From an optimization exercise on the open Yosys and OpenROAD flow, aimed at small area; shortcuts taken in it are not production practice.
In this exercise RTL edits were held to simulation tests only and were not proved equivalent to the original.
Some runs may be left out. An edit can pass the tests and still lose a function that they never use.
In runs 9 to 11 the design's own scripts or RTL, not TritonCTS, make the clock network.
The flow treats the clock pin as an ideal source. Dropping or thinning the clock tree relies on that and would not hold on a real chip.
Power is estimated from default activity; no workload was simulated.

**Run 1: logic cells by family**

Bar = 50 um.
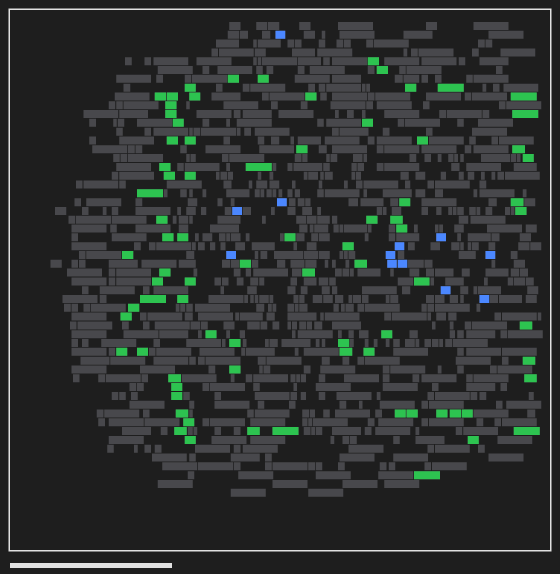
**Run 1: drive-strength map**

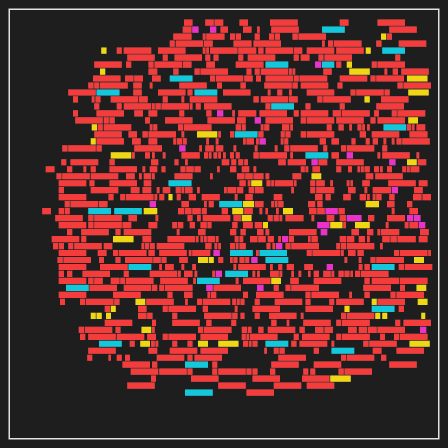
**Run 1: cell outlines without signal wires**

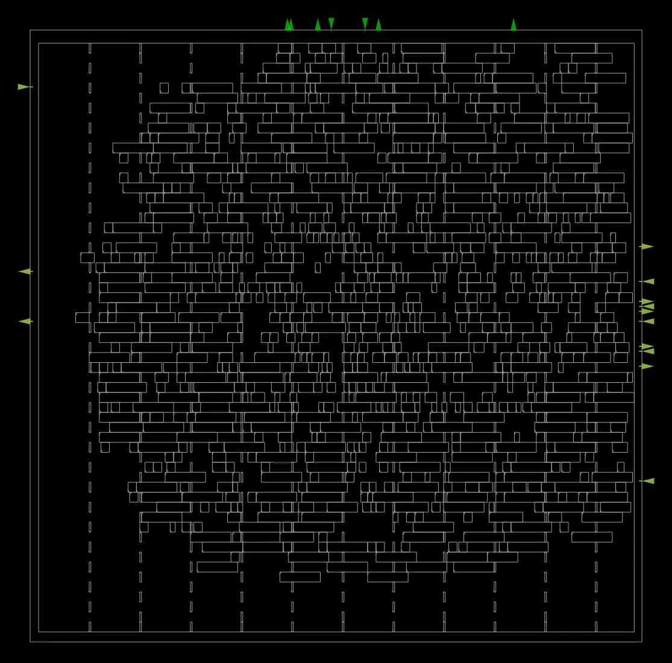
==> flow/config.mk <==
export PLATFORM = sky130hd
export DESIGN_NAME = ivn_top
export DESIGN_NICKNAME = ivn_top
export VERILOG_FILES = /design/flow/design.v
export SDC_FILE = /design/flow/constraint.sdc
export NUM_CORES = 4
export LEC_CHECK = 0
export CAP_MARGIN = 20
export CORE_MARGIN = 2
export CORE_UTILIZATION = 40
export SLEW_MARGIN = 20
==> flow/constraint.sdc <==
create_clock -name core_clock -period 10.0 [get_ports {clk}]
set_input_delay 2.0000 -clock core_clock [delete_from_list [all_inputs] [get_ports {clk}]]
set_output_delay 2.0000 -clock core_clock [all_outputs]
set_load 0.01 [all_outputs]
==> flow/design.v <==
module ivn_top (
    input clk,
    input reset,
    input [3:0] lane,
    input s,
    input s_valid,
    output [5:0] s_vn,
    output [5:0] s_vn_valid
);
    wire [5:0] s_store;
    wire [5:0] s_valid_store;
    wire [5:0] s_load;
    wire [5:0] s_valid_load;
    reg [3:0] reg_lane;
    reg [3:0] current_lane;
    reg wen;
    reg load;
    parameter WAIT = 2'd0;
    parameter STORE = 2'd1;
    parameter LOAD = 2'd2;
    reg [1:0] state;
    reg [1:0] next_state;
    always @(*) begin
        case(state) 
        WAIT: begin
            reg_lane = current_lane;
            wen = 1'b0;
            load = 1'b0;
            if (current_lane != lane) begin
                next_state = STORE;
            end else begin
                next_state = WAIT;
            end
        end
        STORE: begin
            reg_lane = current_lane;
            wen = 1'b1;
            load = 1'b0;
            next_state = LOAD;
        end
        LOAD: begin
            reg_lane = lane;
            wen = 1'b0;
            load = 1'b1;
            next_state = WAIT;
        end
        default: begin
            reg_lane = current_lane;
            wen = 1'b0;
            load = 1'b0;
            next_state = WAIT;
        end
        endcase
    end
    always @(posedge clk) begin
        if (reset) begin
            state <= WAIT;
            current_lane <= 0;
        end else begin
            state <= next_state;
            if (state == LOAD) begin
                current_lane <= lane;
            end
        end 
    end 
    ivn_register ivn_reg(.clk(clk), .reset(reset), .wen(wen), .lane(reg_lane), .s_store(s_store), .s_valid_store(s_valid_store),
    .s_load(s_load), .s_valid_load(s_valid_load)
    );
    ivn_logic shared_logic(.clk(clk), .reset(reset), .load(load), .s_load(s_load), .s_valid_load(s_valid_load),
    .s(s), .s_valid(s_valid), .s_vn(s_vn), .s_vn_valid(s_vn_valid), .s_store(s_store), .s_valid_store(s_valid_store)
    );
endmodule
module ivn_register (
    input clk,
    input reset,
    input wen,
    input [3:0] lane,
    input [5:0] s_store,
    input [5:0] s_valid_store,
    output [5:0] s_load,
    output [5:0] s_valid_load
);
    reg [11:0] registers [15:0];
    assign s_load = registers[lane][5:0];
    assign s_valid_load = registers[lane][11:6];
    always@(posedge clk) begin
        if (reset) begin
            registers[0] <= 0;
            registers[1] <= 0;
            registers[2] <= 0;
            registers[3] <= 0;
            registers[4] <= 0;
            registers[5] <= 0;
            registers[6] <= 0;
            registers[7] <= 0;
            registers[8] <= 0;
            registers[9] <= 0;
            registers[10] <= 0;
            registers[11] <= 0;
            registers[12] <= 0;
            registers[13] <= 0;
            registers[14] <= 0;
            registers[15] <= 0;
        end
        if (wen) begin
            registers[lane][5:0] <= s_store;
            registers[lane][11:6] <= s_valid_store;
        end
    end
endmodule
module ivn_logic (
    input clk,
    input reset,
    input load,
    input [5:0] s_load,
    input [5:0] s_valid_load,
    input s,
    input s_valid,
    output [5:0] s_store,
    output [5:0] s_valid_store,
    output [5:0] s_vn,
    output [5:0] s_vn_valid
);
    wire [2:0] s_xor;
    wire [2:0] s_xor_valid;
    wire [2:0] s_r;
    wire [2:0] s_r_valid;
    reg [5:0] s_in;
    reg [5:0] s_valid_in;
    always @(*) begin
        if (load) begin
            s_in = s_load;
            s_valid_in = s_valid_load;
        end else begin
            s_in[0] = s;
            s_valid_in[0] = s_valid;
            s_in[1] = s_xor[0];
            s_valid_in[1] = s_xor_valid[0];
            s_in[2] = s_r[0];
            s_valid_in[2] = s_r_valid[0];
            s_in[3] = s_xor[1];
            s_valid_in[3] = s_xor_valid[1];
            s_in[4] = s_r[1];
            s_valid_in[4] = s_r_valid[1];
            s_in[5] = s_xor[2];
            s_valid_in[5] = s_xor_valid[2];
        end
    end
    ivn_pe pe0(.clk(clk), .reset(reset), .s(s_in[0]), .s_valid(s_valid_in[0]),
    .s_vn(s_vn[0]), .s_vn_valid(s_vn_valid[0]), .s_xor(s_xor[0]), .s_xor_valid(s_xor_valid[0]),
    .s_r(s_r[0]), .s_r_valid(s_r_valid[0]), .s_store(s_store[0]), .s_valid_store(s_valid_store[0]));
    ivn_pe pe1(.clk(clk), .reset(reset), .s(s_in[1]), .s_valid(s_valid_in[1]),
    .s_vn(s_vn[1]), .s_vn_valid(s_vn_valid[1]), .s_xor(s_xor[1]), .s_xor_valid(s_xor_valid[1]),
    .s_r(s_r[1]), .s_r_valid(s_r_valid[1]), .s_store(s_store[1]), .s_valid_store(s_valid_store[1]));
    ivn_pe pe2(.clk(clk), .reset(reset), .s(s_in[2]), .s_valid(s_valid_in[2]),
    .s_vn(s_vn[2]), .s_vn_valid(s_vn_valid[2]), .s_xor(s_xor[2]), .s_xor_valid(s_xor_valid[2]),
    .s_r(s_r[2]), .s_r_valid(s_r_valid[2]), .s_store(s_store[2]), .s_valid_store(s_valid_store[2]));
    ivn_pe pe3(.clk(clk), .reset(reset), .s(s_in[3]), .s_valid(s_valid_in[3]),
    .s_vn(s_vn[3]), .s_vn_valid(s_vn_valid[3]), .s_xor(), .s_xor_valid(),
    .s_r(), .s_r_valid(), .s_store(s_store[3]), .s_valid_store(s_valid_store[3]));
    ivn_pe pe4(.clk(clk), .reset(reset), .s(s_in[4]), .s_valid(s_valid_in[4]),
    .s_vn(s_vn[4]), .s_vn_valid(s_vn_valid[4]), .s_xor(), .s_xor_valid(),
    .s_r(), .s_r_valid(), .s_store(s_store[4]), .s_valid_store(s_valid_store[4]));
    ivn_pe pe5(.clk(clk), .reset(reset), .s(s_in[5]), .s_valid(s_valid_in[5]),
    .s_vn(s_vn[5]), .s_vn_valid(s_vn_valid[5]), .s_xor(), .s_xor_valid(),
    .s_r(), .s_r_valid(), .s_store(s_store[5]), .s_valid_store(s_valid_store[5]));
endmodule
module ivn_pe (
    input clk,
    input reset,
    input s,
    input s_valid,
    output s_vn,
    output s_vn_valid,
    output s_xor,
    output s_xor_valid,
    output s_r,
    output s_r_valid, 
    output s_store,
    output s_valid_store
);
    reg s_reg;
    reg s_valid_reg;
    assign s_store = s_reg;
    assign s_valid_store = s_valid_reg;
    assign s_vn = s_reg;
    assign s_vn_valid = (s_valid_reg && s_valid) && (s_reg !=s);
    assign s_xor = s_reg ^ s;
    assign s_xor_valid = s_valid_reg && s_valid;
    assign s_r = s_reg;
    assign s_r_valid = (s_valid_reg && s_valid) && (s_reg ==s);
    always@(posedge clk) begin
        if (reset) begin
            s_reg <= 0;
            s_valid_reg <= 0;
        end else begin
            s_reg <= s;
            s_valid_reg <= s_valid;
        end
    end
endmodule
==> flow/run.sh <==
#!/bin/bash
# synth_recipe.tcl (not shown) runs the flow's synth.tcl, then flattens the netlist and writes it again
# the make line also repeats each setting of config.mk as NAME=value (left out here)
make -C /OpenROAD-flow-scripts/flow DESIGN_CONFIG=/design/flow/config.mk WORK_HOME=/design/flow/orfs CLKGATE_MAP_FILE= SYNTH_SCRIPT=/design/flow/synth_recipe.tcl finish
==> impl_results.md, run 1 <==
* Most flops, register: ivn_reg.registers
* Share of cells above drive strength 1 at 12.05%
* Crit path DAT at 5920 ps
* Overall power after layout at 2.130 mW
* Layer with the highest usage after global routing: met2
* Max-slew headroom at 27.67%
* Worst setup slack for register-to-register paths at 6150 ps
* Highest-count cells in the layout ignoring fill and taps: sky130_fd_sc_hd__and2_1, sky130_fd_sc_hd__edfxtp_1, sky130_fd_sc_hd__nand2_1, sky130_fd_sc_hd__mux2i_1, sky130_fd_sc_hd__nor2_1
* Clock-pin slew on the worst setup and hold paths at 60 ps
* Warning count from the yosys run at 4
* Power consumed by the clock network at 0.882 mW
* Hold endpoint: shared_logic.pe1.s_reg
* Leakage power figure at 4.368 nW
* Buffers from clock root to sink, at most at 3
* Power share of the combinational group at 10.2%
* MaxCap Viol Count at 0
* Gate Count Post-Synth at 888
* Worst path buffer plus inverter count at 4
* Met3 GRT Util at 4.468%
* Maximum number of pins on one net before global-route repair at 57
* Number of buffers created by CTS at 24
* Synthesized cell area at 10600 um2
* Met2 Routed Length at 13940 um
* Critical path's largest stage delay at 630 ps
* Setup TNS at 0 ps
* Worst IR Drop VDD at 0.0001239 V
* Least-Margin Pin Slew at 1083 ps
* Aggregate global routing overflow at 0
* Number of synthesized register bits at 210
* Area share of xor/xnor cells in the synthesized design at 0.9916%
* Post-layout nets at 879
* Cell occurring most often along the worst timing path: sky130_fd_sc_hd__buf_4
* Min Clock Period, post-route at 7923 ps
* Sequential share of power at 48.4%
* GR Util All Layers at 21.29%
* Clock group share of total power at 41.4%
* Post-synthesis share of cell area spent on and, or, nand and nor gates at 20.69%
* Total net switching power at 0.5205 mW
* Hold Path Stages at 4
* Number of antenna violations at the first check in global routing at 0
* Fraction of power spent switching nets at 24.44%
* Multiplexer share of the synthesized area at 8.807%
* Diode insertion count for antenna repair at 0
* Routed length on met3 at 2300 um
* Final hold vios at 0
* Beginning of the critical path: lane[0]
* Combinational family with the most area after synthesis: simple AND/OR/NAND/NOR gates
* Portion of synthesized cell area occupied by the leading cell type at 54.40%
* DRC violations left at 0
* Gates resized, CTS repair at 0
* Startpoint of the worst hold path: ivn_reg.registers[11][1]
* Post-synthesis share of cell area spent on full adders, half adders and majority gates at 0%
* R2R Path Start: state[1]
* Dominant register cell in the synthesized netlist: sky130_fd_sc_hd__edfxtp_1
* Cell family with the largest share of critical-path delay: buffers and inverters
* Hold slack final at 661.0 ps
* R2R depth at 7
* Ys async rst share at 0%
* Capturing point of the worst reg2reg path: shared_logic.pe4.s_valid_reg
* Mean routed wirelength per cell at 24.41 um
* Number of library cell types mapped by synthesis at 69
* Final max-slew violation count at 0
* Placer's final routability congestion estimate at 0.9641
* Maximum net fanout on the critical path at 34
* Maximum achievable frequency at 0.1262 GHz
* I/O pin cnt at 20
* Global-route wire length before repair at 44440 um
* Clock insertion delay at the later pin of the skew report at 510 ps
* Clock tree from TritonCTS: done
* Critical-path cell list: buf_2 -> buf_4 -> and3b_1 -> a21o_1 -> buf_4 -> a211oi_1 -> o41ai_1 -> a31oi_1 -> xor2_1 -> nor3b_1 -> clkdlybuf4s50_1
* CP max stage cell: sky130_fd_sc_hd__clkdlybuf4s50_1
* Iter 0 DRT Violations at 682
* Final HPWL from detailed placement at 19520 um
* Final routed wirelength across all metal layers at 29850 um
* Via count of the first global-routing pass at 6902
* Number of hold buffers added after cts at 0
* Fillers at 2391
* H-tree depth reported by CTS at 1
* M2 GR Usage at 34.35%
* Antenna Nets Post-Route at 0
* Registers with the highest flip-flop counts: ivn_reg.registers (192), current_lane (4), state (2)
* Post-route clock period utilization at 79.23%
* Power drawn by the combinational cells at 0.218 mW
* Setup repair after global routing missed its margin: no
* Synth area leader: sky130_fd_sc_hd__edfxtp_1
* Clk sink count at 210
* Areal power density over the cells at 181.9 nW/um2
* M1 wire length at 12670 um
* Cell chosen for the clock root: sky130_fd_sc_hd__clkbuf_16
* Worst setup EP type: output port
* Area fraction in compound gates after synthesis at 7.095%
* GR Layer Usage met1 at 28.72%
* Top area cells in the synthesized netlist: sky130_fd_sc_hd__edfxtp_1, sky130_fd_sc_hd__and2_1, sky130_fd_sc_hd__mux2i_1
* Initial core utilization at 40.67%
* Drt first pass iters at 5
* Critical path class: input port to output port
* Commonest cells in the synthesized netlist: sky130_fd_sc_hd__and2_1, sky130_fd_sc_hd__edfxtp_1, sky130_fd_sc_hd__nand2_1, sky130_fd_sc_hd__mux2i_1, sky130_fd_sc_hd__nor2_1
* Die Span Y at 166.8 um
* Flip-flop count of the largest register after layout at 192
* Post-CTS Setup Bufs at 0
* P_int at 1.610 mW
* Die footprint at 27820 um2
* Via density at 5.652
* Sequential fraction of the synthesis area at 57.80%
* Post-Syn Area per Cell at 11.94 um2
* Final setup violation count at 0
* Quantity of I/O buffers inserted on ports at 19
* Top routing layer in use: met4
* Power of the sequential group at 1.03 mW
* Critical path data required time at 8000 ps
* Hold WC Path Type: flip-flop to flip-flop
* Status: timing/DRC/antenna clean
* Die Span X at 166.8 um
* DR vias at 6912
* Most repeated cell in the gate-level netlist after synthesis: sky130_fd_sc_hd__and2_1
* Setup crit start kind: input port
* Pwr top: registers
* EDFF count, synth at 192
* Area added between synthesis and finish at 10.49%
* Clock tree skew after final layout at 10.42 ps
## Picture notes: 'logic cells by family'
mux cells -> green  # cells 80
xor and xnor cells -> blue  # cells 12
multi-input combinational area share: 34.08%
number of cells in the finished layout apart from fillers: 1223
most common cell after layout, fill and taps aside: sky130_fd_sc_hd__and2_1

## Picture notes: 'drive-strength map'
x2 -> yellow  # cells 50, share 5.6%
x1 and smaller -> red  # cells 781, share 88%
x3 and x4 -> magenta  # cells 28, share 3.2%
x6 and larger -> cyan  # cells 29, share 3.3%

## Picture notes: 'cell outlines without signal wires'
Std-Cell Rows: 59
area of the core region: 26060 um2
total number of sequential cells: 210
Seq area share: 52.31%
post-layout utilization of the core: 44.94%

run 1: through the flow:
step                worst slack, ps  area (um2)  util [%]  cells
floorplan                      3948       10600         -    888
detailed placement             2182       10930     41.94   1180
finish                         2077       11710     44.94   1223
CTS                            2151       11710     44.94   1223
global route                   1816       11710     44.94   1223
global placement               2181       10930     41.94   1180
run 1: area by class of cell:
cell class / count / area [um2] / share of cell area (%)
clock buffers: 35 / 673.1 / 5.748
clock inverters: 8 / 110.1 / 0.9402
inverters: 5 / 18.77 / 0.1603
multi-input cells: 586 / 3991 / 34.08
flip-flops and latches: 210 / 6126 / 52.31
well taps: 335 / 419.2 / 3.579
repair buffers: 44 / 372.9 / 3.184
run 1: how the worst max path moves through the flow:
stage                               end  slack [ps]  cells past startpoint
after floorplan           s_vn_valid[5]        3950                     11
after global placement    s_vn_valid[4]        2180                     11
after detailed placement  s_vn_valid[1]        2180                     11
after CTS                 s_vn_valid[1]        2150                     11
after global routing      s_vn_valid[1]        1820                     11
final                     s_vn_valid[1]        2080                     11
==> run 1 -> run 2 <==
==> flow/design.v (replaced) <==
module ivn_top (
    input clk,
    input reset,
    input [3:0] lane,
    input s,
    input s_valid,
    output [5:0] s_vn,
    output [5:0] s_vn_valid
);
    parameter WAIT = 2'd0;
    parameter STORE = 2'd1;
    parameter LOAD = 2'd2;
    reg [1:0] state;
    reg [1:0] next_state;
    reg [3:0] current_lane;
    reg wen;
    reg load;
    always @(*) begin
        case (state)
        WAIT: begin
            wen = 1'b0;
            load = 1'b0;
            next_state = (current_lane != lane) ? STORE : WAIT;
        end
        STORE: begin
            wen = 1'b1;
            load = 1'b0;
            next_state = LOAD;
        end
        LOAD: begin
            wen = 1'b0;
            load = 1'b1;
            next_state = WAIT;
        end
        default: begin
            wen = 1'b0;
            load = 1'b0;
            next_state = WAIT;
        end
        endcase
    end
    always @(posedge clk) begin
        if (reset) begin
            state <= WAIT;
            current_lane <= 4'd0;
        end else begin
            state <= next_state;
            if (load)
                current_lane <= lane;
        end
    end
    reg [3:0] pe;
    wire b0 = pe[3];
    wire a = pe[2];
    wire c = pe[1];
    wire t = pe[0];
    wire v1 = a | c;
    wire v0 = v1 | t;
    reg [3:0] mem [0:15];
    genvar i;
    generate
        for (i = 0; i < 16; i = i + 1) begin : g_mem
            wire we = wen & (current_lane == i);
            wire hold = ~(we | reset);
            always @(posedge clk)
                mem[i] <= ({4{we}} & pe) | ({4{hold}} & mem[i]);
        end
    endgenerate
    wire [3:0] ld = mem[lane];
    wire lb0 = ld[3];
    wire la = ld[2];
    wire lc = ld[1];
    wire lt = ld[0];
    wire lv1 = la | lc;
    wire lv0 = lv1 | lt;
    wire x = s;
    wire xv = s_valid;
    wire [3:0] step;
    assign step[3] = x;
    assign step[2] = v1 & xv;
    assign step[1] = v0 & xv & (~v1 | (t ^ b0 ^ x));
    assign step[0] = xv & (~v0 | (b0 ^ x));
    always @(posedge clk) begin
        if (reset)
            pe <= 4'd0;
        else if (load)
            pe <= ld;
        else
            pe <= step;
    end
    assign s_vn = {1'b0, t, c, b0, t, b0};
    assign s_vn_valid[0] = v0 & (load ? (lv0 & (b0 ^ lb0)) : (xv & (b0 ^ x)));
    assign s_vn_valid[1] = v1 & (load ? (lv1 & (t ^ lt)) : (xv & (t ^ b0 ^ x)));
    assign s_vn_valid[2] = load & v1 & ~t & lv1 & ~lt & (b0 ^ lb0);
    assign s_vn_valid[3] = a & (load ? (la & (c ^ lc)) : (xv & (c ^ t ^ b0 ^ x)));
    assign s_vn_valid[4] = load & a & ~c & la & ~lc & (t ^ lt);
    assign s_vn_valid[5] = 1'b0;
endmodule
--- a/flow/config.mk
+++ b/flow/config.mk
@@ -7,2 +7,3 @@
 export LEC_CHECK = 0
+export ABC_AREA = 1
 export CAP_MARGIN = 20
==> impl_results.md, run 2 <==
* Tapcell Cnt at 105
* Most flops, register: mem
* Post-synthesis share of cell area spent on full adders, half adders and majority gates at 0%
* Largest cell class by area: multi-input combinational cells
* Capture point of the critical path: s_vn_valid[4]
* Setup crit start kind: input port
* Critical path's largest stage delay at 560 ps
* Status: timing/DRC/antenna clean
* Worst path buffer plus inverter count at 3
* Leakage power figure at 1.603 nW
* Areal power density over the cells at 155.1 nW/um2
* Final hold vios at 0
* Cell chosen for the clock root: sky130_fd_sc_hd__clkbuf_8
* Std-Cell Rows at 33
* Clock insertion delay at the later pin of the skew report at 360 ps
* Multiplexer share of the synthesized area at 0%
* Inverters, non-clock at 33
* CP max stage cell: sky130_fd_sc_hd__clkdlybuf4s50_1
* Hold Path Stages at 1
* Number of hold buffers added after cts at 0
* Maximum number of pins on one net before global-route repair at 67
* Most repeated cell in the gate-level netlist after synthesis: sky130_fd_sc_hd__nand2_1
* Post-synthesis share of cell area spent on and, or, nand and nor gates at 36.43%
* EDFF count, synth at 0
* Hold WC Path Type: flip-flop to flip-flop
* Placer's final routability congestion estimate at 0.9463
* Seq area share at 38.86%
* Met3 GRT Util at 5.638%
* Synth area leader: sky130_fd_sc_hd__dfxtp_1
* Beginning of the critical path: lane[0]
* Number of library cell types mapped by synthesis at 22
* Number of buffers created by CTS at 9
* Critical path class: input port to output port
* Buffers from clock root to sink, at most at 2
* Comb_multi_in at 381
* Highest-count cells in the layout ignoring fill and taps: sky130_fd_sc_hd__nand2_1, sky130_fd_sc_hd__nand3_1, sky130_fd_sc_hd__dfxtp_1, sky130_fd_sc_hd__o21ai_0, sky130_fd_sc_hd__nor2_1
* Final setup violation count at 0
* Register area at 1481 um2
* Total placed instance area at 3618 um2
* Crit path DAT at 4650 ps
* Post-CTS Setup Bufs at 0
* Via density at 5.298
* Setup repair after global routing missed its margin: no
* Setup TNS at 0 ps
* Die Span Y at 96.24 um
* Number of antenna violations at the first check in global routing at 0
* Synthesized cell area at 3403 um2
* Via count of the first global-routing pass at 3149
* Most common cell after layout, fill and taps aside: sky130_fd_sc_hd__nand2_1
* Startpoint of the worst hold path: state[1]
* Hold endpoint: state[0]
* Worst setup EP type: output port
* Area share of xor/xnor cells in the synthesized design at 1.801%
* Sequential fraction of the synthesis area at 43.53%
* Max-slew headroom at 39.95%
* Number of clock buffers in the layout at 10
* ClkCell Share at 5.087%
* Initial core utilization at 41.42%
* Number of synthesized register bits at 74
* Share of cells above drive strength 1 at 3.448%
* Capturing point of the worst reg2reg path: mem[9][3]
* Die footprint at 9262 um2
* Clock tree skew after final layout at 6.703 ps
* Final HPWL from detailed placement at 7054 um
* Maximum achievable frequency at 0.1503 GHz
* Combinational family with the most area after synthesis: simple AND/OR/NAND/NOR gates
* Commonest cells in the synthesized netlist: sky130_fd_sc_hd__nand2_1, sky130_fd_sc_hd__nand3_1, sky130_fd_sc_hd__dfxtp_1, sky130_fd_sc_hd__o21ai_0, sky130_fd_sc_hd__nor2_1
* Diode insertion count for antenna repair at 0
* Post-layout nets at 525
* Number of cells in the finished layout apart from fillers at 627
* Post-layout utilization of the core at 46.40%
* Multi-input combinational area share at 44.70%
* Ys async rst share at 0%
* Clock tree from TritonCTS: done
* Top area cells in the synthesized netlist: sky130_fd_sc_hd__dfxtp_1, sky130_fd_sc_hd__nand2_1, sky130_fd_sc_hd__nand3_1
* Final max-slew violation count at 0
* Iter 0 DRT Violations at 268
* R2R Path Start: current_lane[0]
* Total number of sequential cells at 74
* MaxCap Viol Count at 0
* Count of buffers not belonging to the clock network in the layout at 18
* Antenna Nets Post-Route at 0
* Critical-path cell list: clkdlybuf4s50_1 -> nor2_2 -> inv_1 -> nor2_1 -> nand2_1 -> nand2_1 -> nor2_1 -> nand2_1 -> nor2_1 -> nand2_1 -> nand2_1 -> nand2_1 -> nor3b_1 -> clkdlybuf4s50_1
* Buffer share of cell area at 4.660%
* Area used by multi-input combinational logic at 1704 um2
* Cell occurring most often along the worst timing path: sky130_fd_sc_hd__nand2_1
* Fillers at 846
* Aggregate global routing overflow at 0
* Warning count from the yosys run at 2
* Registers with the highest flip-flop counts: mem (64), current_lane (4), pe (4)
* Flip-flop count of the largest register after layout at 64
* Min Clock Period, post-route at 6653 ps
* Drt first pass iters at 5
* Cell family with the largest share of critical-path delay: simple AND/OR/NAND/NOR gates
* Critical Path Stages at 14
* GR Layer Usage met1 at 31.58%
* Hold slack final at 418.5 ps
* Layer with the highest usage after global routing: met2
* Area of the core region at 8217 um2
* R2R depth at 5
* Gate Count Post-Synth at 506
* Critical path data required time at 8000 ps
* Dominant register cell in the synthesized netlist: sky130_fd_sc_hd__dfxtp_1
* Gates resized, CTS repair at 0
* Area fraction in compound gates after synthesis at 11.62%
* Clk sink count at 74
* Post-placement cell count at 611
* H-tree depth reported by CTS at 3
* Maximum net fanout on the critical path at 8
* Post-Syn Area per Cell at 6.726 um2
* Post-route clock period utilization at 66.53%
* Clock-pin slew on the worst setup and hold paths at 80 ps
* M2 GR Usage at 36.63%
* Portion of synthesized cell area occupied by the leading cell type at 43.53%
* Least-Margin Pin Slew at 893.8 ps
[run 2: changes by cell type in the layout (fill, tap and decap cells not counted), moves of 26 or more]
cell / previous run / this run
sky130_fd_sc_hd__and2_1: 195 / 0
sky130_fd_sc_hd__dfxtp_1: 18 / 74
sky130_fd_sc_hd__edfxtp_1: 192 / 0
sky130_fd_sc_hd__inv_1: 5 / 31
sky130_fd_sc_hd__mux2i_1: 57 / 0
sky130_fd_sc_hd__nand2_1: 70 / 138
sky130_fd_sc_hd__nand3_1: 11 / 86
sky130_fd_sc_hd__o21ai_0: 13 / 66
[run 2: power by group]
part | switching [mW] | internal [mW] | total [mW]
registers | 0.00501 | 0.299 | 0.304
logic | 0.0380 | 0.0149 | 0.0528
clock network | 0.119 | 0.116 | 0.234
[run 2: metal layers]
layer	up-vias	part of all wire (%)	wire length, um
li1	1683	-	-
met1	1519	48	4757
met2	99	44	4429
met3	21	5.8	580
met4	0	2.1	206
met5	-	0	0
[run 2: per-stage QoR]
stage	setup slack [ps]	power, mW
4_1_cts	3374	0.5928
5_1_grt	3143	0.6127
3_5_place_dp	3383	0.3630
3_3_place_gp	3405	0.3627
6_report	3347	0.5913
2_1_floorplan	4818	0.3445
**Run 2: nets reached from selected ports**

Bar = 20 um.
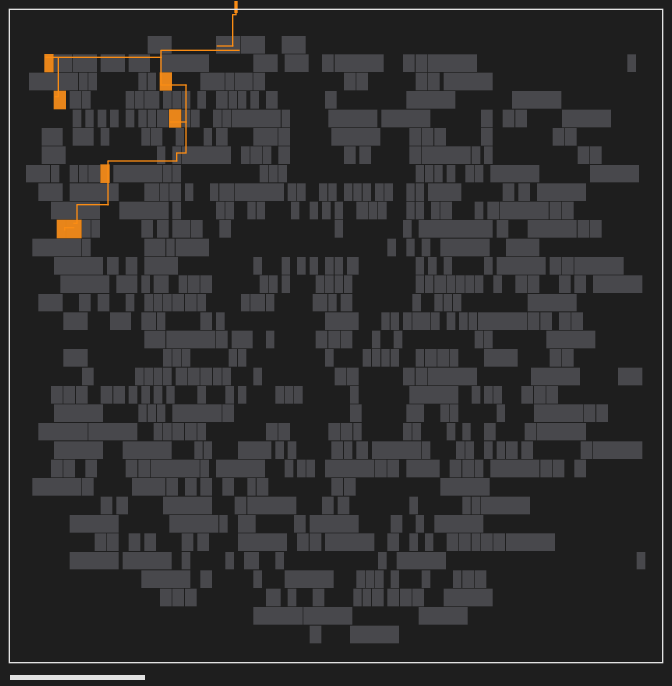
reset -> orange  # bits 1, direction input, end cells 7, buffers 1, wire 92.3 um
I/O pin cnt: 20
quantity of I/O buffers inserted on ports: 17

**Run 2: routed metal, one colour a layer**

Bar = 20 um.
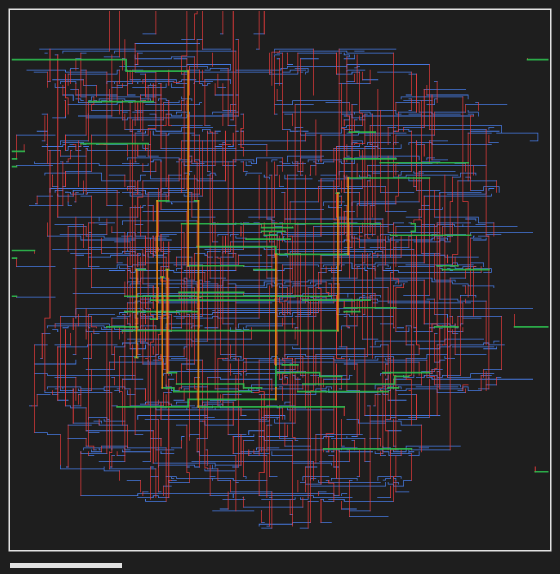
M3 -> green  # wire length 580 um
M1 -> blue  # wire length 4760 um
M2 -> red  # wire length 4430 um
M4 -> orange  # wire length 206 um
GR Util All Layers: 23.41%
mean routed wirelength per cell: 15.91 um
final routed wirelength across all metal layers: 9973 um
DR vias: 3322

**Run 2: drive-strength map**

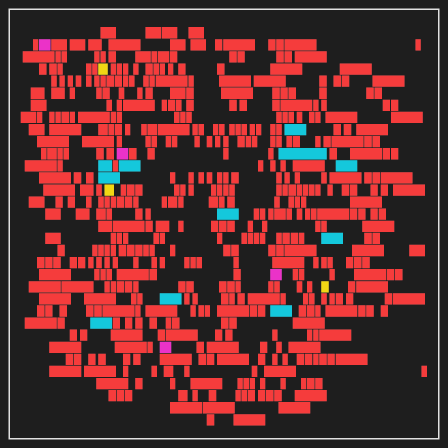
final non-filler cell area: 3812 um2
area added between synthesis and finish: 12.02%

==> run 2 -> run 3 <==
==> flow/flow/run.sh (new file) <==
#!/bin/bash
# Own layout flow: the standard flow (standard.sh) with
#  - synthesis running ABC on an area script (flow/abc.script),
#  - port buffers of the smallest buffer cell,
#  - a clock tree of small clock buffers without dummy loads.
# Each step's full output goes to a log file of its own in this folder.
set -euo pipefail
W=$(pwd)
export OWN_ABC_SCRIPT=$W/flow/abc.script
bash standard.sh SYNTH_SCRIPT=$W/flow/synth.tcl synth > $W/log_synth.txt 2>&1
bash standard.sh SYNTH_SCRIPT=$W/flow/synth.tcl \
  "BUFFER_PORTS_ARGS=-buffer_cell sky130_fd_sc_hd__buf_1" \
  "CTS_ARGS=-sink_clustering_enable -repair_clock_nets -dont_use_dummy_load -buf_list {sky130_fd_sc_hd__clkbuf_2 sky130_fd_sc_hd__clkbuf_4}" \
  finish > $W/log_layout.txt 2>&1
==> flow/flow/abc.script (new file) <==
strash; dc2; &get -n; &st; &dch; &nf -R 1000 -a; &put
==> flow/flow/synth.tcl (new file) <==
# The standard synthesis script (synth_recipe.tcl), with Yosys's abc
# pass run on an area-oriented ABC script instead of ORFS's.
proc synth {args} { yosys synth -nofsm -noshare {*}$args }
proc abc {args} {
  set i [lsearch -exact $args -script]
  if {$i >= 0} { lset args [expr {$i + 1}] $::env(OWN_ABC_SCRIPT) }
  yosys abc {*}$args
}
source $::env(SCRIPTS_DIR)/synth.tcl
# left out here: clear keep_hierarchy, flatten, clean up, hide names made inside functions, write 1_2_yosys.v
==> flow/standard.sh (new file) <==
#!/bin/bash
# synth_recipe.tcl (not shown) runs the flow's synth.tcl, then flattens the netlist and writes it again
# the make line also repeats each setting of config.mk as NAME=value (left out here)
make -C /OpenROAD-flow-scripts/flow DESIGN_CONFIG=/design/flow/config.mk WORK_HOME=/design/flow/orfs CLKGATE_MAP_FILE= SYNTH_SCRIPT=/design/flow/synth_recipe.tcl "${@:-finish}"
--- a/flow/config.mk
+++ b/flow/config.mk
@@ -10,3 +10,5 @@
 export CORE_MARGIN = 2
-export CORE_UTILIZATION = 40
+export CORE_UTILIZATION = 70
+export GPL_TIMING_DRIVEN = 0
+export PLACE_DENSITY = 0.8
 export SLEW_MARGIN = 20
removed: flow/run.sh
==> impl_results.md, run 3 <==
* Die footprint at 4847 um2
* R2R depth at 5
* ClkCell Share at 2.103%
* Total number of sequential cells at 74
* R2R Path Start: state[0]
* Critical Path Stages at 12
* Least-Margin Pin Slew at 997.4 ps
* Comb_multi_in at 226
* Hold slack final at 457.4 ps
* Gates resized, CTS repair at 0
* Gate Count Post-Synth at 308
* Commonest cells in the synthesized netlist: sky130_fd_sc_hd__dfxtp_1, sky130_fd_sc_hd__a22o_1, sky130_fd_sc_hd__nor2_1, sky130_fd_sc_hd__a22oi_1, sky130_fd_sc_hd__nor3_1
* Aggregate global routing overflow at 0
* Clock tree from TritonCTS: done
* Sequential share of power at 63.8%
* Worst path buffer plus inverter count at 2
* Overall power after layout at 0.4877 mW
* Post-layout utilization of the core at 78.63%
* Die Span Y at 69.62 um
* Clk sink count at 74
* Diode insertion count for antenna repair at 0
* H-tree depth reported by CTS at 3
* Std-Cell Rows at 23
* Post-placement cell count at 376
* Number of hold buffers added after cts at 0
* Maximum achievable frequency at 0.1508 GHz
* Top area cells in the synthesized netlist: sky130_fd_sc_hd__dfxtp_1, sky130_fd_sc_hd__a22o_1, sky130_fd_sc_hd__nor2_1
* Area of the core region at 4086 um2
* Via density at 6.909
* Startpoint of the worst hold path: state[1]
* Antenna Nets Post-Route at 0
* Number of clock buffers in the layout at 9
* Power share of the combinational group at 9.1%
* Die Span X at 69.62 um
* Drt first pass iters at 8
* GR Util All Layers at 34.39%
* Clock-pin slew on the worst setup and hold paths at 120 ps
* Number of cells in the finished layout apart from fillers at 385
* Total placed instance area at 3146 um2
* Area share of xor/xnor cells in the synthesized design at 2.906%
* Multi-input combinational area share at 45.95%
* Status: timing/DRC/antenna clean
* Number of buffers created by CTS at 9
* Global-route wire length before repair at 12900 um
* Registers with the highest flip-flop counts: mem (64), current_lane (4), pe (4)
* Cell occurring most often along the worst timing path: sky130_fd_sc_hd__buf_1
* Final max-slew violation count at 0
* Register area at 1481 um2
* Maximum net fanout on the critical path at 10
* Critical path's largest stage delay at 430 ps
* Beginning of the critical path: lane[3]
* Highest-count cells in the layout ignoring fill and taps: sky130_fd_sc_hd__dfxtp_1, sky130_fd_sc_hd__a22o_1, sky130_fd_sc_hd__nor2_1, sky130_fd_sc_hd__a22oi_1, sky130_fd_sc_hd__buf_1
* Post-synthesis share of cell area spent on full adders, half adders and majority gates at 0%
* Most repeated cell in the gate-level netlist after synthesis: sky130_fd_sc_hd__dfxtp_1
* Fillers at 302
* Cell chosen for the clock root: sky130_fd_sc_hd__clkbuf_4
* Combinational family with the most area after synthesis: compound AO/OA/AOI/OAI gates
* Iter 0 DRT Violations at 337
* Post-Syn Area per Cell at 9.786 um2
* I/O pin cnt at 20
* Number of library cell types mapped by synthesis at 31
* Leakage power figure at 1.166 nW
* Synthesized cell area at 3014 um2
* Inverters, non-clock at 2
* Critical-path cell list: buf_1 -> nand2b_1 -> nor3_1 -> a22oi_1 -> nand4_1 -> a221oi_1 -> nand3_1 -> o21ai_0 -> or2_0 -> a21o_1 -> nor4b_1 -> buf_1
* Share of cells above drive strength 1 at 5.075%
* Maximum number of pins on one net before global-route repair at 27
* Capturing point of the worst reg2reg path: mem[2][1]
* Synth area leader: sky130_fd_sc_hd__dfxtp_1
* Buffer share of cell area at 3.660%
* Placer's final routability congestion estimate at 1.041
* Post-synthesis share of cell area spent on and, or, nand and nor gates at 16.44%
* P_int at 0.3573 mW
* EDFF count, synth at 0
* DRC violations left at 0
* Crit path DAT at 4630 ps
* Mean routed wirelength per cell at 20.86 um
* MaxCap Viol Count at 0
* Worst setup slack for register-to-register paths at 8040 ps
* Setup TNS at 0 ps
* Initial core utilization at 73.76%
* Cell family with the largest share of critical-path delay: simple AND/OR/NAND/NOR gates
* Final hold vios at 0
* Worst IR Drop VDD at 0.0001125 V
* Area fraction in compound gates after synthesis at 29.39%
* Clock tree skew after final layout at 25.44 ps
* Seq area share at 46.11%
* Post-CTS Setup Bufs at 0
* Worst setup EP type: output port
* Portion of synthesized cell area occupied by the leading cell type at 49.15%
* Largest cell class by area: flip-flops and latches
* Areal power density over the cells at 151.8 nW/um2
* Post-route clock period utilization at 66.32%
* Sequential fraction of the synthesis area at 49.15%
* Worst setup timing slack at the placement stage at 3449 ps
* Quantity of I/O buffers inserted on ports at 17
* Final setup violation count at 0
* Clock insertion delay at the later pin of the skew report at 430 ps
* Number of antenna violations at the first check in global routing at 0
* Flip-flop count of the largest register after layout at 64
* Clock group share of total power at 27.0%
* CP max stage cell: sky130_fd_sc_hd__nor3_1
* Dominant register cell in the synthesized netlist: sky130_fd_sc_hd__dfxtp_1
* Number of synthesized register bits at 74
* Area used by multi-input combinational logic at 1476 um2
* Capture point of the critical path: s_vn_valid[2]
* Final routed wirelength across all metal layers at 8033 um
* Min Clock Period, post-route at 6632 ps
* Max-slew headroom at 33.41%
* Setup crit start kind: input port
* Warning count from the yosys run at 2
* Buffers from clock root to sink, at most at 2
* Hold WC Path Type: flip-flop to flip-flop
* Via count of the first global-routing pass at 2475
* Critical path data required time at 8000 ps
* Fraction of power spent switching nets at 26.75%
* Ys async rst share at 0%
* Setup repair after global routing missed its margin: no
run 3: changes by cell type after synthesis, sizes merged, moves of 11 or more:
| cell | delta |
|---|---|
| o21ai | -63 |
| a22oi | +18 |
| a22o | +67 |
| inv | -32 |
| nand3 | -82 |
| clkbuf | -11 |
| nand2 | -132 |
run 3: how the worst min path moves through the flow:
stage,slack [ps],endpoint,depth (start not counted)
finish,460,state[0],1
global route,480,state[0],1
CTS,460,state[0],1
detailed placement,460,mem[3][1],1
global placement,440,state[0],1
floorplan,430,state[0],1
run 3: routing by layer:
metal  global-route usage [%]  up-vias  routed length [um]
met3                    5.959       27                 696
met1                    47.35     1243                3472
met4                    15.81        0                 264
met2                    52.99      150                3599
met5                        0        -                   0
li1                         -     1240                   -
run 3: power by group through the flow:
stage	Sequential [mW]	Combinational [mW]	Clock (mW)
floorplan	0.313	0.0310	0
global placement	0.318	0.0421	0
detailed placement	0.318	0.0435	0
CTS	0.311	0.0438	0.130
global route	0.313	0.0497	0.140
finish	0.311	0.0446	0.132
**Run 3: routed metal, one colour a layer**

Bar = 20 um.
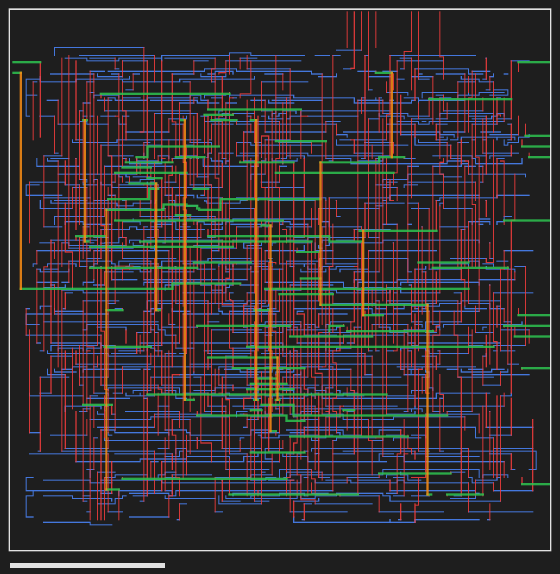
M2 -> red  # wire length 3600 um
M1 -> blue  # wire length 3470 um
M4 -> orange  # wire length 265 um
M3 -> green  # wire length 697 um

**Run 3: drive-strength map**

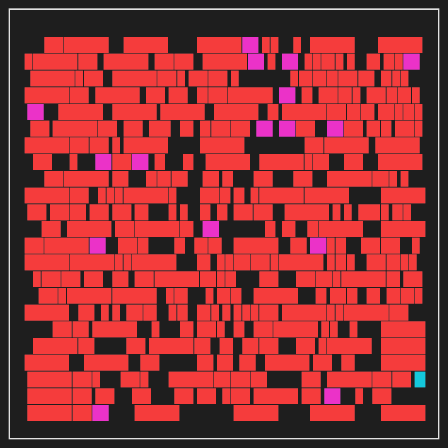
x3 and x4 -> magenta  # cells 16, share 4.8%
x1 and smaller -> red  # cells 318, share 95%
x2 -> cyan  # cells 1, share 0.30%
final non-filler cell area: 3213 um2
area added between synthesis and finish: 6.600%
count of buffers not belonging to the clock network in the layout: 24
post-route setup slack: 3368 ps

**Run 3: nets reached from selected ports**

Bar = 20 um.
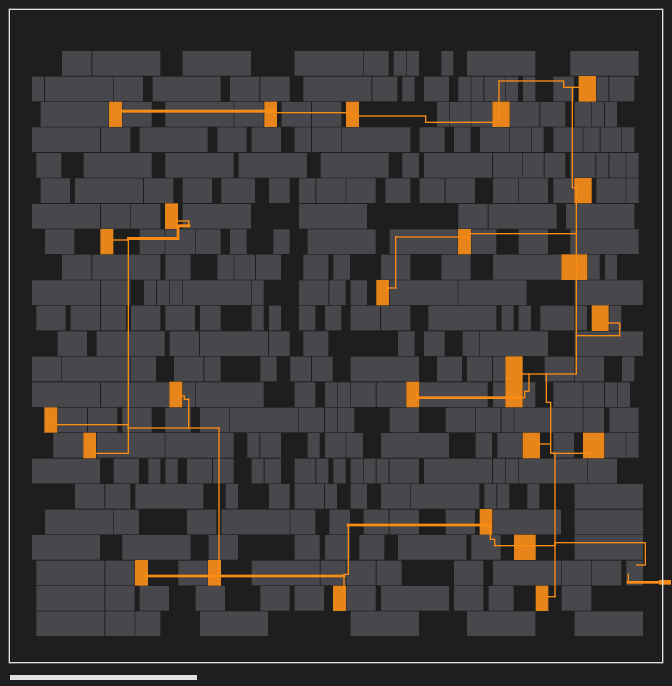
reset -> orange  # bits 1, direction input, end cells 26, buffers 1, wire 325 um

==> run 3 -> run 4 <==
==> flow/flow/abc.script (replaced) <==
strash; dc2; &get -n; &st; &dch -f; &nf -R 1000 -a; &put
--- a/flow/config.mk
+++ b/flow/config.mk
@@ -10,5 +10,3 @@
 export CORE_MARGIN = 2
-export CORE_UTILIZATION = 70
-export GPL_TIMING_DRIVEN = 0
-export PLACE_DENSITY = 0.8
+export CORE_UTILIZATION = 40
 export SLEW_MARGIN = 20
==> impl_results.md, run 4 <==
* Clock tree skew after final layout at 32.37 ps
* Post-Syn Area per Cell at 9.786 um2
* Antenna Nets Post-Route at 0
* Synth area leader: sky130_fd_sc_hd__dfxtp_1
* Via density at 6.040
* Capturing point of the worst reg2reg path: mem[14][3]
* DR vias at 2591
* Tapcell Cnt at 99
* DRC violations left at 0
* Comb_multi_in at 226
* Startpoint of the worst hold path: state[0]
* Hold endpoint: state[0]
* Synthesized cell area at 3014 um2
* Area of the core region at 7292 um2
* Hold Path Stages at 1
* Share of cells above drive strength 1 at 3.333%
* Beginning of the critical path: lane[2]
* Critical Path Stages at 14
* Final routed wirelength across all metal layers at 8295 um
* EDFF count, synth at 0
* Maximum number of pins on one net before global-route repair at 27
* Global-route wire length before repair at 13410 um
* Leakage power figure at 1.132 nW
* Mean routed wirelength per cell at 19.34 um
* Multi-input combinational area share at 45.63%
* Post-layout nets at 340
* Largest cell class by area: flip-flops and latches
* Final HPWL from detailed placement at 5688 um
* Count of buffers not belonging to the clock network in the layout at 19
* Critical path class: input port to output port
* Ys async rst share at 0%
* R2R Path Start: state[0]
* Maximum net fanout on the critical path at 9
* Final max-slew violation count at 0
* R2R depth at 5
* Warning count from the yosys run at 2
* Cell family with the largest share of critical-path delay: simple AND/OR/NAND/NOR gates
* Placer's final routability congestion estimate at 0.9081
* Number of synthesized register bits at 74
* Gate Count Post-Synth at 308
* Hold WC Path Type: flip-flop to flip-flop
* Multiplexer share of the synthesized area at 0%
* Least-Margin Pin Slew at 1086 ps
* Aggregate global routing overflow at 0
* Worst setup EP type: output port
* ClkCell Share at 2.088%
* Clock-pin slew on the worst setup and hold paths at 100 ps
* Post-placement cell count at 420
* Highest-count cells in the layout ignoring fill and taps: sky130_fd_sc_hd__dfxtp_1, sky130_fd_sc_hd__a22o_1, sky130_fd_sc_hd__nor2_1, sky130_fd_sc_hd__nand2_1, sky130_fd_sc_hd__a22oi_1
* Area fraction in compound gates after synthesis at 29.64%
* Quantity of I/O buffers inserted on ports at 17
* Most common cell after layout, fill and taps aside: sky130_fd_sc_hd__dfxtp_1
* Number of hold buffers added after cts at 0
* Number of library cell types mapped by synthesis at 28
* Cell chosen for the clock root: sky130_fd_sc_hd__clkbuf_4
* Post-route clock period utilization at 65.54%
* Die footprint at 8246 um2
* Most repeated cell in the gate-level netlist after synthesis: sky130_fd_sc_hd__dfxtp_1
* Number of clock buffers in the layout at 9
* Area used by multi-input combinational logic at 1476 um2
* Registers with the highest flip-flop counts: mem (64), current_lane (4), pe (4)
* Number of cells in the finished layout apart from fillers at 429
* Area added between synthesis and finish at 7.347%
* MaxCap Viol Count at 0
* Sequential fraction of the synthesis area at 49.15%
* Diode insertion count for antenna repair at 0
* Setup repair after global routing missed its margin: no
* Setup crit start kind: input port
* Critical-path cell list: buf_1 -> nand2_1 -> nor3_1 -> a22o_1 -> a221oi_1 -> nand4_1 -> a221oi_1 -> nand4_1 -> o21ai_0 -> nor2_1 -> nor2_1 -> a211oi_1 -> a21o_1 -> buf_1
* Post-CTS Setup Bufs at 0
* Min Clock Period, post-route at 6554 ps
* Worst IR Drop VDD at 0.00008031 V
* Buffers from clock root to sink, at most at 2
* Most flops, register: mem
* Iter 0 DRT Violations at 267
* Fillers at 742
* Critical path data required time at 8000 ps
* Combinational family with the most area after synthesis: compound AO/OA/AOI/OAI gates
* Worst setup slack for register-to-register paths at 7920 ps
* Clock tree from TritonCTS: done
* CP max stage cell: sky130_fd_sc_hd__nor3_1
* Clk sink count at 74
* Capture point of the critical path: s_vn_valid[0]
* Total number of sequential cells at 74
* Post-synthesis share of cell area spent on full adders, half adders and majority gates at 0%
* Post-synthesis share of cell area spent on and, or, nand and nor gates at 16.19%
* GR Util All Layers at 21.24%
* Die Span Y at 90.81 um
* Drt first pass iters at 5
* Area share of xor/xnor cells in the synthesized design at 2.906%
* Via count of the first global-routing pass at 2446
* Final setup violation count at 0
* Top area cells in the synthesized netlist: sky130_fd_sc_hd__dfxtp_1, sky130_fd_sc_hd__a22o_1, sky130_fd_sc_hd__nor2_1
* I/O pin cnt at 20
* Buffer share of cell area at 2.436%
* Status: timing/DRC/antenna clean
* Critical path's largest stage delay at 510 ps
* Number of buffers created by CTS at 9
* Overall power after layout at 0.4764 mW
* Die Span X at 90.81 um
* Clock insertion delay at the later pin of the skew report at 420 ps
* Flip-flop count of the largest register after layout at 64
* Final hold vios at 0
* Crit path DAT at 4550 ps
* Initial core utilization at 41.33%
* Maximum achievable frequency at 0.1526 GHz
* Areal power density over the cells at 147.2 nW/um2
* Register area at 1481 um2
-- run 4: cell types whose count changed in the layout (fill, tap and decap cells not counted), sizes merged, moves of 3 or more --
cell	change
nor3	-3
or2	-3
nand2	+13
buf	-5
nor2	-9
-- run 4: per-layer routing --
layer	global-route usage (%)	routed length [um]	vias up
li1	-	-	1242
met1	29.55	3968	1252
met2	32.28	3641	81
met3	5.342	515	16
met4	6.944	170	0
met5	0	0	-
-- run 4: through the flow --
step / area [um2] / util, % / worst slack [ps] / hold WS, ps
6_report: 3236 / 44.37 / 3446 / 467.8
5_1_grt: 3236 / 44.37 / 3188 / 499.9
4_1_cts: 3236 / 44.37 / 3501 / 468.9
3_5_place_dp: 3168 / 43.45 / 3492 / 454.1
3_3_place_gp: 3168 / 43.45 / 3477 / 439.2
2_1_floorplan: 3018 / - / 4346 / 425.1
-- run 4: power by group --
part           internal, mW  switching (mW)  total (mW)
Sequential            0.298         0.00978       0.308
Combinational        0.0123          0.0255      0.0377
Clock                0.0418          0.0887       0.131
**Run 4: nets reached from selected ports**

Bar = 20 um.
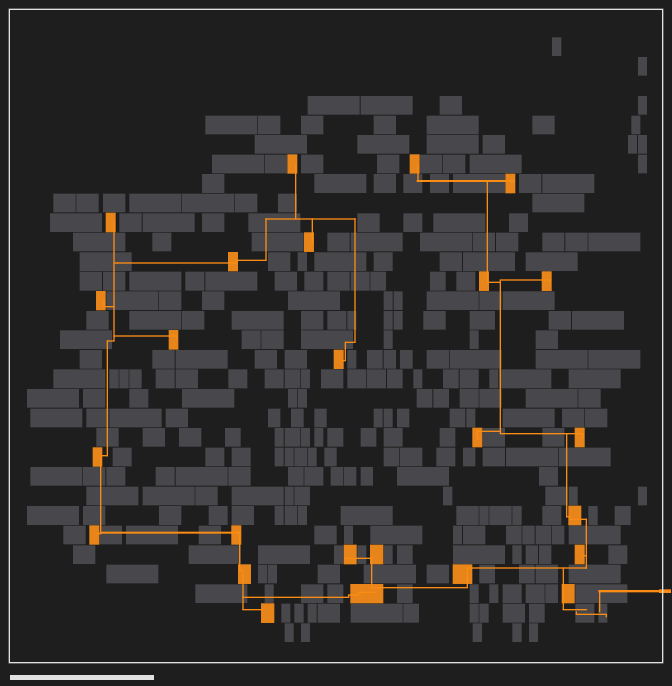
reset -> orange  # bits 1, direction input, end cells 26, buffers 2, wire 347 um

**Run 4: logic cells by family**

Bar = 20 um.
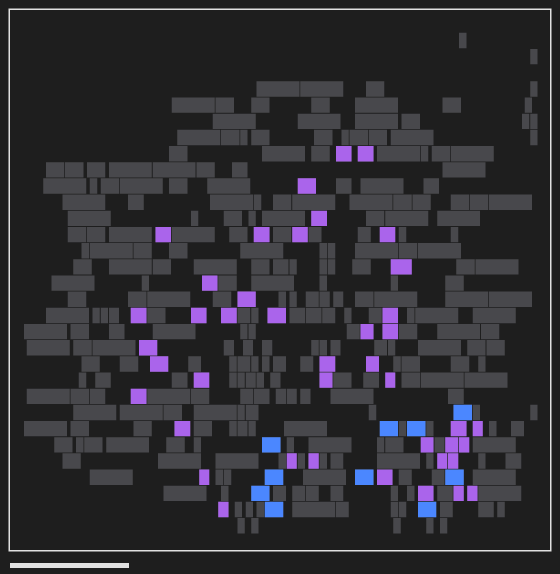
aoi and oai cells -> purple  # cells 42
xor and xnor cells -> blue  # cells 10

**Run 4: cell outlines without signal wires**

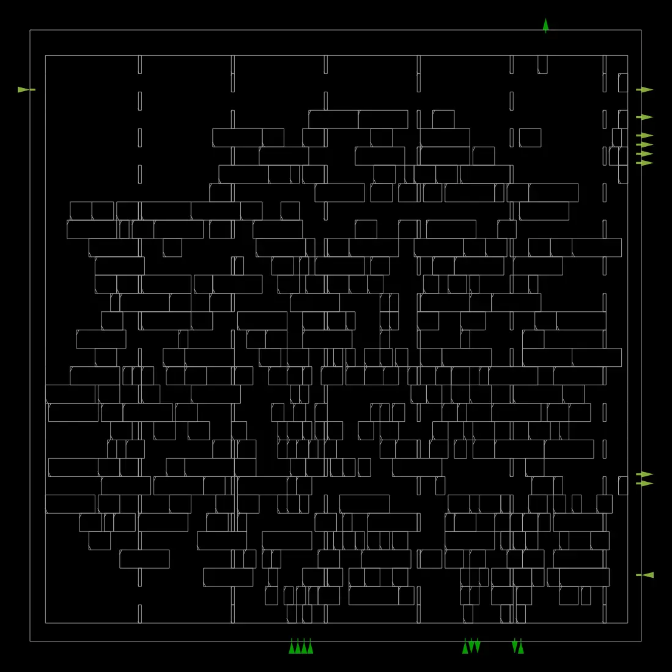
post-layout utilization of the core: 44.37%
Std-Cell Rows: 31
Seq area share: 45.79%

==> run 4 -> run 5 <==
--- a/flow/flow/run.sh
+++ b/flow/flow/run.sh
@@ -12,3 +12,3 @@
   "BUFFER_PORTS_ARGS=-buffer_cell sky130_fd_sc_hd__buf_1" \
-  "CTS_ARGS=-sink_clustering_enable -repair_clock_nets -dont_use_dummy_load -buf_list {sky130_fd_sc_hd__clkbuf_2 sky130_fd_sc_hd__clkbuf_4}" \
+  "CTS_ARGS=-sink_clustering_enable -repair_clock_nets -dont_use_dummy_load -sink_clustering_size 30 -sink_clustering_max_diameter 100 -buf_list {sky130_fd_sc_hd__clkbuf_4 sky130_fd_sc_hd__clkbuf_8}" \
   finish > $W/log_layout.txt 2>&1
==> flow/flow/abc.script (replaced) <==
strash; dc2; &get -n; &st; &dch; &nf -R 1000 -a; &put
==> impl_results.md, run 5 <==
* Area share of xor/xnor cells in the synthesized design at 2.906%
* Placer's final routability congestion estimate at 0.9266
* Maximum achievable frequency at 0.1543 GHz
* Worst setup EP type: output port
* Cell chosen for the clock root: sky130_fd_sc_hd__clkbuf_8
* Power share of the combinational group at 7.9%
* H-tree depth reported by CTS at 3
* Largest cell class by area: flip-flops and latches
* Met2 Routed Length at 3864 um
* Setup repair after global routing missed its margin: no
* Leakage power figure at 1.154 nW
* Number of antenna violations at the first check in global routing at 0
* GR Layer Usage met1 at 28.50%
* Cell occurring most often along the worst timing path: sky130_fd_sc_hd__buf_1
* Antenna Nets Post-Route at 0
* Capture point of the critical path: s_vn_valid[2]
* Worst IR Drop VDD at 0.00006259 V
* Via density at 6.000
* CP max stage cell: sky130_fd_sc_hd__buf_1
* Register area at 1481 um2
* Met3 GRT Util at 6.010%
* Final HPWL from detailed placement at 5870 um
* Post-synthesis share of cell area spent on full adders, half adders and majority gates at 0%
* Critical path's largest stage delay at 370 ps
* Status: timing/DRC/antenna clean
* Top routing layer in use: met4
* Total placed instance area at 3161 um2
* Area fraction in compound gates after synthesis at 29.39%
* Quantity of I/O buffers inserted on ports at 17
* Diode insertion count for antenna repair at 0
* Std-Cell Rows at 31
* Area added between synthesis and finish at 8.966%
* Die Span X at 90.81 um
* Hold Path Stages at 1
* Die Span Y at 90.81 um
* Hold WC Path Type: flip-flop to flip-flop
* Combinational family with the most area after synthesis: compound AO/OA/AOI/OAI gates
* Top area cells in the synthesized netlist: sky130_fd_sc_hd__dfxtp_1, sky130_fd_sc_hd__a22o_1, sky130_fd_sc_hd__nor2_1
* DRC violations left at 0
* Critical Path Stages at 12
* Setup TNS at 0 ps
* Post-layout nets at 339
* Buffer share of cell area at 2.171%
* M2 GR Usage at 33.71%
* Area of the core region at 7292 um2
* Fraction of power spent switching nets at 25.54%
* EDFF count, synth at 0
* Post-CTS Setup Bufs at 0
* ClkCell Share at 3.771%
* Clock-pin slew on the worst setup and hold paths at 70 ps
* Iter 0 DRT Violations at 150
* Area used by multi-input combinational logic at 1476 um2
* Synthesized cell area at 3014 um2
* Registers with the highest flip-flop counts: mem (64), current_lane (4), pe (4)
* Gate Count Post-Synth at 308
* Global-route wire length before repair at 13550 um
* Inverters, non-clock at 2
* Critical-path cell list: buf_1 -> nand2b_1 -> nor2_1 -> a22oi_1 -> nand4_1 -> a221oi_1 -> nand3_1 -> o21ai_0 -> or2_0 -> a21o_1 -> nor4b_1 -> buf_1
* Post-route clock period utilization at 64.81%
* MaxCap Viol Count at 0
* Dominant register cell in the synthesized netlist: sky130_fd_sc_hd__dfxtp_1
* Comb_multi_in at 226
* Worst path buffer plus inverter count at 2
* M1 wire length at 3841 um
* Maximum number of pins on one net before global-route repair at 27
* Via count of the first global-routing pass at 2426
* Setup crit start kind: input port
* Beginning of the critical path: lane[1]
* Number of library cell types mapped by synthesis at 31
* Areal power density over the cells at 161.0 nW/um2
* Post-Syn Area per Cell at 9.786 um2
* Clk sink count at 74
* Most flops, register: mem
* Sequential fraction of the synthesis area at 49.15%
* Startpoint of the worst hold path: state[0]
* Crit path DAT at 4480 ps
* Flip-flop count of the largest register after layout at 64
* I/O pin cnt at 20
* Hold endpoint: state[0]
* Share of cells above drive strength 1 at 3.040%
* Cell family with the largest share of critical-path delay: simple AND/OR/NAND/NOR gates
* P_int at 0.3938 mW
* Capturing point of the worst reg2reg path: mem[1][1]
* R2R depth at 5
* R2R Path Start: state[0]
* Seq area share at 45.10%
* Min Clock Period, post-route at 6481 ps
* Maximum net fanout on the critical path at 10
* Final hold vios at 0
* Number of buffers created by CTS at 9
* Final max-slew violation count at 0
* Final non-filler cell area at 3284 um2
* Warning count from the yosys run at 2
* Clock tree from TritonCTS: done
* Multi-input combinational area share at 44.95%
* Worst setup timing slack at the placement stage at 3588 ps
* Multiplexer share of the synthesized area at 0%
* Layer with the highest usage after global routing: met2
* Highest-count cells in the layout ignoring fill and taps: sky130_fd_sc_hd__dfxtp_1, sky130_fd_sc_hd__a22o_1, sky130_fd_sc_hd__nor2_1, sky130_fd_sc_hd__a22oi_1, sky130_fd_sc_hd__buf_1
* Critical path class: input port to output port
* Number of hold buffers added after cts at 0
* Commonest cells in the synthesized netlist: sky130_fd_sc_hd__dfxtp_1, sky130_fd_sc_hd__a22o_1, sky130_fd_sc_hd__nor2_1, sky130_fd_sc_hd__a22oi_1, sky130_fd_sc_hd__nor3_1
* Sequential share of power at 59.0%
* Buffers from clock root to sink, at most at 2
* Worst setup slack for register-to-register paths at 8010 ps
* Number of synthesized register bits at 74
* Drt first pass iters at 5
* Most common cell after layout, fill and taps aside: sky130_fd_sc_hd__dfxtp_1
* Portion of synthesized cell area occupied by the leading cell type at 49.15%
* Most repeated cell in the gate-level netlist after synthesis: sky130_fd_sc_hd__dfxtp_1
* Clock tree skew after final layout at 12.11 ps
* Clock group share of total power at 33.1%
* Clock insertion delay at the later pin of the skew report at 350 ps
* Final setup violation count at 0
* Synth area leader: sky130_fd_sc_hd__dfxtp_1
* Routed length on met3 at 553 um
* Total net switching power at 0.1351 mW
* Post-synthesis share of cell area spent on and, or, nand and nor gates at 16.44%
* Number of clock buffers in the layout at 9
* Ys async rst share at 0%
* Initial core utilization at 41.33%
* Die footprint at 8246 um2
* Max-slew headroom at 32.46%
* Critical path data required time at 8000 ps
* Hold slack final at 472.4 ps
* Gates resized, CTS repair at 0
* Aggregate global routing overflow at 0
* Least-Margin Pin Slew at 1012 ps
[run 5: cell count changes in the layout (fill, tap and decap cells not counted), sizes merged, moves of 2 or more]
cell / previous run / this run
nand4: 8 / 6
o22ai: 5 / 3
or2: 0 / 3
a21oi: 7 / 9
nor3: 12 / 15
nand2: 19 / 6
nand3: 2 / 4
nor2: 40 / 49
nand2b: 7 / 9
nor2b: 5 / 3
nor3b: 2 / 0
[run 5: worst register-to-register path: cells and delay by family, from the launching register on]
family / cells / cell delay [ps]
AO/OA/AOI/OAI: 1 / 220
flip-flops: 1 / 360
AND/OR/NAND/NOR: 4 / 1300
[run 5: metrics by stage]
step / cells / power [mW]
finish: 428 / 0.5288
global route: 428 / 0.5525
CTS: 428 / 0.5326
detailed placement: 419 / 0.3597
global placement: 419 / 0.3596
floorplan: 309 / 0.3442
[run 5: power groups by stage]
stage	Combinational (mW)	Clock, mW	Sequential (mW)
global placement	0.0412	0	0.318
detailed placement	0.0414	0	0.318
global route	0.0465	0.193	0.313
finish	0.0417	0.175	0.312
CTS	0.0417	0.179	0.312
floorplan	0.0310	0	0.313
**Run 5: drive-strength map**

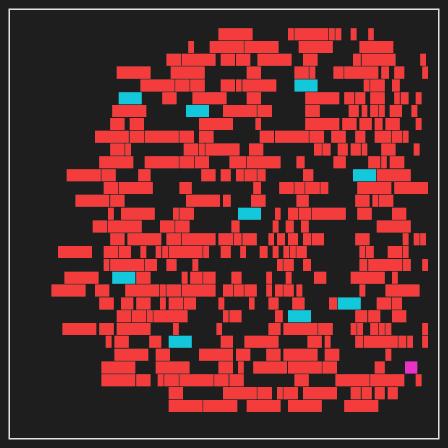
x6 and larger -> cyan  # cells 9, share 2.7%
x1 and smaller -> red  # cells 319, share 97%
x3 and x4 -> magenta  # cells 1, share 0.30%
post-route setup slack: 3519 ps
count of buffers not belonging to the clock network in the layout: 18

**Run 5: routed metal, one colour a layer**

Bar = 20 um.
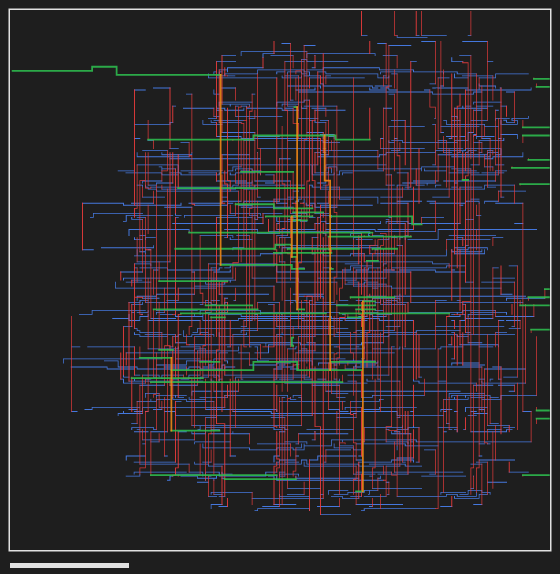
M2 -> red  # wire length 3860 um
M4 -> orange  # wire length 157 um
M3 -> green  # wire length 554 um
M1 -> blue  # wire length 3840 um
final routed wirelength across all metal layers: 8416 um
mean routed wirelength per cell: 19.66 um
GR Util All Layers: 21.48%
DR vias: 2568

**Run 5: cell outlines without signal wires**

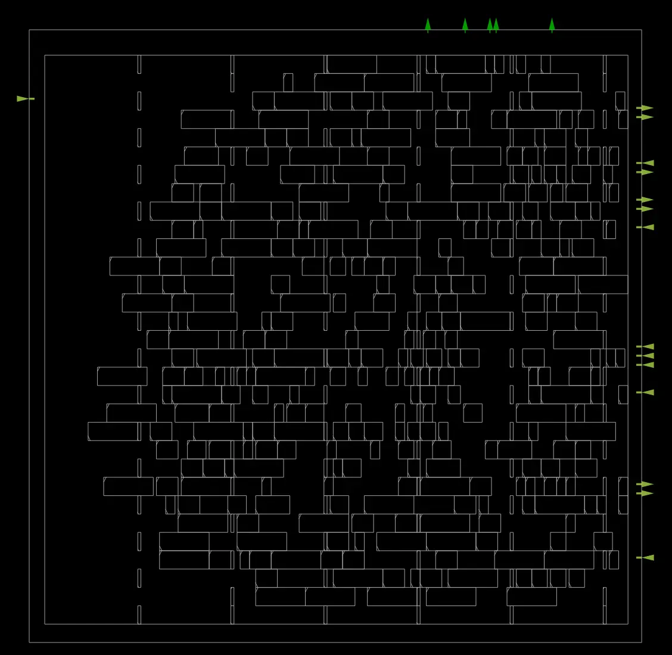
post-layout utilization of the core: 45.04%
Fillers: 760
total number of sequential cells: 74
Tapcell Cnt: 99
number of cells in the finished layout apart from fillers: 428

==> run 5 -> run 6 <==
--- a/flow/flow/run.sh
+++ b/flow/flow/run.sh
@@ -12,3 +12,3 @@
   "BUFFER_PORTS_ARGS=-buffer_cell sky130_fd_sc_hd__buf_1" \
-  "CTS_ARGS=-sink_clustering_enable -repair_clock_nets -dont_use_dummy_load -sink_clustering_size 30 -sink_clustering_max_diameter 100 -buf_list {sky130_fd_sc_hd__clkbuf_4 sky130_fd_sc_hd__clkbuf_8}" \
+  "CTS_ARGS=-sink_clustering_enable -repair_clock_nets -dont_use_dummy_load -sink_clustering_size 20 -sink_clustering_max_diameter 60 -buf_list {sky130_fd_sc_hd__clkbuf_2 sky130_fd_sc_hd__clkbuf_4}" \
   finish > $W/log_layout.txt 2>&1
==> impl_results.md, run 6 <==
* Status: timing/DRC/antenna clean
* Total placed instance area at 3161 um2
* Most repeated cell in the gate-level netlist after synthesis: sky130_fd_sc_hd__dfxtp_1
* Setup repair after global routing missed its margin: no
* Min Clock Period, post-route at 6472 ps
* Gates resized, CTS repair at 0
* Global-route wire length before repair at 13530 um
* Fraction of power spent switching nets at 26.33%
* Number of hold buffers added after cts at 0
* Max-slew headroom at 33.54%
* Aggregate global routing overflow at 0
* Flip-flop count of the largest register after layout at 64
* Post-layout nets at 339
* Die footprint at 8246 um2
* Via count of the first global-routing pass at 2435
* Antenna Nets Post-Route at 0
* Drt first pass iters at 5
* Hold endpoint: state[0]
* Portion of synthesized cell area occupied by the leading cell type at 49.15%
* Worst setup EP type: output port
* Synthesized cell area at 3014 um2
* Hold slack final at 475.4 ps
* Cell chosen for the clock root: sky130_fd_sc_hd__clkbuf_4
* Final HPWL from detailed placement at 5870 um
* Clock tree from TritonCTS: done
* Clock insertion delay at the later pin of the skew report at 400 ps
* Diode insertion count for antenna repair at 0
* Initial core utilization at 41.33%
* R2R depth at 5
* Met2 Routed Length at 3834 um
* Post-Syn Area per Cell at 9.786 um2
* Power drawn by the combinational cells at 0.0417 mW
* Share of cells above drive strength 1 at 3.040%
* Final max-slew violation count at 0
* Final hold vios at 0
* Leakage power figure at 1.131 nW
* DRC violations left at 0
* Crit path DAT at 4470 ps
* Critical path's largest stage delay at 360 ps
* Placer's final routability congestion estimate at 0.9266
* Number of antenna violations at the first check in global routing at 0
* H-tree depth reported by CTS at 3
* Number of buffers created by CTS at 9
* Quantity of I/O buffers inserted on ports at 17
* M1 wire length at 3881 um
* Top routing layer in use: met4
* Setup crit start kind: input port
* Iter 0 DRT Violations at 127
* Maximum net fanout on the critical path at 10
* R2R Path Start: state[0]
* Post-route clock period utilization at 64.72%
* MaxCap Viol Count at 0
* Worst setup slack for register-to-register paths at 8050 ps
* Least-Margin Pin Slew at 995.5 ps
* Area used by multi-input combinational logic at 1476 um2
* Clock group share of total power at 26.7%
* Cell occurring most often along the worst timing path: sky130_fd_sc_hd__buf_1
* Die Span Y at 90.81 um
* Maximum number of pins on one net before global-route repair at 27
* Dominant register cell in the synthesized netlist: sky130_fd_sc_hd__dfxtp_1
* Ys async rst share at 0%
* Gate Count Post-Synth at 308
* Capturing point of the worst reg2reg path: mem[1][2]
* Startpoint of the worst hold path: state[0]
* Routed length on met3 at 479 um
* Post-CTS Setup Bufs at 0
* Synth area leader: sky130_fd_sc_hd__dfxtp_1
* Worst path buffer plus inverter count at 2
* Critical-path cell list: buf_1 -> nand2b_1 -> nor2_1 -> a22oi_1 -> nand4_1 -> a221oi_1 -> nand3_1 -> o21ai_0 -> or2_0 -> a21o_1 -> nor4b_1 -> buf_1
* Power of the sequential group at 0.312 mW
* I/O pin cnt at 20
* Commonest cells in the synthesized netlist: sky130_fd_sc_hd__dfxtp_1, sky130_fd_sc_hd__a22o_1, sky130_fd_sc_hd__nor2_1, sky130_fd_sc_hd__a22oi_1, sky130_fd_sc_hd__nor3_1
* Number of cells in the finished layout apart from fillers at 428
* P_int at 0.3552 mW
* Sequential share of power at 64.6%
* Area added between synthesis and finish at 7.099%
* Cell family with the largest share of critical-path delay: simple AND/OR/NAND/NOR gates
* Post-placement cell count at 419
* Worst setup timing slack at the placement stage at 3588 ps
* Number of library cell types mapped by synthesis at 31
* Areal power density over the cells at 149.4 nW/um2
* Clk sink count at 74
* Total net switching power at 0.1270 mW
* Sequential fraction of the synthesis area at 49.15%
* Std-Cell Rows at 31
* Warning count from the yosys run at 2
* Buffers from clock root to sink, at most at 2
* Registers with the highest flip-flop counts: mem (64), current_lane (4), pe (4)
* Die Span X at 90.81 um
* Critical path data required time at 8000 ps
* Via density at 5.988
* Worst IR Drop VDD at 0.00007587 V
* Final setup violation count at 0
* Top area cells in the synthesized netlist: sky130_fd_sc_hd__dfxtp_1, sky130_fd_sc_hd__a22o_1, sky130_fd_sc_hd__nor2_1
* Power consumed by the clock network at 0.129 mW
* Final non-filler cell area at 3228 um2
* Setup TNS at 0 ps
* Maximum achievable frequency at 0.1545 GHz
* Overall power after layout at 0.4822 mW
* Post-route setup slack at 3528 ps
* Power share of the combinational group at 8.6%
* Clock tree skew after final layout at 22.48 ps
* EDFF count, synth at 0
* Register area at 1481 um2
* Highest-count cells in the layout ignoring fill and taps: sky130_fd_sc_hd__dfxtp_1, sky130_fd_sc_hd__a22o_1, sky130_fd_sc_hd__nor2_1, sky130_fd_sc_hd__a22oi_1, sky130_fd_sc_hd__buf_1
* Number of synthesized register bits at 74
* Most common cell after layout, fill and taps aside: sky130_fd_sc_hd__dfxtp_1
* Clock-pin slew on the worst setup and hold paths at 110 ps
* Pwr top: registers
* Most flops, register: mem
* Hold WC Path Type: flip-flop to flip-flop
* Critical path class: input port to output port
* CP max stage cell: sky130_fd_sc_hd__nor2_1
* Hold Path Stages at 1
run 6: cells by family after synthesis:
family                 Yosys count  share of synthesized area, %
AND/OR/NAND/NOR                104                         16.44
flip-flops                      74                         49.15
other                            1                        0.1244
AO/OA/AOI/OAI                  110                         29.39
buffers and inverters            9                         1.993
XOR/XNOR                        10                         2.906
run 6: cell type report:
class,instances,share of cell area (%)
flip-flops and latches,74,45.89
repair buffers,18,2.209
clock buffers,9,2.093
inverters,2,0.2326
well taps,99,3.837
multi-input cells,226,45.74
run 6: how the worst max path moves through the flow:
stage	slack, ps	to	depth (start not counted)	from
2_1_floorplan	4200	s_vn_valid[2]	10	lane[2]
3_3_place_gp	3520	s_vn_valid[2]	12	lane[1]
3_5_place_dp	3590	s_vn_valid[2]	12	lane[1]
4_1_cts	3570	s_vn_valid[2]	12	lane[1]
5_1_grt	3250	s_vn_valid[2]	12	lane[3]
6_report	3530	s_vn_valid[2]	12	lane[1]
run 6: layer usage:
metal  up-vias  GRT usage (%)
met3        12          6.427
met5         -              0
met2        88          33.64
li1       1241              -
met1      1222          28.29
met4         0          6.061
**Run 6: cell outlines without signal wires**

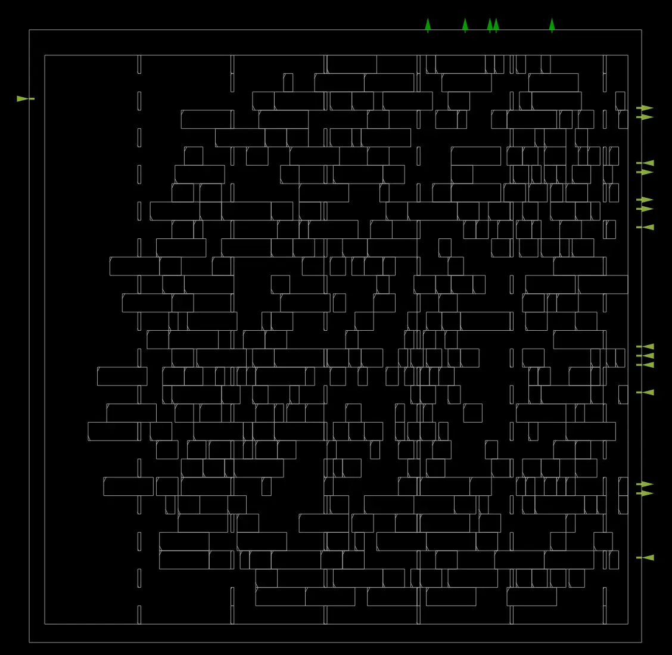
Fillers: 766
area of the core region: 7292 um2
post-layout utilization of the core: 44.27%
Seq area share: 45.89%

**Run 6: routed metal, one colour a layer**

Bar = 20 um.
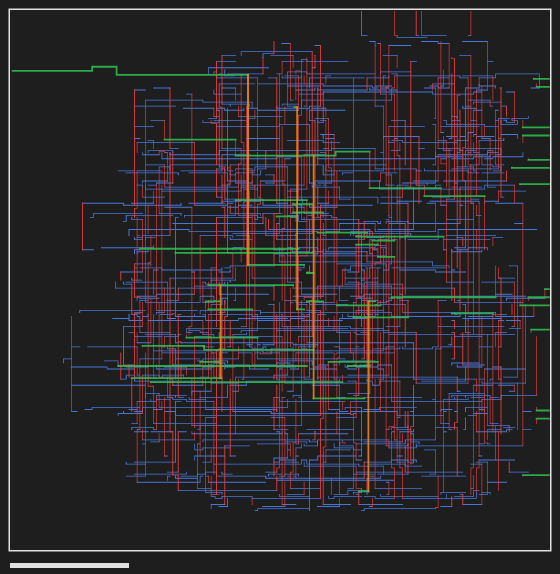
M4 -> orange  # wire length 154 um
M2 -> red  # wire length 3830 um
M1 -> blue  # wire length 3880 um
M3 -> green  # wire length 480 um
GR Util All Layers: 21.32%
DR vias: 2563
final routed wirelength across all metal layers: 8349 um
mean routed wirelength per cell: 19.51 um

**Run 6: logic cells by family**

Bar = 20 um.
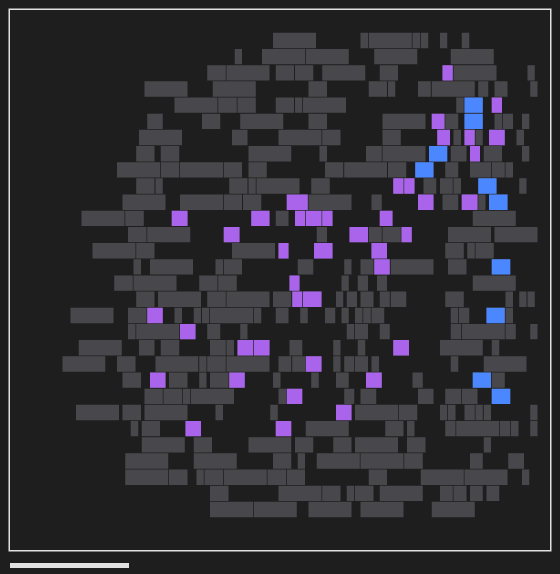
aoi and oai cells -> purple  # cells 41
xor and xnor cells -> blue  # cells 10

==> run 6 -> run 7 <==
--- a/flow/design.v
+++ b/flow/design.v
@@ -59,2 +59,4 @@
     reg [3:0] mem [0:15];
+    wire [3:0] addr = load ? lane : current_lane;
+    wire [3:0] rd [0:15];
     genvar i;
@@ -62,3 +64,5 @@
         for (i = 0; i < 16; i = i + 1) begin : g_mem
-            wire we = wen & (current_lane == i);
+            wire sel = (addr == i);
+            wire we = wen & sel;
+            assign rd[i] = {4{sel}} & mem[i];
             wire hold = ~(we | reset);
@@ -68,3 +72,4 @@
     endgenerate
-    wire [3:0] ld = mem[lane];
+    wire [3:0] ld = rd[0] | rd[1] | rd[2] | rd[3] | rd[4] | rd[5] | rd[6] | rd[7]
+        | rd[8] | rd[9] | rd[10] | rd[11] | rd[12] | rd[13] | rd[14] | rd[15];
     wire lb0 = ld[3];
--- a/flow/config.mk
+++ b/flow/config.mk
@@ -8,5 +8,5 @@
 export ABC_AREA = 1
-export CAP_MARGIN = 20
+export CAP_MARGIN = 0
 export CORE_MARGIN = 2
 export CORE_UTILIZATION = 40
-export SLEW_MARGIN = 20
+export SLEW_MARGIN = 0
==> impl_results.md, run 7 <==
* CP max stage cell: sky130_fd_sc_hd__or2_0
* Status: timing/DRC/antenna clean
* Post-CTS Setup Bufs at 0
* Clock-pin slew on the worst setup and hold paths at 100 ps
* Final non-filler cell area at 3184 um2
* Gate Count Post-Synth at 291
* Drt first pass iters at 6
* Final HPWL from detailed placement at 5545 um
* M1 wire length at 3828 um
* Areal power density over the cells at 151.2 nW/um2
* Number of hold buffers added after cts at 0
* Initial core utilization at 41.07%
* Die footprint at 8112 um2
* Post-Syn Area per Cell at 10.18 um2
* Most common cell after layout, fill and taps aside: sky130_fd_sc_hd__dfxtp_1
* Overall power after layout at 0.4814 mW
* Cell chosen for the clock root: sky130_fd_sc_hd__clkbuf_4
* Setup TNS at 0 ps
* Fraction of power spent switching nets at 26.31%
* Global-route wire length before repair at 13380 um
* Diode insertion count for antenna repair at 0
* Total placed instance area at 3117 um2
* Die Span Y at 90.07 um
* Critical path class: input port to output port
* Final hold vios at 0
* Top routing layer in use: met4
* Warning count from the yosys run at 2
* Number of antenna violations at the first check in global routing at 0
* Number of synthesized register bits at 74
* Leakage power figure at 1.164 nW
* Worst path buffer plus inverter count at 2
* Flip-flop count of the largest register after layout at 64
* Critical-path cell list: buf_1 -> mux2i_1 -> or2_0 -> nor2_1 -> a22o_1 -> a221oi_1 -> nand4_1 -> nor2_1 -> or2_0 -> nand3_1 -> a32o_1 -> buf_1
* Cell family with the largest share of critical-path delay: simple AND/OR/NAND/NOR gates
* Die Span X at 90.07 um
* Hold slack final at 444.4 ps
* Clock insertion delay at the later pin of the skew report at 410 ps
* Critical path data required time at 8000 ps
* Dominant register cell in the synthesized netlist: sky130_fd_sc_hd__dfxtp_1
* Synth area leader: sky130_fd_sc_hd__dfxtp_1
* Area used by multi-input combinational logic at 1425 um2
* Total net switching power at 0.1266 mW
* Worst IR Drop VDD at 0.00004704 V
* Power drawn by the combinational cells at 0.0487 mW
* DRC violations left at 0
* Register area at 1481 um2
* Share of cells above drive strength 1 at 3.514%
* Post-route setup slack at 3418 ps
* Min Clock Period, post-route at 6582 ps
* Via count of the first global-routing pass at 2507
* Setup crit start kind: input port
* Quantity of I/O buffers inserted on ports at 17
* H-tree depth reported by CTS at 3
* Gates resized, CTS repair at 0
* Number of library cell types mapped by synthesis at 30
* Hold WC Path Type: flip-flop to flip-flop
* MaxCap Viol Count at 0
* Std-Cell Rows at 31
* Aggregate global routing overflow at 0
* Clock tree from TritonCTS: done
* Max-slew headroom at 30.97%
* Post-route clock period utilization at 65.82%
* Via density at 6.034
* Routed length on met3 at 389 um
* Most flops, register: mem
* Commonest cells in the synthesized netlist: sky130_fd_sc_hd__dfxtp_1, sky130_fd_sc_hd__a22o_1, sky130_fd_sc_hd__nor2_1, sky130_fd_sc_hd__nor3_1, sky130_fd_sc_hd__a222oi_1
* Sequential share of power at 63.5%
* Most repeated cell in the gate-level netlist after synthesis: sky130_fd_sc_hd__dfxtp_1
* Setup repair after global routing missed its margin: no
* Post-placement cell count at 403
* Top area cells in the synthesized netlist: sky130_fd_sc_hd__dfxtp_1, sky130_fd_sc_hd__a22o_1, sky130_fd_sc_hd__nor2_1
* Critical path's largest stage delay at 430 ps
* Highest-count cells in the layout ignoring fill and taps: sky130_fd_sc_hd__dfxtp_1, sky130_fd_sc_hd__a22o_1, sky130_fd_sc_hd__nor2_1, sky130_fd_sc_hd__nor3_1, sky130_fd_sc_hd__buf_1
* Sequential fraction of the synthesis area at 50.00%
* Registers with the highest flip-flop counts: mem (64), current_lane (4), pe (4)
* EDFF count, synth at 0
* Met2 Routed Length at 3703 um
* Power consumed by the clock network at 0.127 mW
* Crit path DAT at 4580 ps
* Pwr top: registers
* Buffers from clock root to sink, at most at 2
* Synthesized cell area at 2963 um2
* Least-Margin Pin Slew at 1034 ps
* Maximum number of pins on one net before global-route repair at 27
* Placer's final routability congestion estimate at 0.9684
* P_int at 0.3548 mW
* Worst setup EP type: output port
* Clk sink count at 74
* Portion of synthesized cell area occupied by the leading cell type at 50.00%
* Final max-slew violation count at 0
* Final setup violation count at 0
* I/O pin cnt at 20
* Power share of the combinational group at 10.1%
* Power of the sequential group at 0.306 mW
* Maximum net fanout on the critical path at 8
* Maximum achievable frequency at 0.1519 GHz
* Ys async rst share at 0%
* Number of buffers created by CTS at 9
* Clock tree skew after final layout at 26.04 ps
* Post-layout nets at 323
* Iter 0 DRT Violations at 307
* Antenna Nets Post-Route at 0
* Clock group share of total power at 26.4%
* Worst setup timing slack at the placement stage at 3469 ps
* Area added between synthesis and finish at 7.475%
[run 7: cell type report]
type,count,area share [%]
Multi-Input combinational cell,209,44.75
Clock buffer,9,2.122
Sequential cell,74,46.52
Inverter,2,0.2358
Tap cell,99,3.890
Timing Repair Buffer,19,2.475
[run 7: final timing paths]
kind                  from             to  slack (ps)  depth (start not counted)
setup reg to reg  state[0]          pe[0]        6840                         10
hold / removal    state[1]       state[0]         440                          1
hold reg to reg   state[1]       state[0]         440                          1
setup / recovery   lane[3]  s_vn_valid[0]        3420                         12
[run 7: routing by layer]
metal  global-route usage (%)  up-vias
met5                        0        -
met4                    11.15        0
met3                    4.191       18
met2                    33.08       86
met1                    27.18     1194
li1                         -     1188
[run 7: cells by family after synthesis]
kind of cell    after synthesis  synth area share (%)
xor+xnor                     10                 2.956
buf+inv                       9                 2.027
mux                           4                 1.351
flops                        74                 50.00
compound gates              100                 28.84
simple gates                 93                 14.70
other cells                   1                0.1266
**Run 7: nets reached from selected ports**

Bar = 20 um.
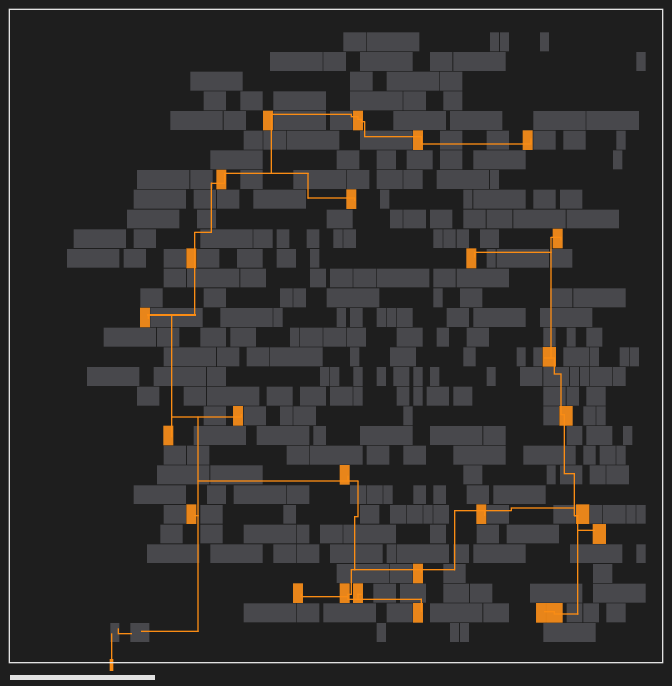

**Run 7: cell outlines without signal wires**

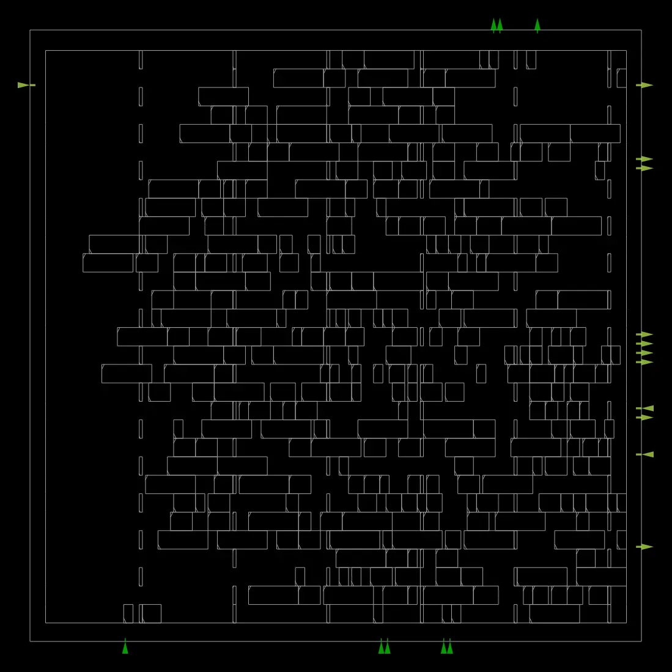
post-layout utilization of the core: 44.14%
area of the core region: 7214 um2
Seq area share: 46.52%
Fillers: 721
number of cells in the finished layout apart from fillers: 412

**Run 7: routed metal, one colour a layer**

Bar = 20 um.
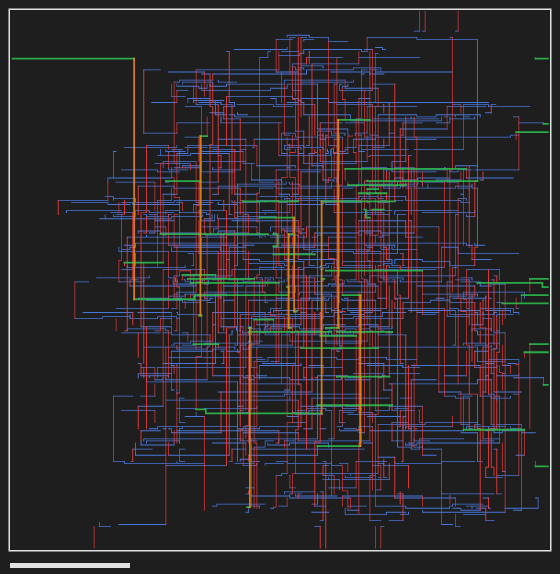
M4 -> orange  # wire length 226 um
M2 -> red  # wire length 3700 um
M3 -> green  # wire length 390 um
M1 -> blue  # wire length 3830 um
DR vias: 2486
final routed wirelength across all metal layers: 8148 um
GR Util All Layers: 21.00%
mean routed wirelength per cell: 19.78 um

==> run 7 -> run 8 <==
--- a/flow/config.mk
+++ b/flow/config.mk
@@ -8,5 +8,5 @@
 export ABC_AREA = 1
-export CAP_MARGIN = 0
+export CAP_MARGIN = 20
 export CORE_MARGIN = 2
 export CORE_UTILIZATION = 40
-export SLEW_MARGIN = 0
+export SLEW_MARGIN = 20
==> impl_results.md, run 8 <==
* Status: timing/DRC/antenna clean
* Maximum number of pins on one net before global-route repair at 27
* Maximum net fanout on the critical path at 8
* Critical path's largest stage delay at 430 ps
* Worst path buffer plus inverter count at 2
* Number of hold buffers added after cts at 0
* Pwr top: registers
* P_int at 0.3548 mW
* Critical Path Stages at 12
* Capturing point of the worst reg2reg path: pe[0]
* Quantity of I/O buffers inserted on ports at 17
* Cell family with the largest share of critical-path delay: simple AND/OR/NAND/NOR gates
* Iter 0 DRT Violations at 307
* Placer's final routability congestion estimate at 0.9684
* Via count of the first global-routing pass at 2507
* Final HPWL from detailed placement at 5545 um
* Area of the core region at 7214 um2
* Routed length on met3 at 389 um
* Met3 GRT Util at 4.191%
* Crit path DAT at 4580 ps
* Synth area leader: sky130_fd_sc_hd__dfxtp_1
* GR Layer Usage met1 at 27.18%
* Clock-pin slew on the worst setup and hold paths at 100 ps
* Met2 Routed Length at 3703 um
* Post-route clock period utilization at 65.82%
* Cell chosen for the clock root: sky130_fd_sc_hd__clkbuf_4
* Maximum achievable frequency at 0.1519 GHz
* Beginning of the critical path: lane[3]
* Worst setup slack for register-to-register paths at 6840 ps
* R2R depth at 10
* Clock group share of total power at 26.4%
* Power consumed by the clock network at 0.127 mW
* EDFF count, synth at 0
* GR Util All Layers at 21.00%
* Min Clock Period, post-route at 6582 ps
* M2 GR Usage at 33.08%
* Final setup violation count at 0
* Die Span Y at 90.07 um
* Most flops, register: mem
* Fraction of power spent switching nets at 26.31%
* Power share of the combinational group at 10.1%
* MaxCap Viol Count at 0
* Critical path class: input port to output port
* Startpoint of the worst hold path: state[1]
* Dominant register cell in the synthesized netlist: sky130_fd_sc_hd__dfxtp_1
* Ys async rst share at 0%
* Setup TNS at 0 ps
* Critical-path cell list: buf_1 -> mux2i_1 -> or2_0 -> nor2_1 -> a22o_1 -> a221oi_1 -> nand4_1 -> nor2_1 -> or2_0 -> nand3_1 -> a32o_1 -> buf_1
* Hold Path Stages at 1
* Sequential fraction of the synthesis area at 50.00%
* Max-slew headroom at 30.97%
* Clock tree skew after final layout at 26.04 ps
* Post-layout nets at 323
* Diode insertion count for antenna repair at 0
* Drt first pass iters at 6
* Worst setup timing slack at the placement stage at 3469 ps
* Clk sink count at 74
* Antenna Nets Post-Route at 0
* Hold endpoint: state[0]
* Final max-slew violation count at 0
* M1 wire length at 3828 um
* Layer with the highest usage after global routing: met2
* Worst setup EP type: output port
* Final routed wirelength across all metal layers at 8148 um
* Buffers from clock root to sink, at most at 2
* Aggregate global routing overflow at 0
* Setup crit start kind: input port
* Hold WC Path Type: flip-flop to flip-flop
* Portion of synthesized cell area occupied by the leading cell type at 50.00%
* Synthesized cell area at 2963 um2
* Registers with the highest flip-flop counts: mem (64), current_lane (4), pe (4)
* Least-Margin Pin Slew at 1034 ps
* CP max stage cell: sky130_fd_sc_hd__or2_0
* Clock insertion delay at the later pin of the skew report at 410 ps
* Number of antenna violations at the first check in global routing at 0
* Die footprint at 8112 um2
* Setup repair after global routing missed its margin: no
* Areal power density over the cells at 151.2 nW/um2
* Share of cells above drive strength 1 at 3.514%
* H-tree depth reported by CTS at 3
* DR vias at 2486
* Initial core utilization at 41.07%
* Power of the sequential group at 0.306 mW
* Leakage power figure at 1.164 nW
* Total net switching power at 0.1266 mW
* Critical path data required time at 8000 ps
* Most repeated cell in the gate-level netlist after synthesis: sky130_fd_sc_hd__dfxtp_1
* Commonest cells in the synthesized netlist: sky130_fd_sc_hd__dfxtp_1, sky130_fd_sc_hd__a22o_1, sky130_fd_sc_hd__nor2_1, sky130_fd_sc_hd__nor3_1, sky130_fd_sc_hd__a222oi_1
* Mean routed wirelength per cell at 19.78 um
* Via density at 6.034
* Number of buffers created by CTS at 9
* Top routing layer in use: met4
* Highest-count cells in the layout ignoring fill and taps: sky130_fd_sc_hd__dfxtp_1, sky130_fd_sc_hd__a22o_1, sky130_fd_sc_hd__nor2_1, sky130_fd_sc_hd__nor3_1, sky130_fd_sc_hd__buf_1
* Fillers at 721
* Post-CTS Setup Bufs at 0
* Worst IR Drop VDD at 0.00004704 V
* Global-route wire length before repair at 13380 um
* Warning count from the yosys run at 2
* Final hold vios at 0
* Die Span X at 90.07 um
* Power drawn by the combinational cells at 0.0487 mW
* Flip-flop count of the largest register after layout at 64
* R2R Path Start: state[0]
* Std-Cell Rows at 31
* Gates resized, CTS repair at 0
* Sequential share of power at 63.5%
* Number of synthesized register bits at 74
* Top area cells in the synthesized netlist: sky130_fd_sc_hd__dfxtp_1, sky130_fd_sc_hd__a22o_1, sky130_fd_sc_hd__nor2_1
* I/O pin cnt at 20
* DRC violations left at 0
* Clock tree from TritonCTS: done
* Capture point of the critical path: s_vn_valid[0]
* Gate Count Post-Synth at 291
* Number of library cell types mapped by synthesis at 30
run 8: cell counts after synthesis:
Identical to the previous run, type by type.
run 8: per-stage QoR:
step           util, %  cells  hold slack [ps]  power, mW  area, um2
6_report         44.14    412            444.4     0.4814       3184
5_1_grt          44.14    412            483.1     0.5033       3184
4_1_cts          44.14    412            444.7     0.4859       3184
3_5_place_dp     43.20    403            429.6     0.3605       3117
3_3_place_gp     43.20    403            423.1     0.3597       3117
2_1_floorplan        -    292            411.4     0.3446       2967
run 8: logic make-up (layout without fill, tap and decap cells):
logic type,count (synthesis),count (layout),share of synthesized area [%]
buffers and inverters,9,30,2.027
DFF,74,74,50.00
muxes,4,4,1.351
xor gates and xnor gates,10,10,2.956
AOI/OAI and AO/OA,100,100,28.84
other,1,2,0.1266
and+or+nand+nor,93,93,14.70
run 8: cell type report:
cell class | instances | area (um2) | area share, %
multi-input cells | 209 | 1425 | 44.75
clock buffers | 9 | 67.56 | 2.122
repair buffers | 19 | 78.83 | 2.475
flip-flops and latches | 74 | 1481 | 46.52
inverters | 2 | 7.507 | 0.2358
well taps | 99 | 123.9 | 3.890
**Run 8: logic cells by family**

Bar = 20 um.
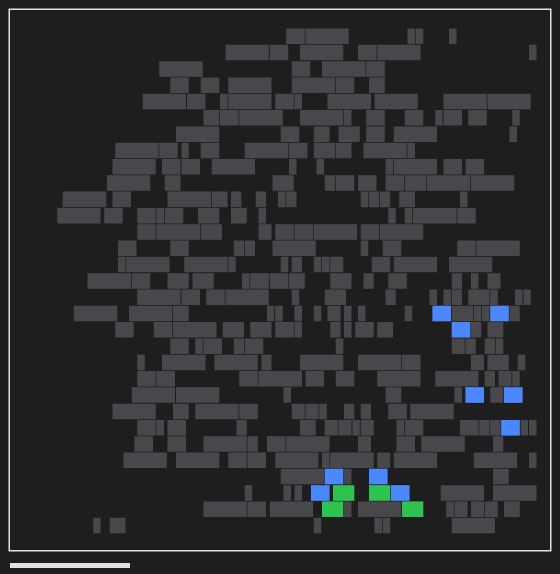
most common cell after layout, fill and taps aside: sky130_fd_sc_hd__dfxtp_1
multi-input combinational area share: 44.75%

**Run 8: drive-strength map**

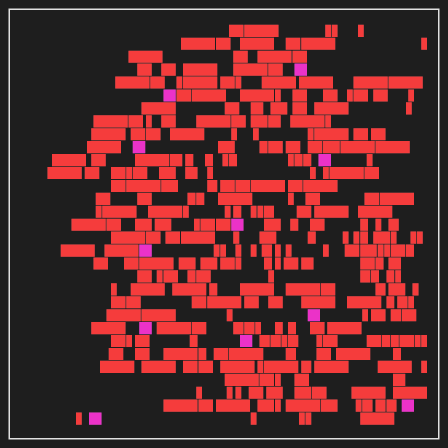
count of buffers not belonging to the clock network in the layout: 19
final non-filler cell area: 3184 um2
post-route setup slack: 3418 ps
area added between synthesis and finish: 7.475%

==> run 8 -> run 9 <==
==> flow/flow/run.sh (replaced) <==
#!/bin/bash
# Own layout flow: the standard flow (standard.sh) with
#  - synthesis running ABC on an area script (flow/abc.script),
#  - port buffers of the smallest buffer cell,
#  - a one-level clock tree of four clock buffers (flow/clock.tcl) in place
#    of TritonCTS.
# Each step's full output goes to a log file of its own in this folder.
set -euo pipefail
W=$(pwd)
export OWN_ABC_SCRIPT=$W/flow/abc.script
export OWN_CLKBUF=sky130_fd_sc_hd__clkbuf_8
export PRE_CTS_TCL=$W/flow/clock.tcl
bash standard.sh SYNTH_SCRIPT=$W/flow/synth.tcl synth > $W/log_synth.txt 2>&1
bash standard.sh SYNTH_SCRIPT=$W/flow/synth.tcl \
  "BUFFER_PORTS_ARGS=-buffer_cell sky130_fd_sc_hd__buf_1" \
  PRE_CTS_TCL=$W/flow/clock.tcl \
  finish > $W/log_layout.txt 2>&1
==> flow/flow/clock.tcl (new file) <==
# PRE_CTS hook: replaces TritonCTS with a one-level clock tree. The clock
# sinks are split into four groups (by x, then by y); each group is driven
# by one clock buffer placed at its centroid, and the clock port drives
# the four buffers.
proc own_sink_xy {p} {
  set b [[[sta::sta_to_db_pin $p] getInst] getBBox]
  return [list [expr {([$b xMin] + [$b xMax]) / 2}] [expr {([$b yMin] + [$b yMax]) / 2}]]
}
proc own_split {items idx} {
  set s [lsort -integer -index $idx $items]
  set h [expr {[llength $s] / 2}]
  return [list [lrange $s 0 [expr {$h - 1}]] [lrange $s $h end]]
}
proc clock_tree_synthesis {args} {
  set items {}
  foreach p [get_pins -of_objects [get_nets clk] -filter "direction == input"] {
    set xy [own_sink_xy $p]
    lappend items [list [lindex $xy 0] [lindex $xy 1] [get_full_name $p]]
  }
  set groups {}
  foreach h [own_split $items 0] {
    foreach g [own_split $h 1] { lappend groups $g }
  }
  set k 0
  foreach g $groups {
    set sx 0
    set sy 0
    set pins {}
    foreach it $g {
      set sx [expr {$sx + [lindex $it 0]}]
      set sy [expr {$sy + [lindex $it 1]}]
      lappend pins [get_pins [lindex $it 2]]
    }
    set n [llength $g]
    set loc [list [expr {$sx / $n / 1000.0}] [expr {$sy / $n / 1000.0}]]
    puts "clock group $k: $n sinks, buffer at $loc"
    insert_buffer -buffer_cell $::env(OWN_CLKBUF) -net clk -load_pins $pins \
      -location $loc -buffer_name clkbuf_leaf_$k -net_name clknet_leaf_$k
    incr k
  }
  foreach net [[ord::get_db_block] getNets] {
    if {[string match clknet_leaf_* [$net getName]] || [$net getName] eq "clk"} {
      $net setSigType CLOCK
    }
  }
  set_propagated_clock [all_clocks]
}
==> impl_results.md, run 9 <==
* Cell family with the largest share of critical-path delay: simple AND/OR/NAND/NOR gates
* Top routing layer in use: met4
* Critical path data required time at 8000 ps
* Min Clock Period, post-route at 6574 ps
* Maximum number of pins on one net before global-route repair at 27
* Post-route setup slack at 3426 ps
* Hold WC Path Type: flip-flop to flip-flop
* Antenna Nets Post-Route at 0
* Fraction of power spent switching nets at 24.54%
* Post-layout nets at 318
* Share of cells above drive strength 1 at 1.948%
* Total net switching power at 0.1140 mW
* Gate Count Post-Synth at 291
* Iter 0 DRT Violations at 253
* Worst setup EP type: output port
* Least-Margin Pin Slew at 1058 ps
* Die footprint at 8112 um2
* Largest cell class by area: flip-flops and latches
* Number of synthesized register bits at 74
* Worst setup slack for register-to-register paths at 6850 ps
* Diode insertion count for antenna repair at 0
* Die Span Y at 90.07 um
* Most repeated cell in the gate-level netlist after synthesis: sky130_fd_sc_hd__dfxtp_1
* Number of cells in the finished layout apart from fillers at 407
* Via count of the first global-routing pass at 2464
* Register area at 1481 um2
* Aggregate global routing overflow at 0
* R2R depth at 10
* Area of the core region at 7214 um2
* DRC violations left at 0
* Highest-count cells in the layout ignoring fill and taps: sky130_fd_sc_hd__dfxtp_1, sky130_fd_sc_hd__a22o_1, sky130_fd_sc_hd__nor2_1, sky130_fd_sc_hd__nor3_1, sky130_fd_sc_hd__buf_1
* Max-slew headroom at 29.39%
* I/O pin cnt at 20
* Capturing point of the worst reg2reg path: pe[0]
* Hold slack final at 445.8 ps
* GR Util All Layers at 19.68%
* Post-placement cell count at 403
* Met2 Routed Length at 3676 um
* Post-Syn Area per Cell at 10.18 um2
* Flip-flop count of the largest register after layout at 64
* Drt first pass iters at 5
* Ys async rst share at 0%
* Comb_multi_in at 209
* Maximum achievable frequency at 0.1521 GHz
* R2R Path Start: state[0]
* Critical-path cell list: buf_1 -> mux2i_1 -> or2_0 -> nor2_1 -> a22o_1 -> a221oi_1 -> nand4_1 -> nor2_1 -> or2_0 -> nand3_1 -> a32o_1 -> buf_1
* CP max stage cell: sky130_fd_sc_hd__or2_0
* Registers with the highest flip-flop counts: mem (64), current_lane (4), pe (4)
* Area used by multi-input combinational logic at 1425 um2
* Initial core utilization at 41.07%
* Sequential share of power at 65.8%
* Setup repair after global routing missed its margin: no
* Seq area share at 46.71%
* Total number of sequential cells at 74
* Maximum net fanout on the critical path at 8
* Routed length on met3 at 395 um
* Synth area leader: sky130_fd_sc_hd__dfxtp_1
* Capture point of the critical path: s_vn_valid[0]
* Critical Path Stages at 12
* Clock tree skew after final layout at 5.443 ps
* Dominant register cell in the synthesized netlist: sky130_fd_sc_hd__dfxtp_1
* P_int at 0.3504 mW
* Placer's final routability congestion estimate at 0.9684
* Clock insertion delay at the later pin of the skew report at 170 ps
* Die Span X at 90.07 um
* Status: timing/DRC/antenna clean
* Areal power density over the cells at 146.4 nW/um2
* Worst setup timing slack at the placement stage at 3469 ps
* Setup TNS at 0 ps
* DR vias at 2467
* Overall power after layout at 0.4643 mW
* Final hold vios at 0
* Crit path DAT at 4570 ps
* Most flops, register: mem
* Number of hold buffers added after cts at 0
* Synthesized cell area at 2963 um2
* Worst IR Drop VDD at 0.00005752 V
* Quantity of I/O buffers inserted on ports at 17
* Total placed instance area at 3117 um2
* Final non-filler cell area at 3172 um2
* Gates resized, CTS repair at 0
* Fillers at 719
* Critical path's largest stage delay at 430 ps
* Post-CTS Setup Bufs at 0
* Most common cell after layout, fill and taps aside: sky130_fd_sc_hd__dfxtp_1
* Multi-input combinational area share at 44.93%
* MaxCap Viol Count at 0
* Inverters, non-clock at 2
* Critical path class: input port to output port
* EDFF count, synth at 0
* Post-layout utilization of the core at 43.96%
* Clock-pin slew on the worst setup and hold paths at 110 ps
* Power share of the combinational group at 10.4%
* Portion of synthesized cell area occupied by the leading cell type at 50.00%
* Final HPWL from detailed placement at 5545 um
* M1 wire length at 3847 um
* Beginning of the critical path: lane[3]
* Final setup violation count at 0
* Post-route clock period utilization at 65.74%
* Std-Cell Rows at 31
* Global-route wire length before repair at 13280 um
* Via density at 6.061
* Final max-slew violation count at 0
* Sequential fraction of the synthesis area at 50.00%
* Number of library cell types mapped by synthesis at 30
* Leakage power figure at 1.151 nW
* Setup crit start kind: input port
* Area added between synthesis and finish at 7.052%
* Worst path buffer plus inverter count at 2
* Commonest cells in the synthesized netlist: sky130_fd_sc_hd__dfxtp_1, sky130_fd_sc_hd__a22o_1, sky130_fd_sc_hd__nor2_1, sky130_fd_sc_hd__nor3_1, sky130_fd_sc_hd__a222oi_1
* Top area cells in the synthesized netlist: sky130_fd_sc_hd__dfxtp_1, sky130_fd_sc_hd__a22o_1, sky130_fd_sc_hd__nor2_1
* Clock group share of total power at 23.7%
* Warning count from the yosys run at 2
* Tapcell Cnt at 99
* Number of antenna violations at the first check in global routing at 0
## run 9: cell counts after synthesis
No cell type changed its count.
## run 9: worst min path at each step
| stage | startpoint | to | slack [ps] | cells past startpoint |
|---|---|---|---|---|
| floorplan | state[0] | state[0] | 410 | 1 |
| global placement | state[1] | state[0] | 420 | 1 |
| detailed placement | state[1] | state[0] | 430 | 1 |
| CTS | state[1] | state[0] | 450 | 1 |
| global route | state[1] | state[0] | 480 | 1 |
| finish | state[1] | state[0] | 450 | 1 |
## run 9: logic make-up (layout without fill, tap and decap cells)
group	Yosys count	in the layout	synth area share (%)
compound gates	100	100	28.84
other cells	1	2	0.1266
mux	4	4	1.351
flops	74	74	50.00
simple gates	93	93	14.70
buf+inv	9	25	2.027
xor+xnor	10	10	2.956
## run 9: power groups by stage
stage          Clock, mW  Combinational (mW)  Sequential, mW
6_report           0.110              0.0484           0.306
3_3_place_gp           0              0.0474           0.312
2_1_floorplan          0              0.0338           0.311
5_1_grt            0.127              0.0535           0.307
4_1_cts            0.112              0.0483           0.306
3_5_place_dp           0              0.0481           0.312
## run 9: metal layers
layer	global-route usage (%)	vias up
met2	32.64	83
met3	1.593	11
li1	-	1178
met5	0	-
met4	4.359	0
met1	28.07	1195
**Run 9: logic cells by family**

Bar = 20 um.
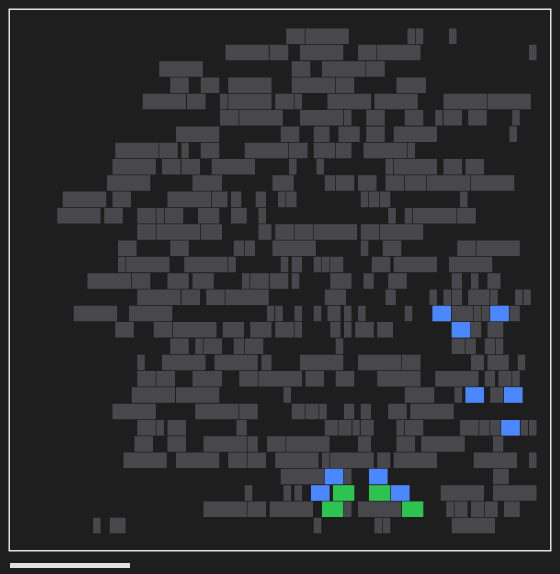
xor and xnor cells -> blue  # cells 10
mux cells -> green  # cells 4

**Run 9: nets reached from selected ports**

Bar = 20 um.
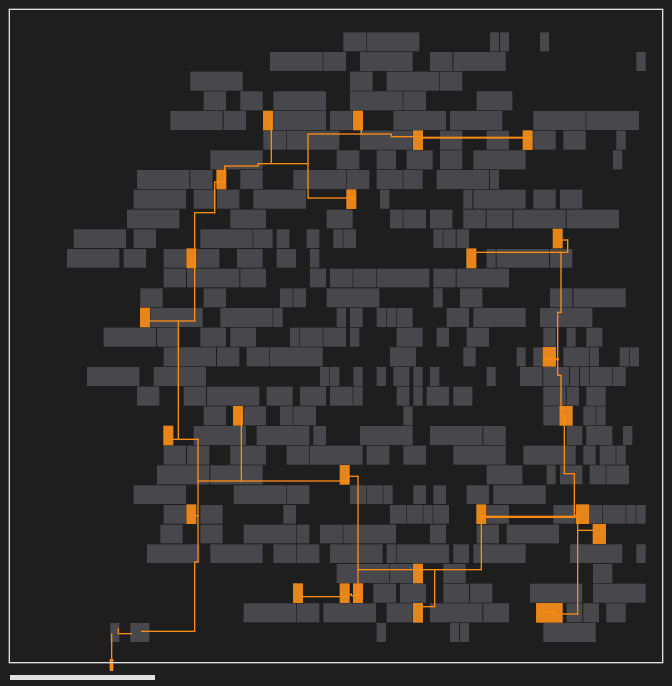
reset -> orange  # bits 1, direction input, end cells 26, buffers 2, wire 343 um

**Run 9: routed metal, one colour a layer**

Bar = 20 um.
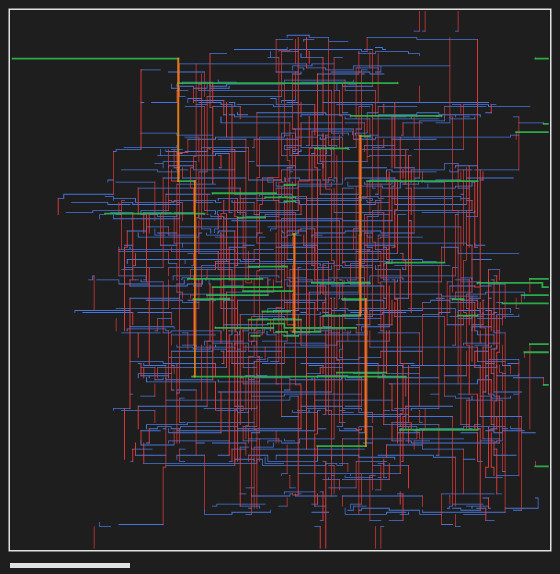
mean routed wirelength per cell: 19.76 um
final routed wirelength across all metal layers: 8044 um

==> run 9 -> run 10 <==
--- a/flow/flow/run.sh
+++ b/flow/flow/run.sh
@@ -4,2 +4,3 @@
 #  - port buffers of the smallest buffer cell,
+#  - synthesis buffers removed before placement (flow/preplace.tcl),
 #  - a one-level clock tree of four clock buffers (flow/clock.tcl) in place
@@ -12,2 +13,3 @@
 export PRE_CTS_TCL=$W/flow/clock.tcl
+export PRE_GLOBAL_PLACE_TCL=$W/flow/preplace.tcl
 bash standard.sh SYNTH_SCRIPT=$W/flow/synth.tcl synth > $W/log_synth.txt 2>&1
@@ -15,3 +17,3 @@
   "BUFFER_PORTS_ARGS=-buffer_cell sky130_fd_sc_hd__buf_1" \
-  PRE_CTS_TCL=$W/flow/clock.tcl \
+  PRE_CTS_TCL=$W/flow/clock.tcl PRE_GLOBAL_PLACE_TCL=$W/flow/preplace.tcl \
   finish > $W/log_layout.txt 2>&1
==> flow/flow/preplace.tcl (new file) <==
# PRE_GLOBAL_PLACE hook: remove synthesis's buffers (as timing-driven global
# placement does) before the ports get their buffers.
remove_buffers
--- a/flow/config.mk
+++ b/flow/config.mk
@@ -11,2 +11,3 @@
 export CORE_UTILIZATION = 40
+export GPL_TIMING_DRIVEN = 0
 export SLEW_MARGIN = 20
==> impl_results.md, run 10 <==
* Status: timing/DRC/antenna clean
* Critical path data required time at 8000 ps
* Area added between synthesis and finish at 6.588%
* Total placed instance area at 3103 um2
* Setup repair after global routing missed its margin: no
* Total net switching power at 0.1152 mW
* Clock insertion delay at the later pin of the skew report at 170 ps
* Area share of xor/xnor cells in the synthesized design at 2.956%
* Via density at 6.062
* DRC violations left at 0
* Critical path class: input port to output port
* Clock tree skew after final layout at 10.06 ps
* Global-route wire length before repair at 12840 um
* I/O pin cnt at 20
* Final non-filler cell area at 3158 um2
* Number of library cell types mapped by synthesis at 30
* Highest-count cells in the layout ignoring fill and taps: sky130_fd_sc_hd__dfxtp_1, sky130_fd_sc_hd__a22o_1, sky130_fd_sc_hd__nor2_1, sky130_fd_sc_hd__nor3_1, sky130_fd_sc_hd__buf_1
* Post-synthesis share of cell area spent on full adders, half adders and majority gates at 0%
* Cell family with the largest share of critical-path delay: compound AO/OA/AOI/OAI gates
* Maximum number of pins on one net before global-route repair at 27
* Worst path buffer plus inverter count at 2
* EDFF count, synth at 0
* Top area cells in the synthesized netlist: sky130_fd_sc_hd__dfxtp_1, sky130_fd_sc_hd__a22o_1, sky130_fd_sc_hd__nor2_1
* Clock-pin slew on the worst setup and hold paths at 100 ps
* Hold WC Path Type: flip-flop to flip-flop
* Worst setup timing slack at the placement stage at 3392 ps
* Drt first pass iters at 5
* Post-placement cell count at 401
* Power share of the combinational group at 9.9%
* Die footprint at 8112 um2
* Portion of synthesized cell area occupied by the leading cell type at 50.00%
* Critical path's largest stage delay at 450 ps
* M1 wire length at 3692 um
* Registers with the highest flip-flop counts: mem (64), current_lane (4), pe (4)
* Synth area leader: sky130_fd_sc_hd__dfxtp_1
* Sequential share of power at 66.3%
* DR vias at 2455
* Share of cells above drive strength 1 at 1.634%
* Post-layout nets at 316
* Via count of the first global-routing pass at 2416
* Sequential fraction of the synthesis area at 50.00%
* MaxCap Viol Count at 0
* Critical-path cell list: buf_1 -> mux2i_1 -> or2_0 -> nor2_1 -> a222oi_1 -> nand3_1 -> a221oi_1 -> a31o_1 -> nand3_1 -> a32o_1 -> buf_1
* Post-Syn Area per Cell at 10.18 um2
* GR Util All Layers at 18.99%
* Final hold vios at 0
* Most common cell after layout, fill and taps aside: sky130_fd_sc_hd__dfxtp_1
* Area fraction in compound gates after synthesis at 28.84%
* Setup crit start kind: input port
* Least-Margin Pin Slew at 1067 ps
* Overall power after layout at 0.4651 mW
* Leakage power figure at 1.144 nW
* Warning count from the yosys run at 2
* Std-Cell Rows at 31
* Met3 GRT Util at 1.174%
* Flip-flop count of the largest register after layout at 64
* Met2 Routed Length at 3479 um
* Most repeated cell in the gate-level netlist after synthesis: sky130_fd_sc_hd__dfxtp_1
* Post-synthesis share of cell area spent on and, or, nand and nor gates at 14.70%
* Post-CTS Setup Bufs at 0
* Clock group share of total power at 23.9%
* Worst IR Drop VDD at 0.00005613 V
* Aggregate global routing overflow at 0
* Number of synthesized register bits at 74
* M2 GR Usage at 30.95%
* CP max stage cell: sky130_fd_sc_hd__or2_0
* Maximum achievable frequency at 0.1516 GHz
* Worst setup EP type: output port
* Final routed wirelength across all metal layers at 7802 um
* Final max-slew violation count at 0
* Layer with the highest usage after global routing: met2
* Gate Count Post-Synth at 291
* P_int at 0.3499 mW
* Min Clock Period, post-route at 6595 ps
* Die Span X at 90.07 um
* Fraction of power spent switching nets at 24.77%
* Number of hold buffers added after cts at 0
* Commonest cells in the synthesized netlist: sky130_fd_sc_hd__dfxtp_1, sky130_fd_sc_hd__a22o_1, sky130_fd_sc_hd__nor2_1, sky130_fd_sc_hd__nor3_1, sky130_fd_sc_hd__a222oi_1
* Hold slack final at 447.6 ps
* Diode insertion count for antenna repair at 0
* Number of antenna violations at the first check in global routing at 0
* Mean routed wirelength per cell at 19.26 um
* Ys async rst share at 0%
* Synthesized cell area at 2963 um2
* Dominant register cell in the synthesized netlist: sky130_fd_sc_hd__dfxtp_1
* Initial core utilization at 41.07%
* Quantity of I/O buffers inserted on ports at 17
* Placer's final routability congestion estimate at 0.8408
* Area of the core region at 7214 um2
* Maximum net fanout on the critical path at 8
* Gates resized, CTS repair at 0
* Areal power density over the cells at 147.3 nW/um2
[run 10: changes by cell type in the layout (fill, tap and decap cells not counted)]
cell                    change
sky130_fd_sc_hd__buf_2      +1
sky130_fd_sc_hd__buf_1      -1
sky130_fd_sc_hd__buf_4      -2
[run 10: path summary, 6_finish.rpt]
path                            slack (ps)  cells after the start            end      from
worst min register to register         450                      1       state[0]  state[0]
worst max-delay path                  3400                     11  s_vn_valid[0]   lane[3]
worst max register to register        6790                      9          pe[2]  state[0]
worst min-delay path                   450                      1       state[0]  state[0]
[run 10: cell type report, clock buffers not listed]
| cell class | instances | area [um2] |
|---|---|---|
| inverters | 2 | 7.507 |
| fillers | 707 | 4056 |
| multi-input cells | 209 | 1425 |
| flip-flops and latches | 74 | 1481 |
| well taps | 99 | 123.9 |
| repair buffers | 17 | 65.06 |
[run 10: power groups by stage]
| stage | clock (mW) | sequential [mW] | combinational (mW) |
|---|---|---|---|
| after floorplan | 0 | 0.311 | 0.0338 |
| after CTS | 0.113 | 0.308 | 0.0454 |
| after global placement | 0 | 0.315 | 0.0449 |
| after detailed placement | 0 | 0.315 | 0.0450 |
| after global routing | 0.123 | 0.309 | 0.0506 |
| final | 0.111 | 0.308 | 0.0459 |
**Run 10: cell outlines without signal wires**

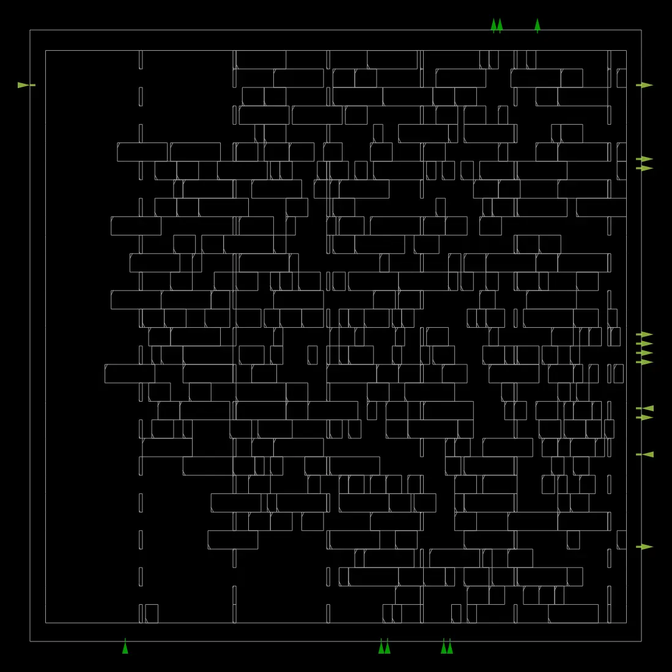
Seq area share: 46.91%
post-layout utilization of the core: 43.77%
Fillers: 707
number of cells in the finished layout apart from fillers: 405

**Run 10: routed metal, one colour a layer**

Bar = 20 um.
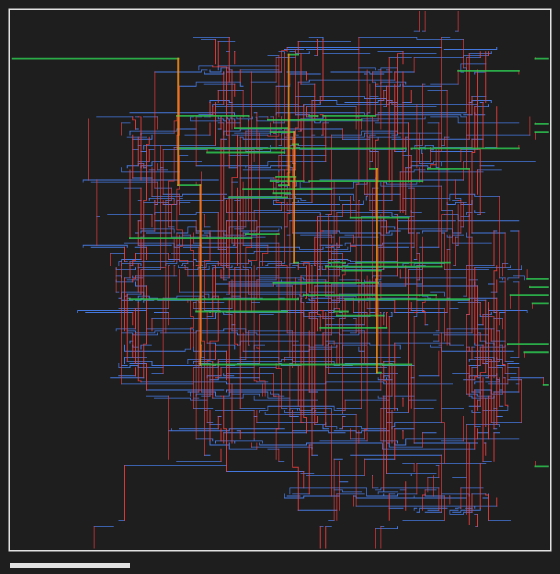
M2 -> red  # wire length 3480 um
M3 -> green  # wire length 503 um
M4 -> orange  # wire length 129 um
M1 -> blue  # wire length 3690 um

**Run 10: logic cells by family**

Bar = 20 um.
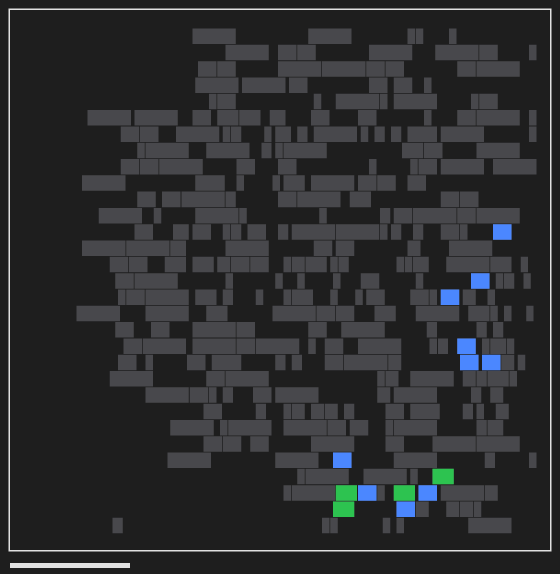
multi-input combinational area share: 45.13%

==> run 10 -> run 11 <==
--- a/flow/design.v
+++ b/flow/design.v
@@ -61,2 +61,9 @@
     wire [3:0] rd [0:15];
+    reg wr;
+    always @(*) begin
+        wr = ~reset;
+        if (wen)
+            wr = 1'b1;
+    end
+    wire [3:0] wdata = {4{wr}} & pe;
     genvar i;
@@ -65,7 +72,6 @@
             wire sel = (addr == i);
-            wire we = wen & sel;
             assign rd[i] = {4{sel}} & mem[i];
-            wire hold = ~(we | reset);
+            wire hold = ~(sel | reset);
             always @(posedge clk)
-                mem[i] <= ({4{we}} & pe) | ({4{hold}} & mem[i]);
+                mem[i] <= ({4{sel}} & wdata) | ({4{hold}} & mem[i]);
         end
@@ -95,8 +101,16 @@
     end
+    wire ib0 = load ? lb0 : x;
+    wire ib1 = load ? lt : (b0 ^ x);
+    wire ib3 = load ? lc : (t ^ b0 ^ x);
+    wire iv0 = load ? lv0 : xv;
+    wire iv1 = load ? lv1 : xv;
+    wire iv3 = load ? la : xv;
+    wire e0 = b0 ^ ib0;
+    wire e1 = t ^ ib1;
     assign s_vn = {1'b0, t, c, b0, t, b0};
-    assign s_vn_valid[0] = v0 & (load ? (lv0 & (b0 ^ lb0)) : (xv & (b0 ^ x)));
-    assign s_vn_valid[1] = v1 & (load ? (lv1 & (t ^ lt)) : (xv & (t ^ b0 ^ x)));
-    assign s_vn_valid[2] = load & v1 & ~t & lv1 & ~lt & (b0 ^ lb0);
-    assign s_vn_valid[3] = a & (load ? (la & (c ^ lc)) : (xv & (c ^ t ^ b0 ^ x)));
-    assign s_vn_valid[4] = load & a & ~c & la & ~lc & (t ^ lt);
+    assign s_vn_valid[0] = v0 & iv0 & e0;
+    assign s_vn_valid[1] = v1 & iv1 & e1;
+    assign s_vn_valid[2] = load & v1 & ~t & lv1 & ~lt & e0;
+    assign s_vn_valid[3] = a & iv3 & (c ^ ib3);
+    assign s_vn_valid[4] = load & a & ~c & la & ~lc & e1;
     assign s_vn_valid[5] = 1'b0;
==> impl_results.md, run 11 <==
* Top area cells in the synthesized netlist: sky130_fd_sc_hd__dfxtp_1, sky130_fd_sc_hd__a22o_1, sky130_fd_sc_hd__nor2_1
* Total number of sequential cells at 74
* Via density at 5.743
* Via count of the first global-routing pass at 2121
* Register area at 1481 um2
* Portion of synthesized cell area occupied by the leading cell type at 51.10%
* Least-Margin Pin Slew at 1109 ps
* Synth area leader: sky130_fd_sc_hd__dfxtp_1
* Quantity of I/O buffers inserted on ports at 17
* Leakage power figure at 1.134 nW
* Inverters, non-clock at 0
* Drt first pass iters at 4
* Iter 0 DRT Violations at 201
* DR vias at 2303
* Setup crit start kind: input port
* Largest cell class by area: flip-flops and latches
* R2R depth at 8
* MaxCap Viol Count at 0
* Power consumed by the clock network at 0.112 mW
* Post-placement cell count at 397
* Initial core utilization at 40.62%
* Post-route setup slack at 3289 ps
* Worst setup slack for register-to-register paths at 6900 ps
* Std-Cell Rows at 31
* Comb_multi_in at 207
* Status: timing/DRC/antenna clean
* Clock insertion delay at the later pin of the skew report at 170 ps
* Seq area share at 47.88%
* Die Span Y at 89.13 um
* Max-slew headroom at 26.02%
* Number of cells in the finished layout apart from fillers at 401
* Synthesized cell area at 2899 um2
* GR Layer Usage met1 at 27.08%
* Power of the sequential group at 0.304 mW
* Power share of the combinational group at 11.1%
* Number of library cell types mapped by synthesis at 25
* M2 GR Usage at 28.15%
* Fraction of power spent switching nets at 24.71%
* Final setup violation count at 0
* Ys async rst share at 0%
* EDFF count, synth at 0
* Post-CTS Setup Bufs at 0
* Die footprint at 7944 um2
* Most repeated cell in the gate-level netlist after synthesis: sky130_fd_sc_hd__dfxtp_1
* Hold slack final at 465.8 ps
* Areal power density over the cells at 151.4 nW/um2
* Commonest cells in the synthesized netlist: sky130_fd_sc_hd__dfxtp_1, sky130_fd_sc_hd__a22o_1, sky130_fd_sc_hd__nor2_1, sky130_fd_sc_hd__a22oi_1, sky130_fd_sc_hd__nand2_1
* Maximum number of pins on one net before global-route repair at 28
* Sequential share of power at 65.0%
* Worst setup EP type: output port
* Final non-filler cell area at 3094 um2
* Post-route clock period utilization at 67.11%
* Final routed wirelength across all metal layers at 7118 um
* Clock-pin slew on the worst setup and hold paths at 120 ps
* Setup repair after global routing missed its margin: no
* M1 wire length at 3584 um
* Gates resized, CTS repair at 0
* Sequential fraction of the synthesis area at 51.10%
* Final max-slew violation count at 0
* Clock tree skew after final layout at 11.87 ps
* Area used by multi-input combinational logic at 1369 um2
* Global-route wire length before repair at 11250 um
* Capture point of the critical path: s_vn_valid[1]
* Layer with the highest usage after global routing: met2
* Top routing layer in use: met4
* Highest-count cells in the layout ignoring fill and taps: sky130_fd_sc_hd__dfxtp_1, sky130_fd_sc_hd__a22o_1, sky130_fd_sc_hd__nor2_1, sky130_fd_sc_hd__buf_1, sky130_fd_sc_hd__a22oi_1
* Registers with the highest flip-flop counts: mem (64), current_lane (4), pe (4)
* Hold WC Path Type: flip-flop to flip-flop
* Clock group share of total power at 23.9%
* Maximum net fanout on the critical path at 9
## run 11: critical path: stages
cell,delay [ps]
sky130_fd_sc_hd__buf_1,90
sky130_fd_sc_hd__mux2i_1,370
sky130_fd_sc_hd__or2_0,290
sky130_fd_sc_hd__nor2_1,210
sky130_fd_sc_hd__a222oi_1,420
sky130_fd_sc_hd__nand3_1,210
sky130_fd_sc_hd__a221oi_1,390
sky130_fd_sc_hd__nand2_1,160
sky130_fd_sc_hd__nand2_1,100
sky130_fd_sc_hd__xor2_1,90
sky130_fd_sc_hd__nor3_1,200
sky130_fd_sc_hd__buf_1,170
## run 11: kinds of logic after synthesis
kind of cell	Yosys count	synth area share [%]
compound gates	97	28.14
simple gates	95	14.72
flops	74	51.10
xor+xnor	9	2.719
buf+inv	7	1.813
mux	4	1.381
other cells	1	0.1294
## run 11: worst min-delay path by stage
stage / from / end / slack, ps / cells past startpoint
4_1_cts: state[1] / state[0] / 470 / 1
3_3_place_gp: state[1] / state[0] / 440 / 1
6_report: state[1] / state[0] / 470 / 1
3_5_place_dp: state[1] / state[0] / 450 / 1
2_1_floorplan: state[1] / state[0] / 430 / 1
5_1_grt: state[1] / state[0] / 500 / 1
**Run 11: logic cells by family**

Bar = 20 um.
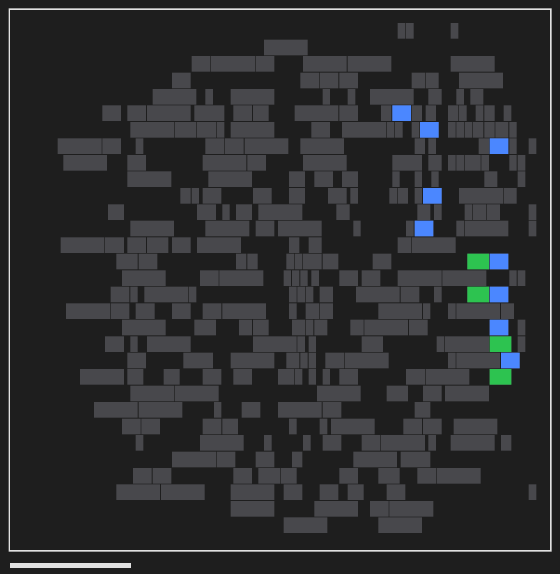
xor and xnor cells -> blue  # cells 9
mux cells -> green  # cells 4, where middle right

**Run 11: nets reached from selected ports**

Bar = 20 um.
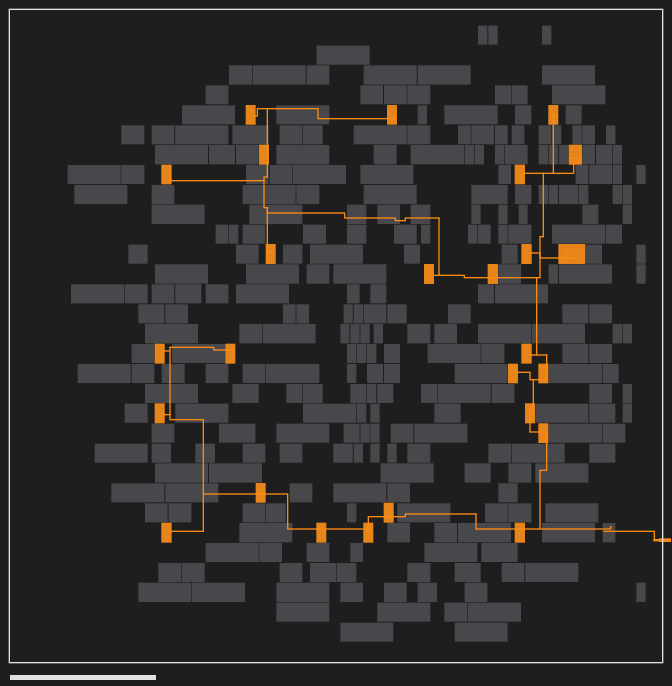
reset -> orange  # bits 1, direction input, end cells 27, buffers 1, wire 316 um

**Run 11: cell outlines without signal wires**

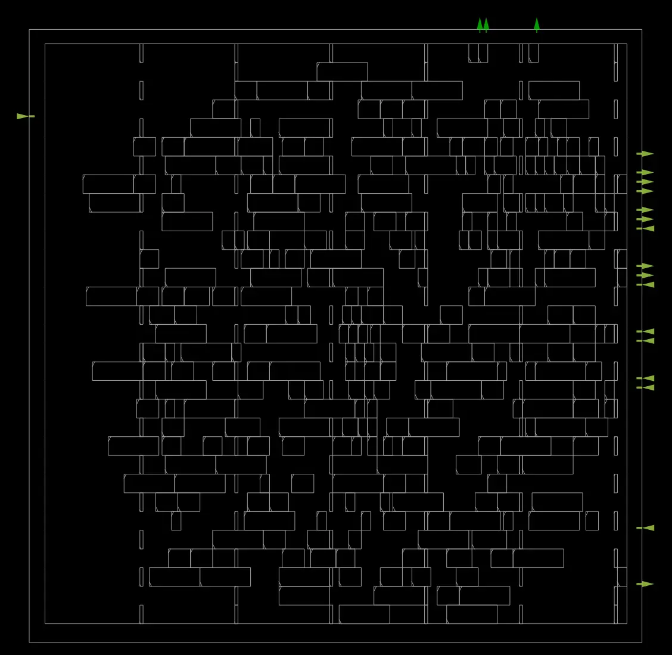
post-layout utilization of the core: 43.36%
Fillers: 735


==> notes/layouts.md <==
Pictures saved along the way, in no particular order.

Nets reached from selected ports.
panel A
Bar = 20 um.
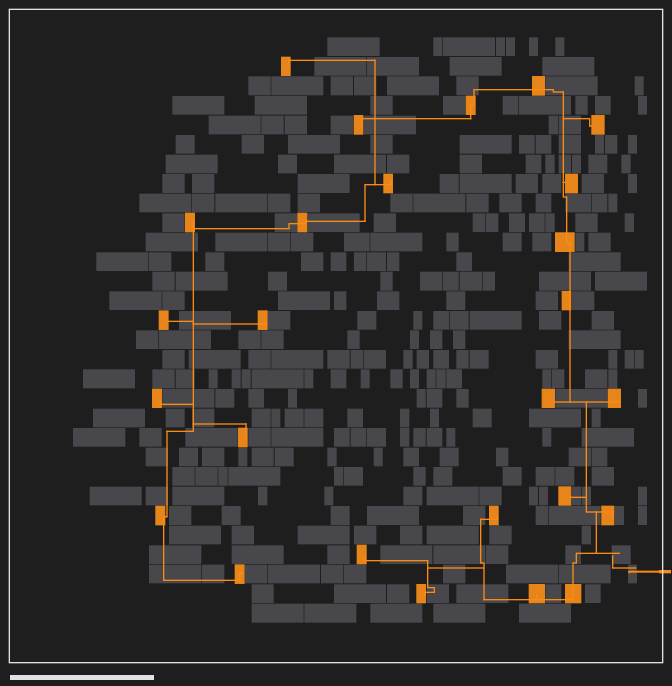
panel B
Bar = 50 um.
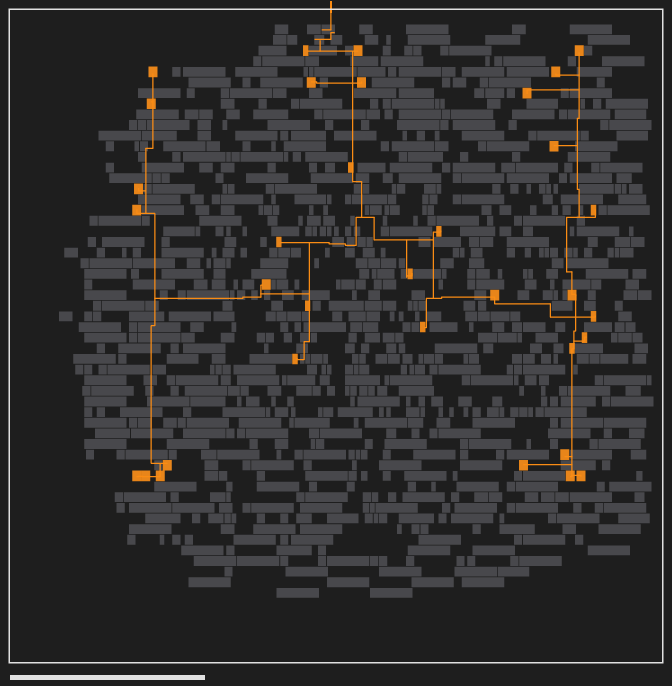
panel C
Bar = 20 um.
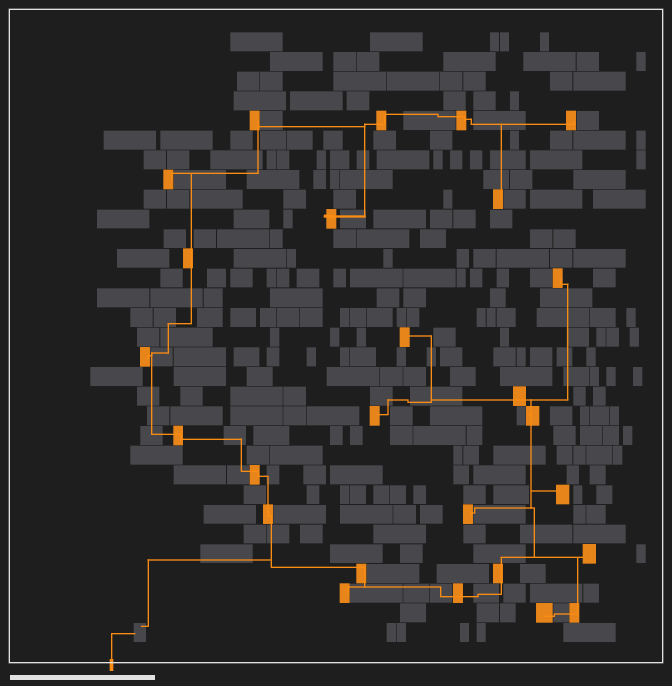
Of these, largest die: panel B
Of these, most cells: panel B
- run 6 = panel A
- run 10 = panel C
- run 1 = panel B

Key to panel A:
reset -> orange  # bits 1, direction input, end cells 26, buffers 2, wire 355 um


==> notes/layouts.md <==
Pictures saved along the way, in no particular order.

Routed metal, one colour a layer.
(a)
Bar = 20 um.
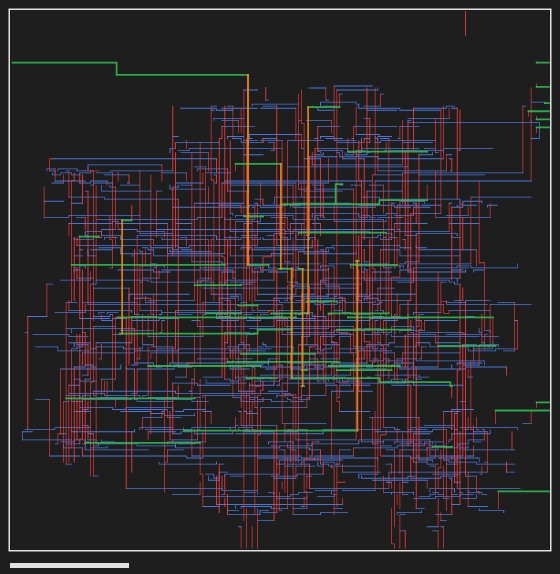
(b)
Bar = 20 um.
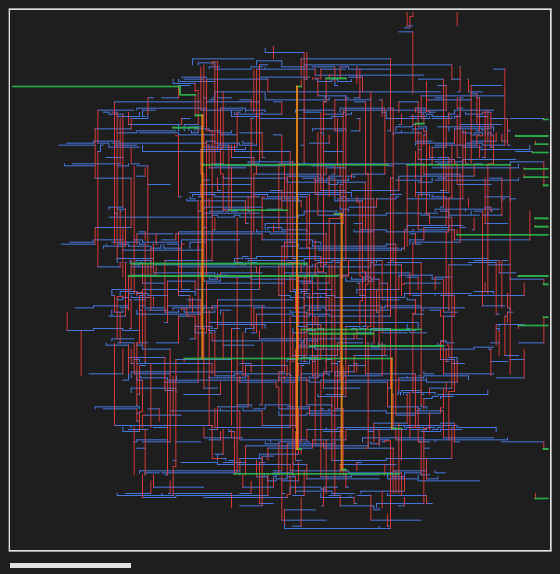
(c)
Bar = 50 um.
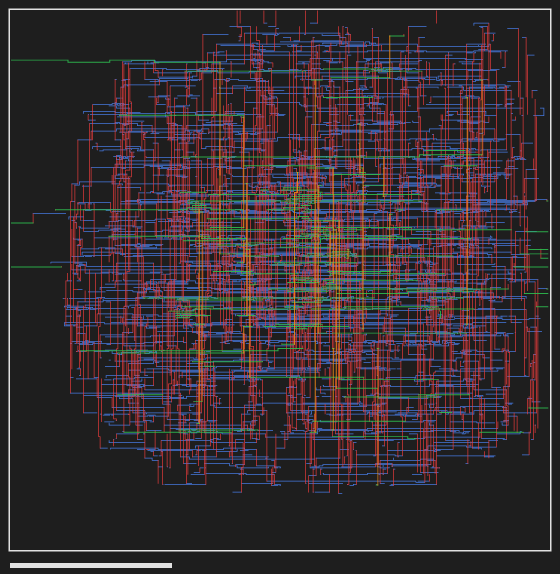
- most wire: (c)
- largest die: (c)
| from | picture |
|---|---|
| run 1 | (c) |
| run 4 | (a) |
| run 11 | (b) |

Key to (c):
M4 -> orange  # wire length 946 um
M2 -> red  # wire length 13900 um
M1 -> blue  # wire length 12700 um
M3 -> green  # wire length 2300 um

## separate check: timing with driven ports
No port has a modelled driver above. Below, the same layouts with a new extraction and two added sets of constraints.
Step 1 sets driving cells, clkbuf_16 on the clock port and buf_2 on the other inputs (assumed; they add their load-dependent delay and slew).
Step 2 also shifts input and output timing later by t, the mid clock arrival at the registers, as if the neighbouring blocks saw the same clock.
Slacks: ideal / step 1 / step 2; pairs: ideal / step 1.
run | t (ns) | setup slack, ns | hold slack, ns
run 1 | 0.557 | 2.077 / 2.052 / 2.052 | 0.661 / 0.661 / 0.661
run 2 | 0.388 | 3.347 / 3.327 / 3.327 | 0.418 / 0.418 / 0.418
run 3 | 0.440 | 3.368 / 3.344 / 3.344 | 0.457 / 0.457 / 0.457
run 4 | 0.428 | 3.446 / 3.424 / 3.424 | 0.468 / 0.468 / 0.468
run 5 | 0.374 | 3.519 / 3.494 / 3.494 | 0.472 / 0.472 / 0.472
run 6 | 0.424 | 3.528 / 3.503 / 3.503 | 0.475 / 0.475 / 0.475
run 7 | 0.431 | 3.418 / 3.391 / 3.391 | 0.444 / 0.444 / 0.444
run 8 | 0.431 | 3.418 / 3.391 / 3.391 | 0.444 / 0.444 / 0.444
run 9 | 0.227 | 3.426 / 3.400 / 3.400 | 0.446 / 0.446 / 0.446
run 10 | 0.228 | 3.405 / 3.385 / 3.385 | 0.448 / 0.448 / 0.448
run 11 | 0.225 | 3.289 / 3.268 / 3.268 | 0.466 / 0.466 / 0.466
After both steps every run listed still meets setup and hold.
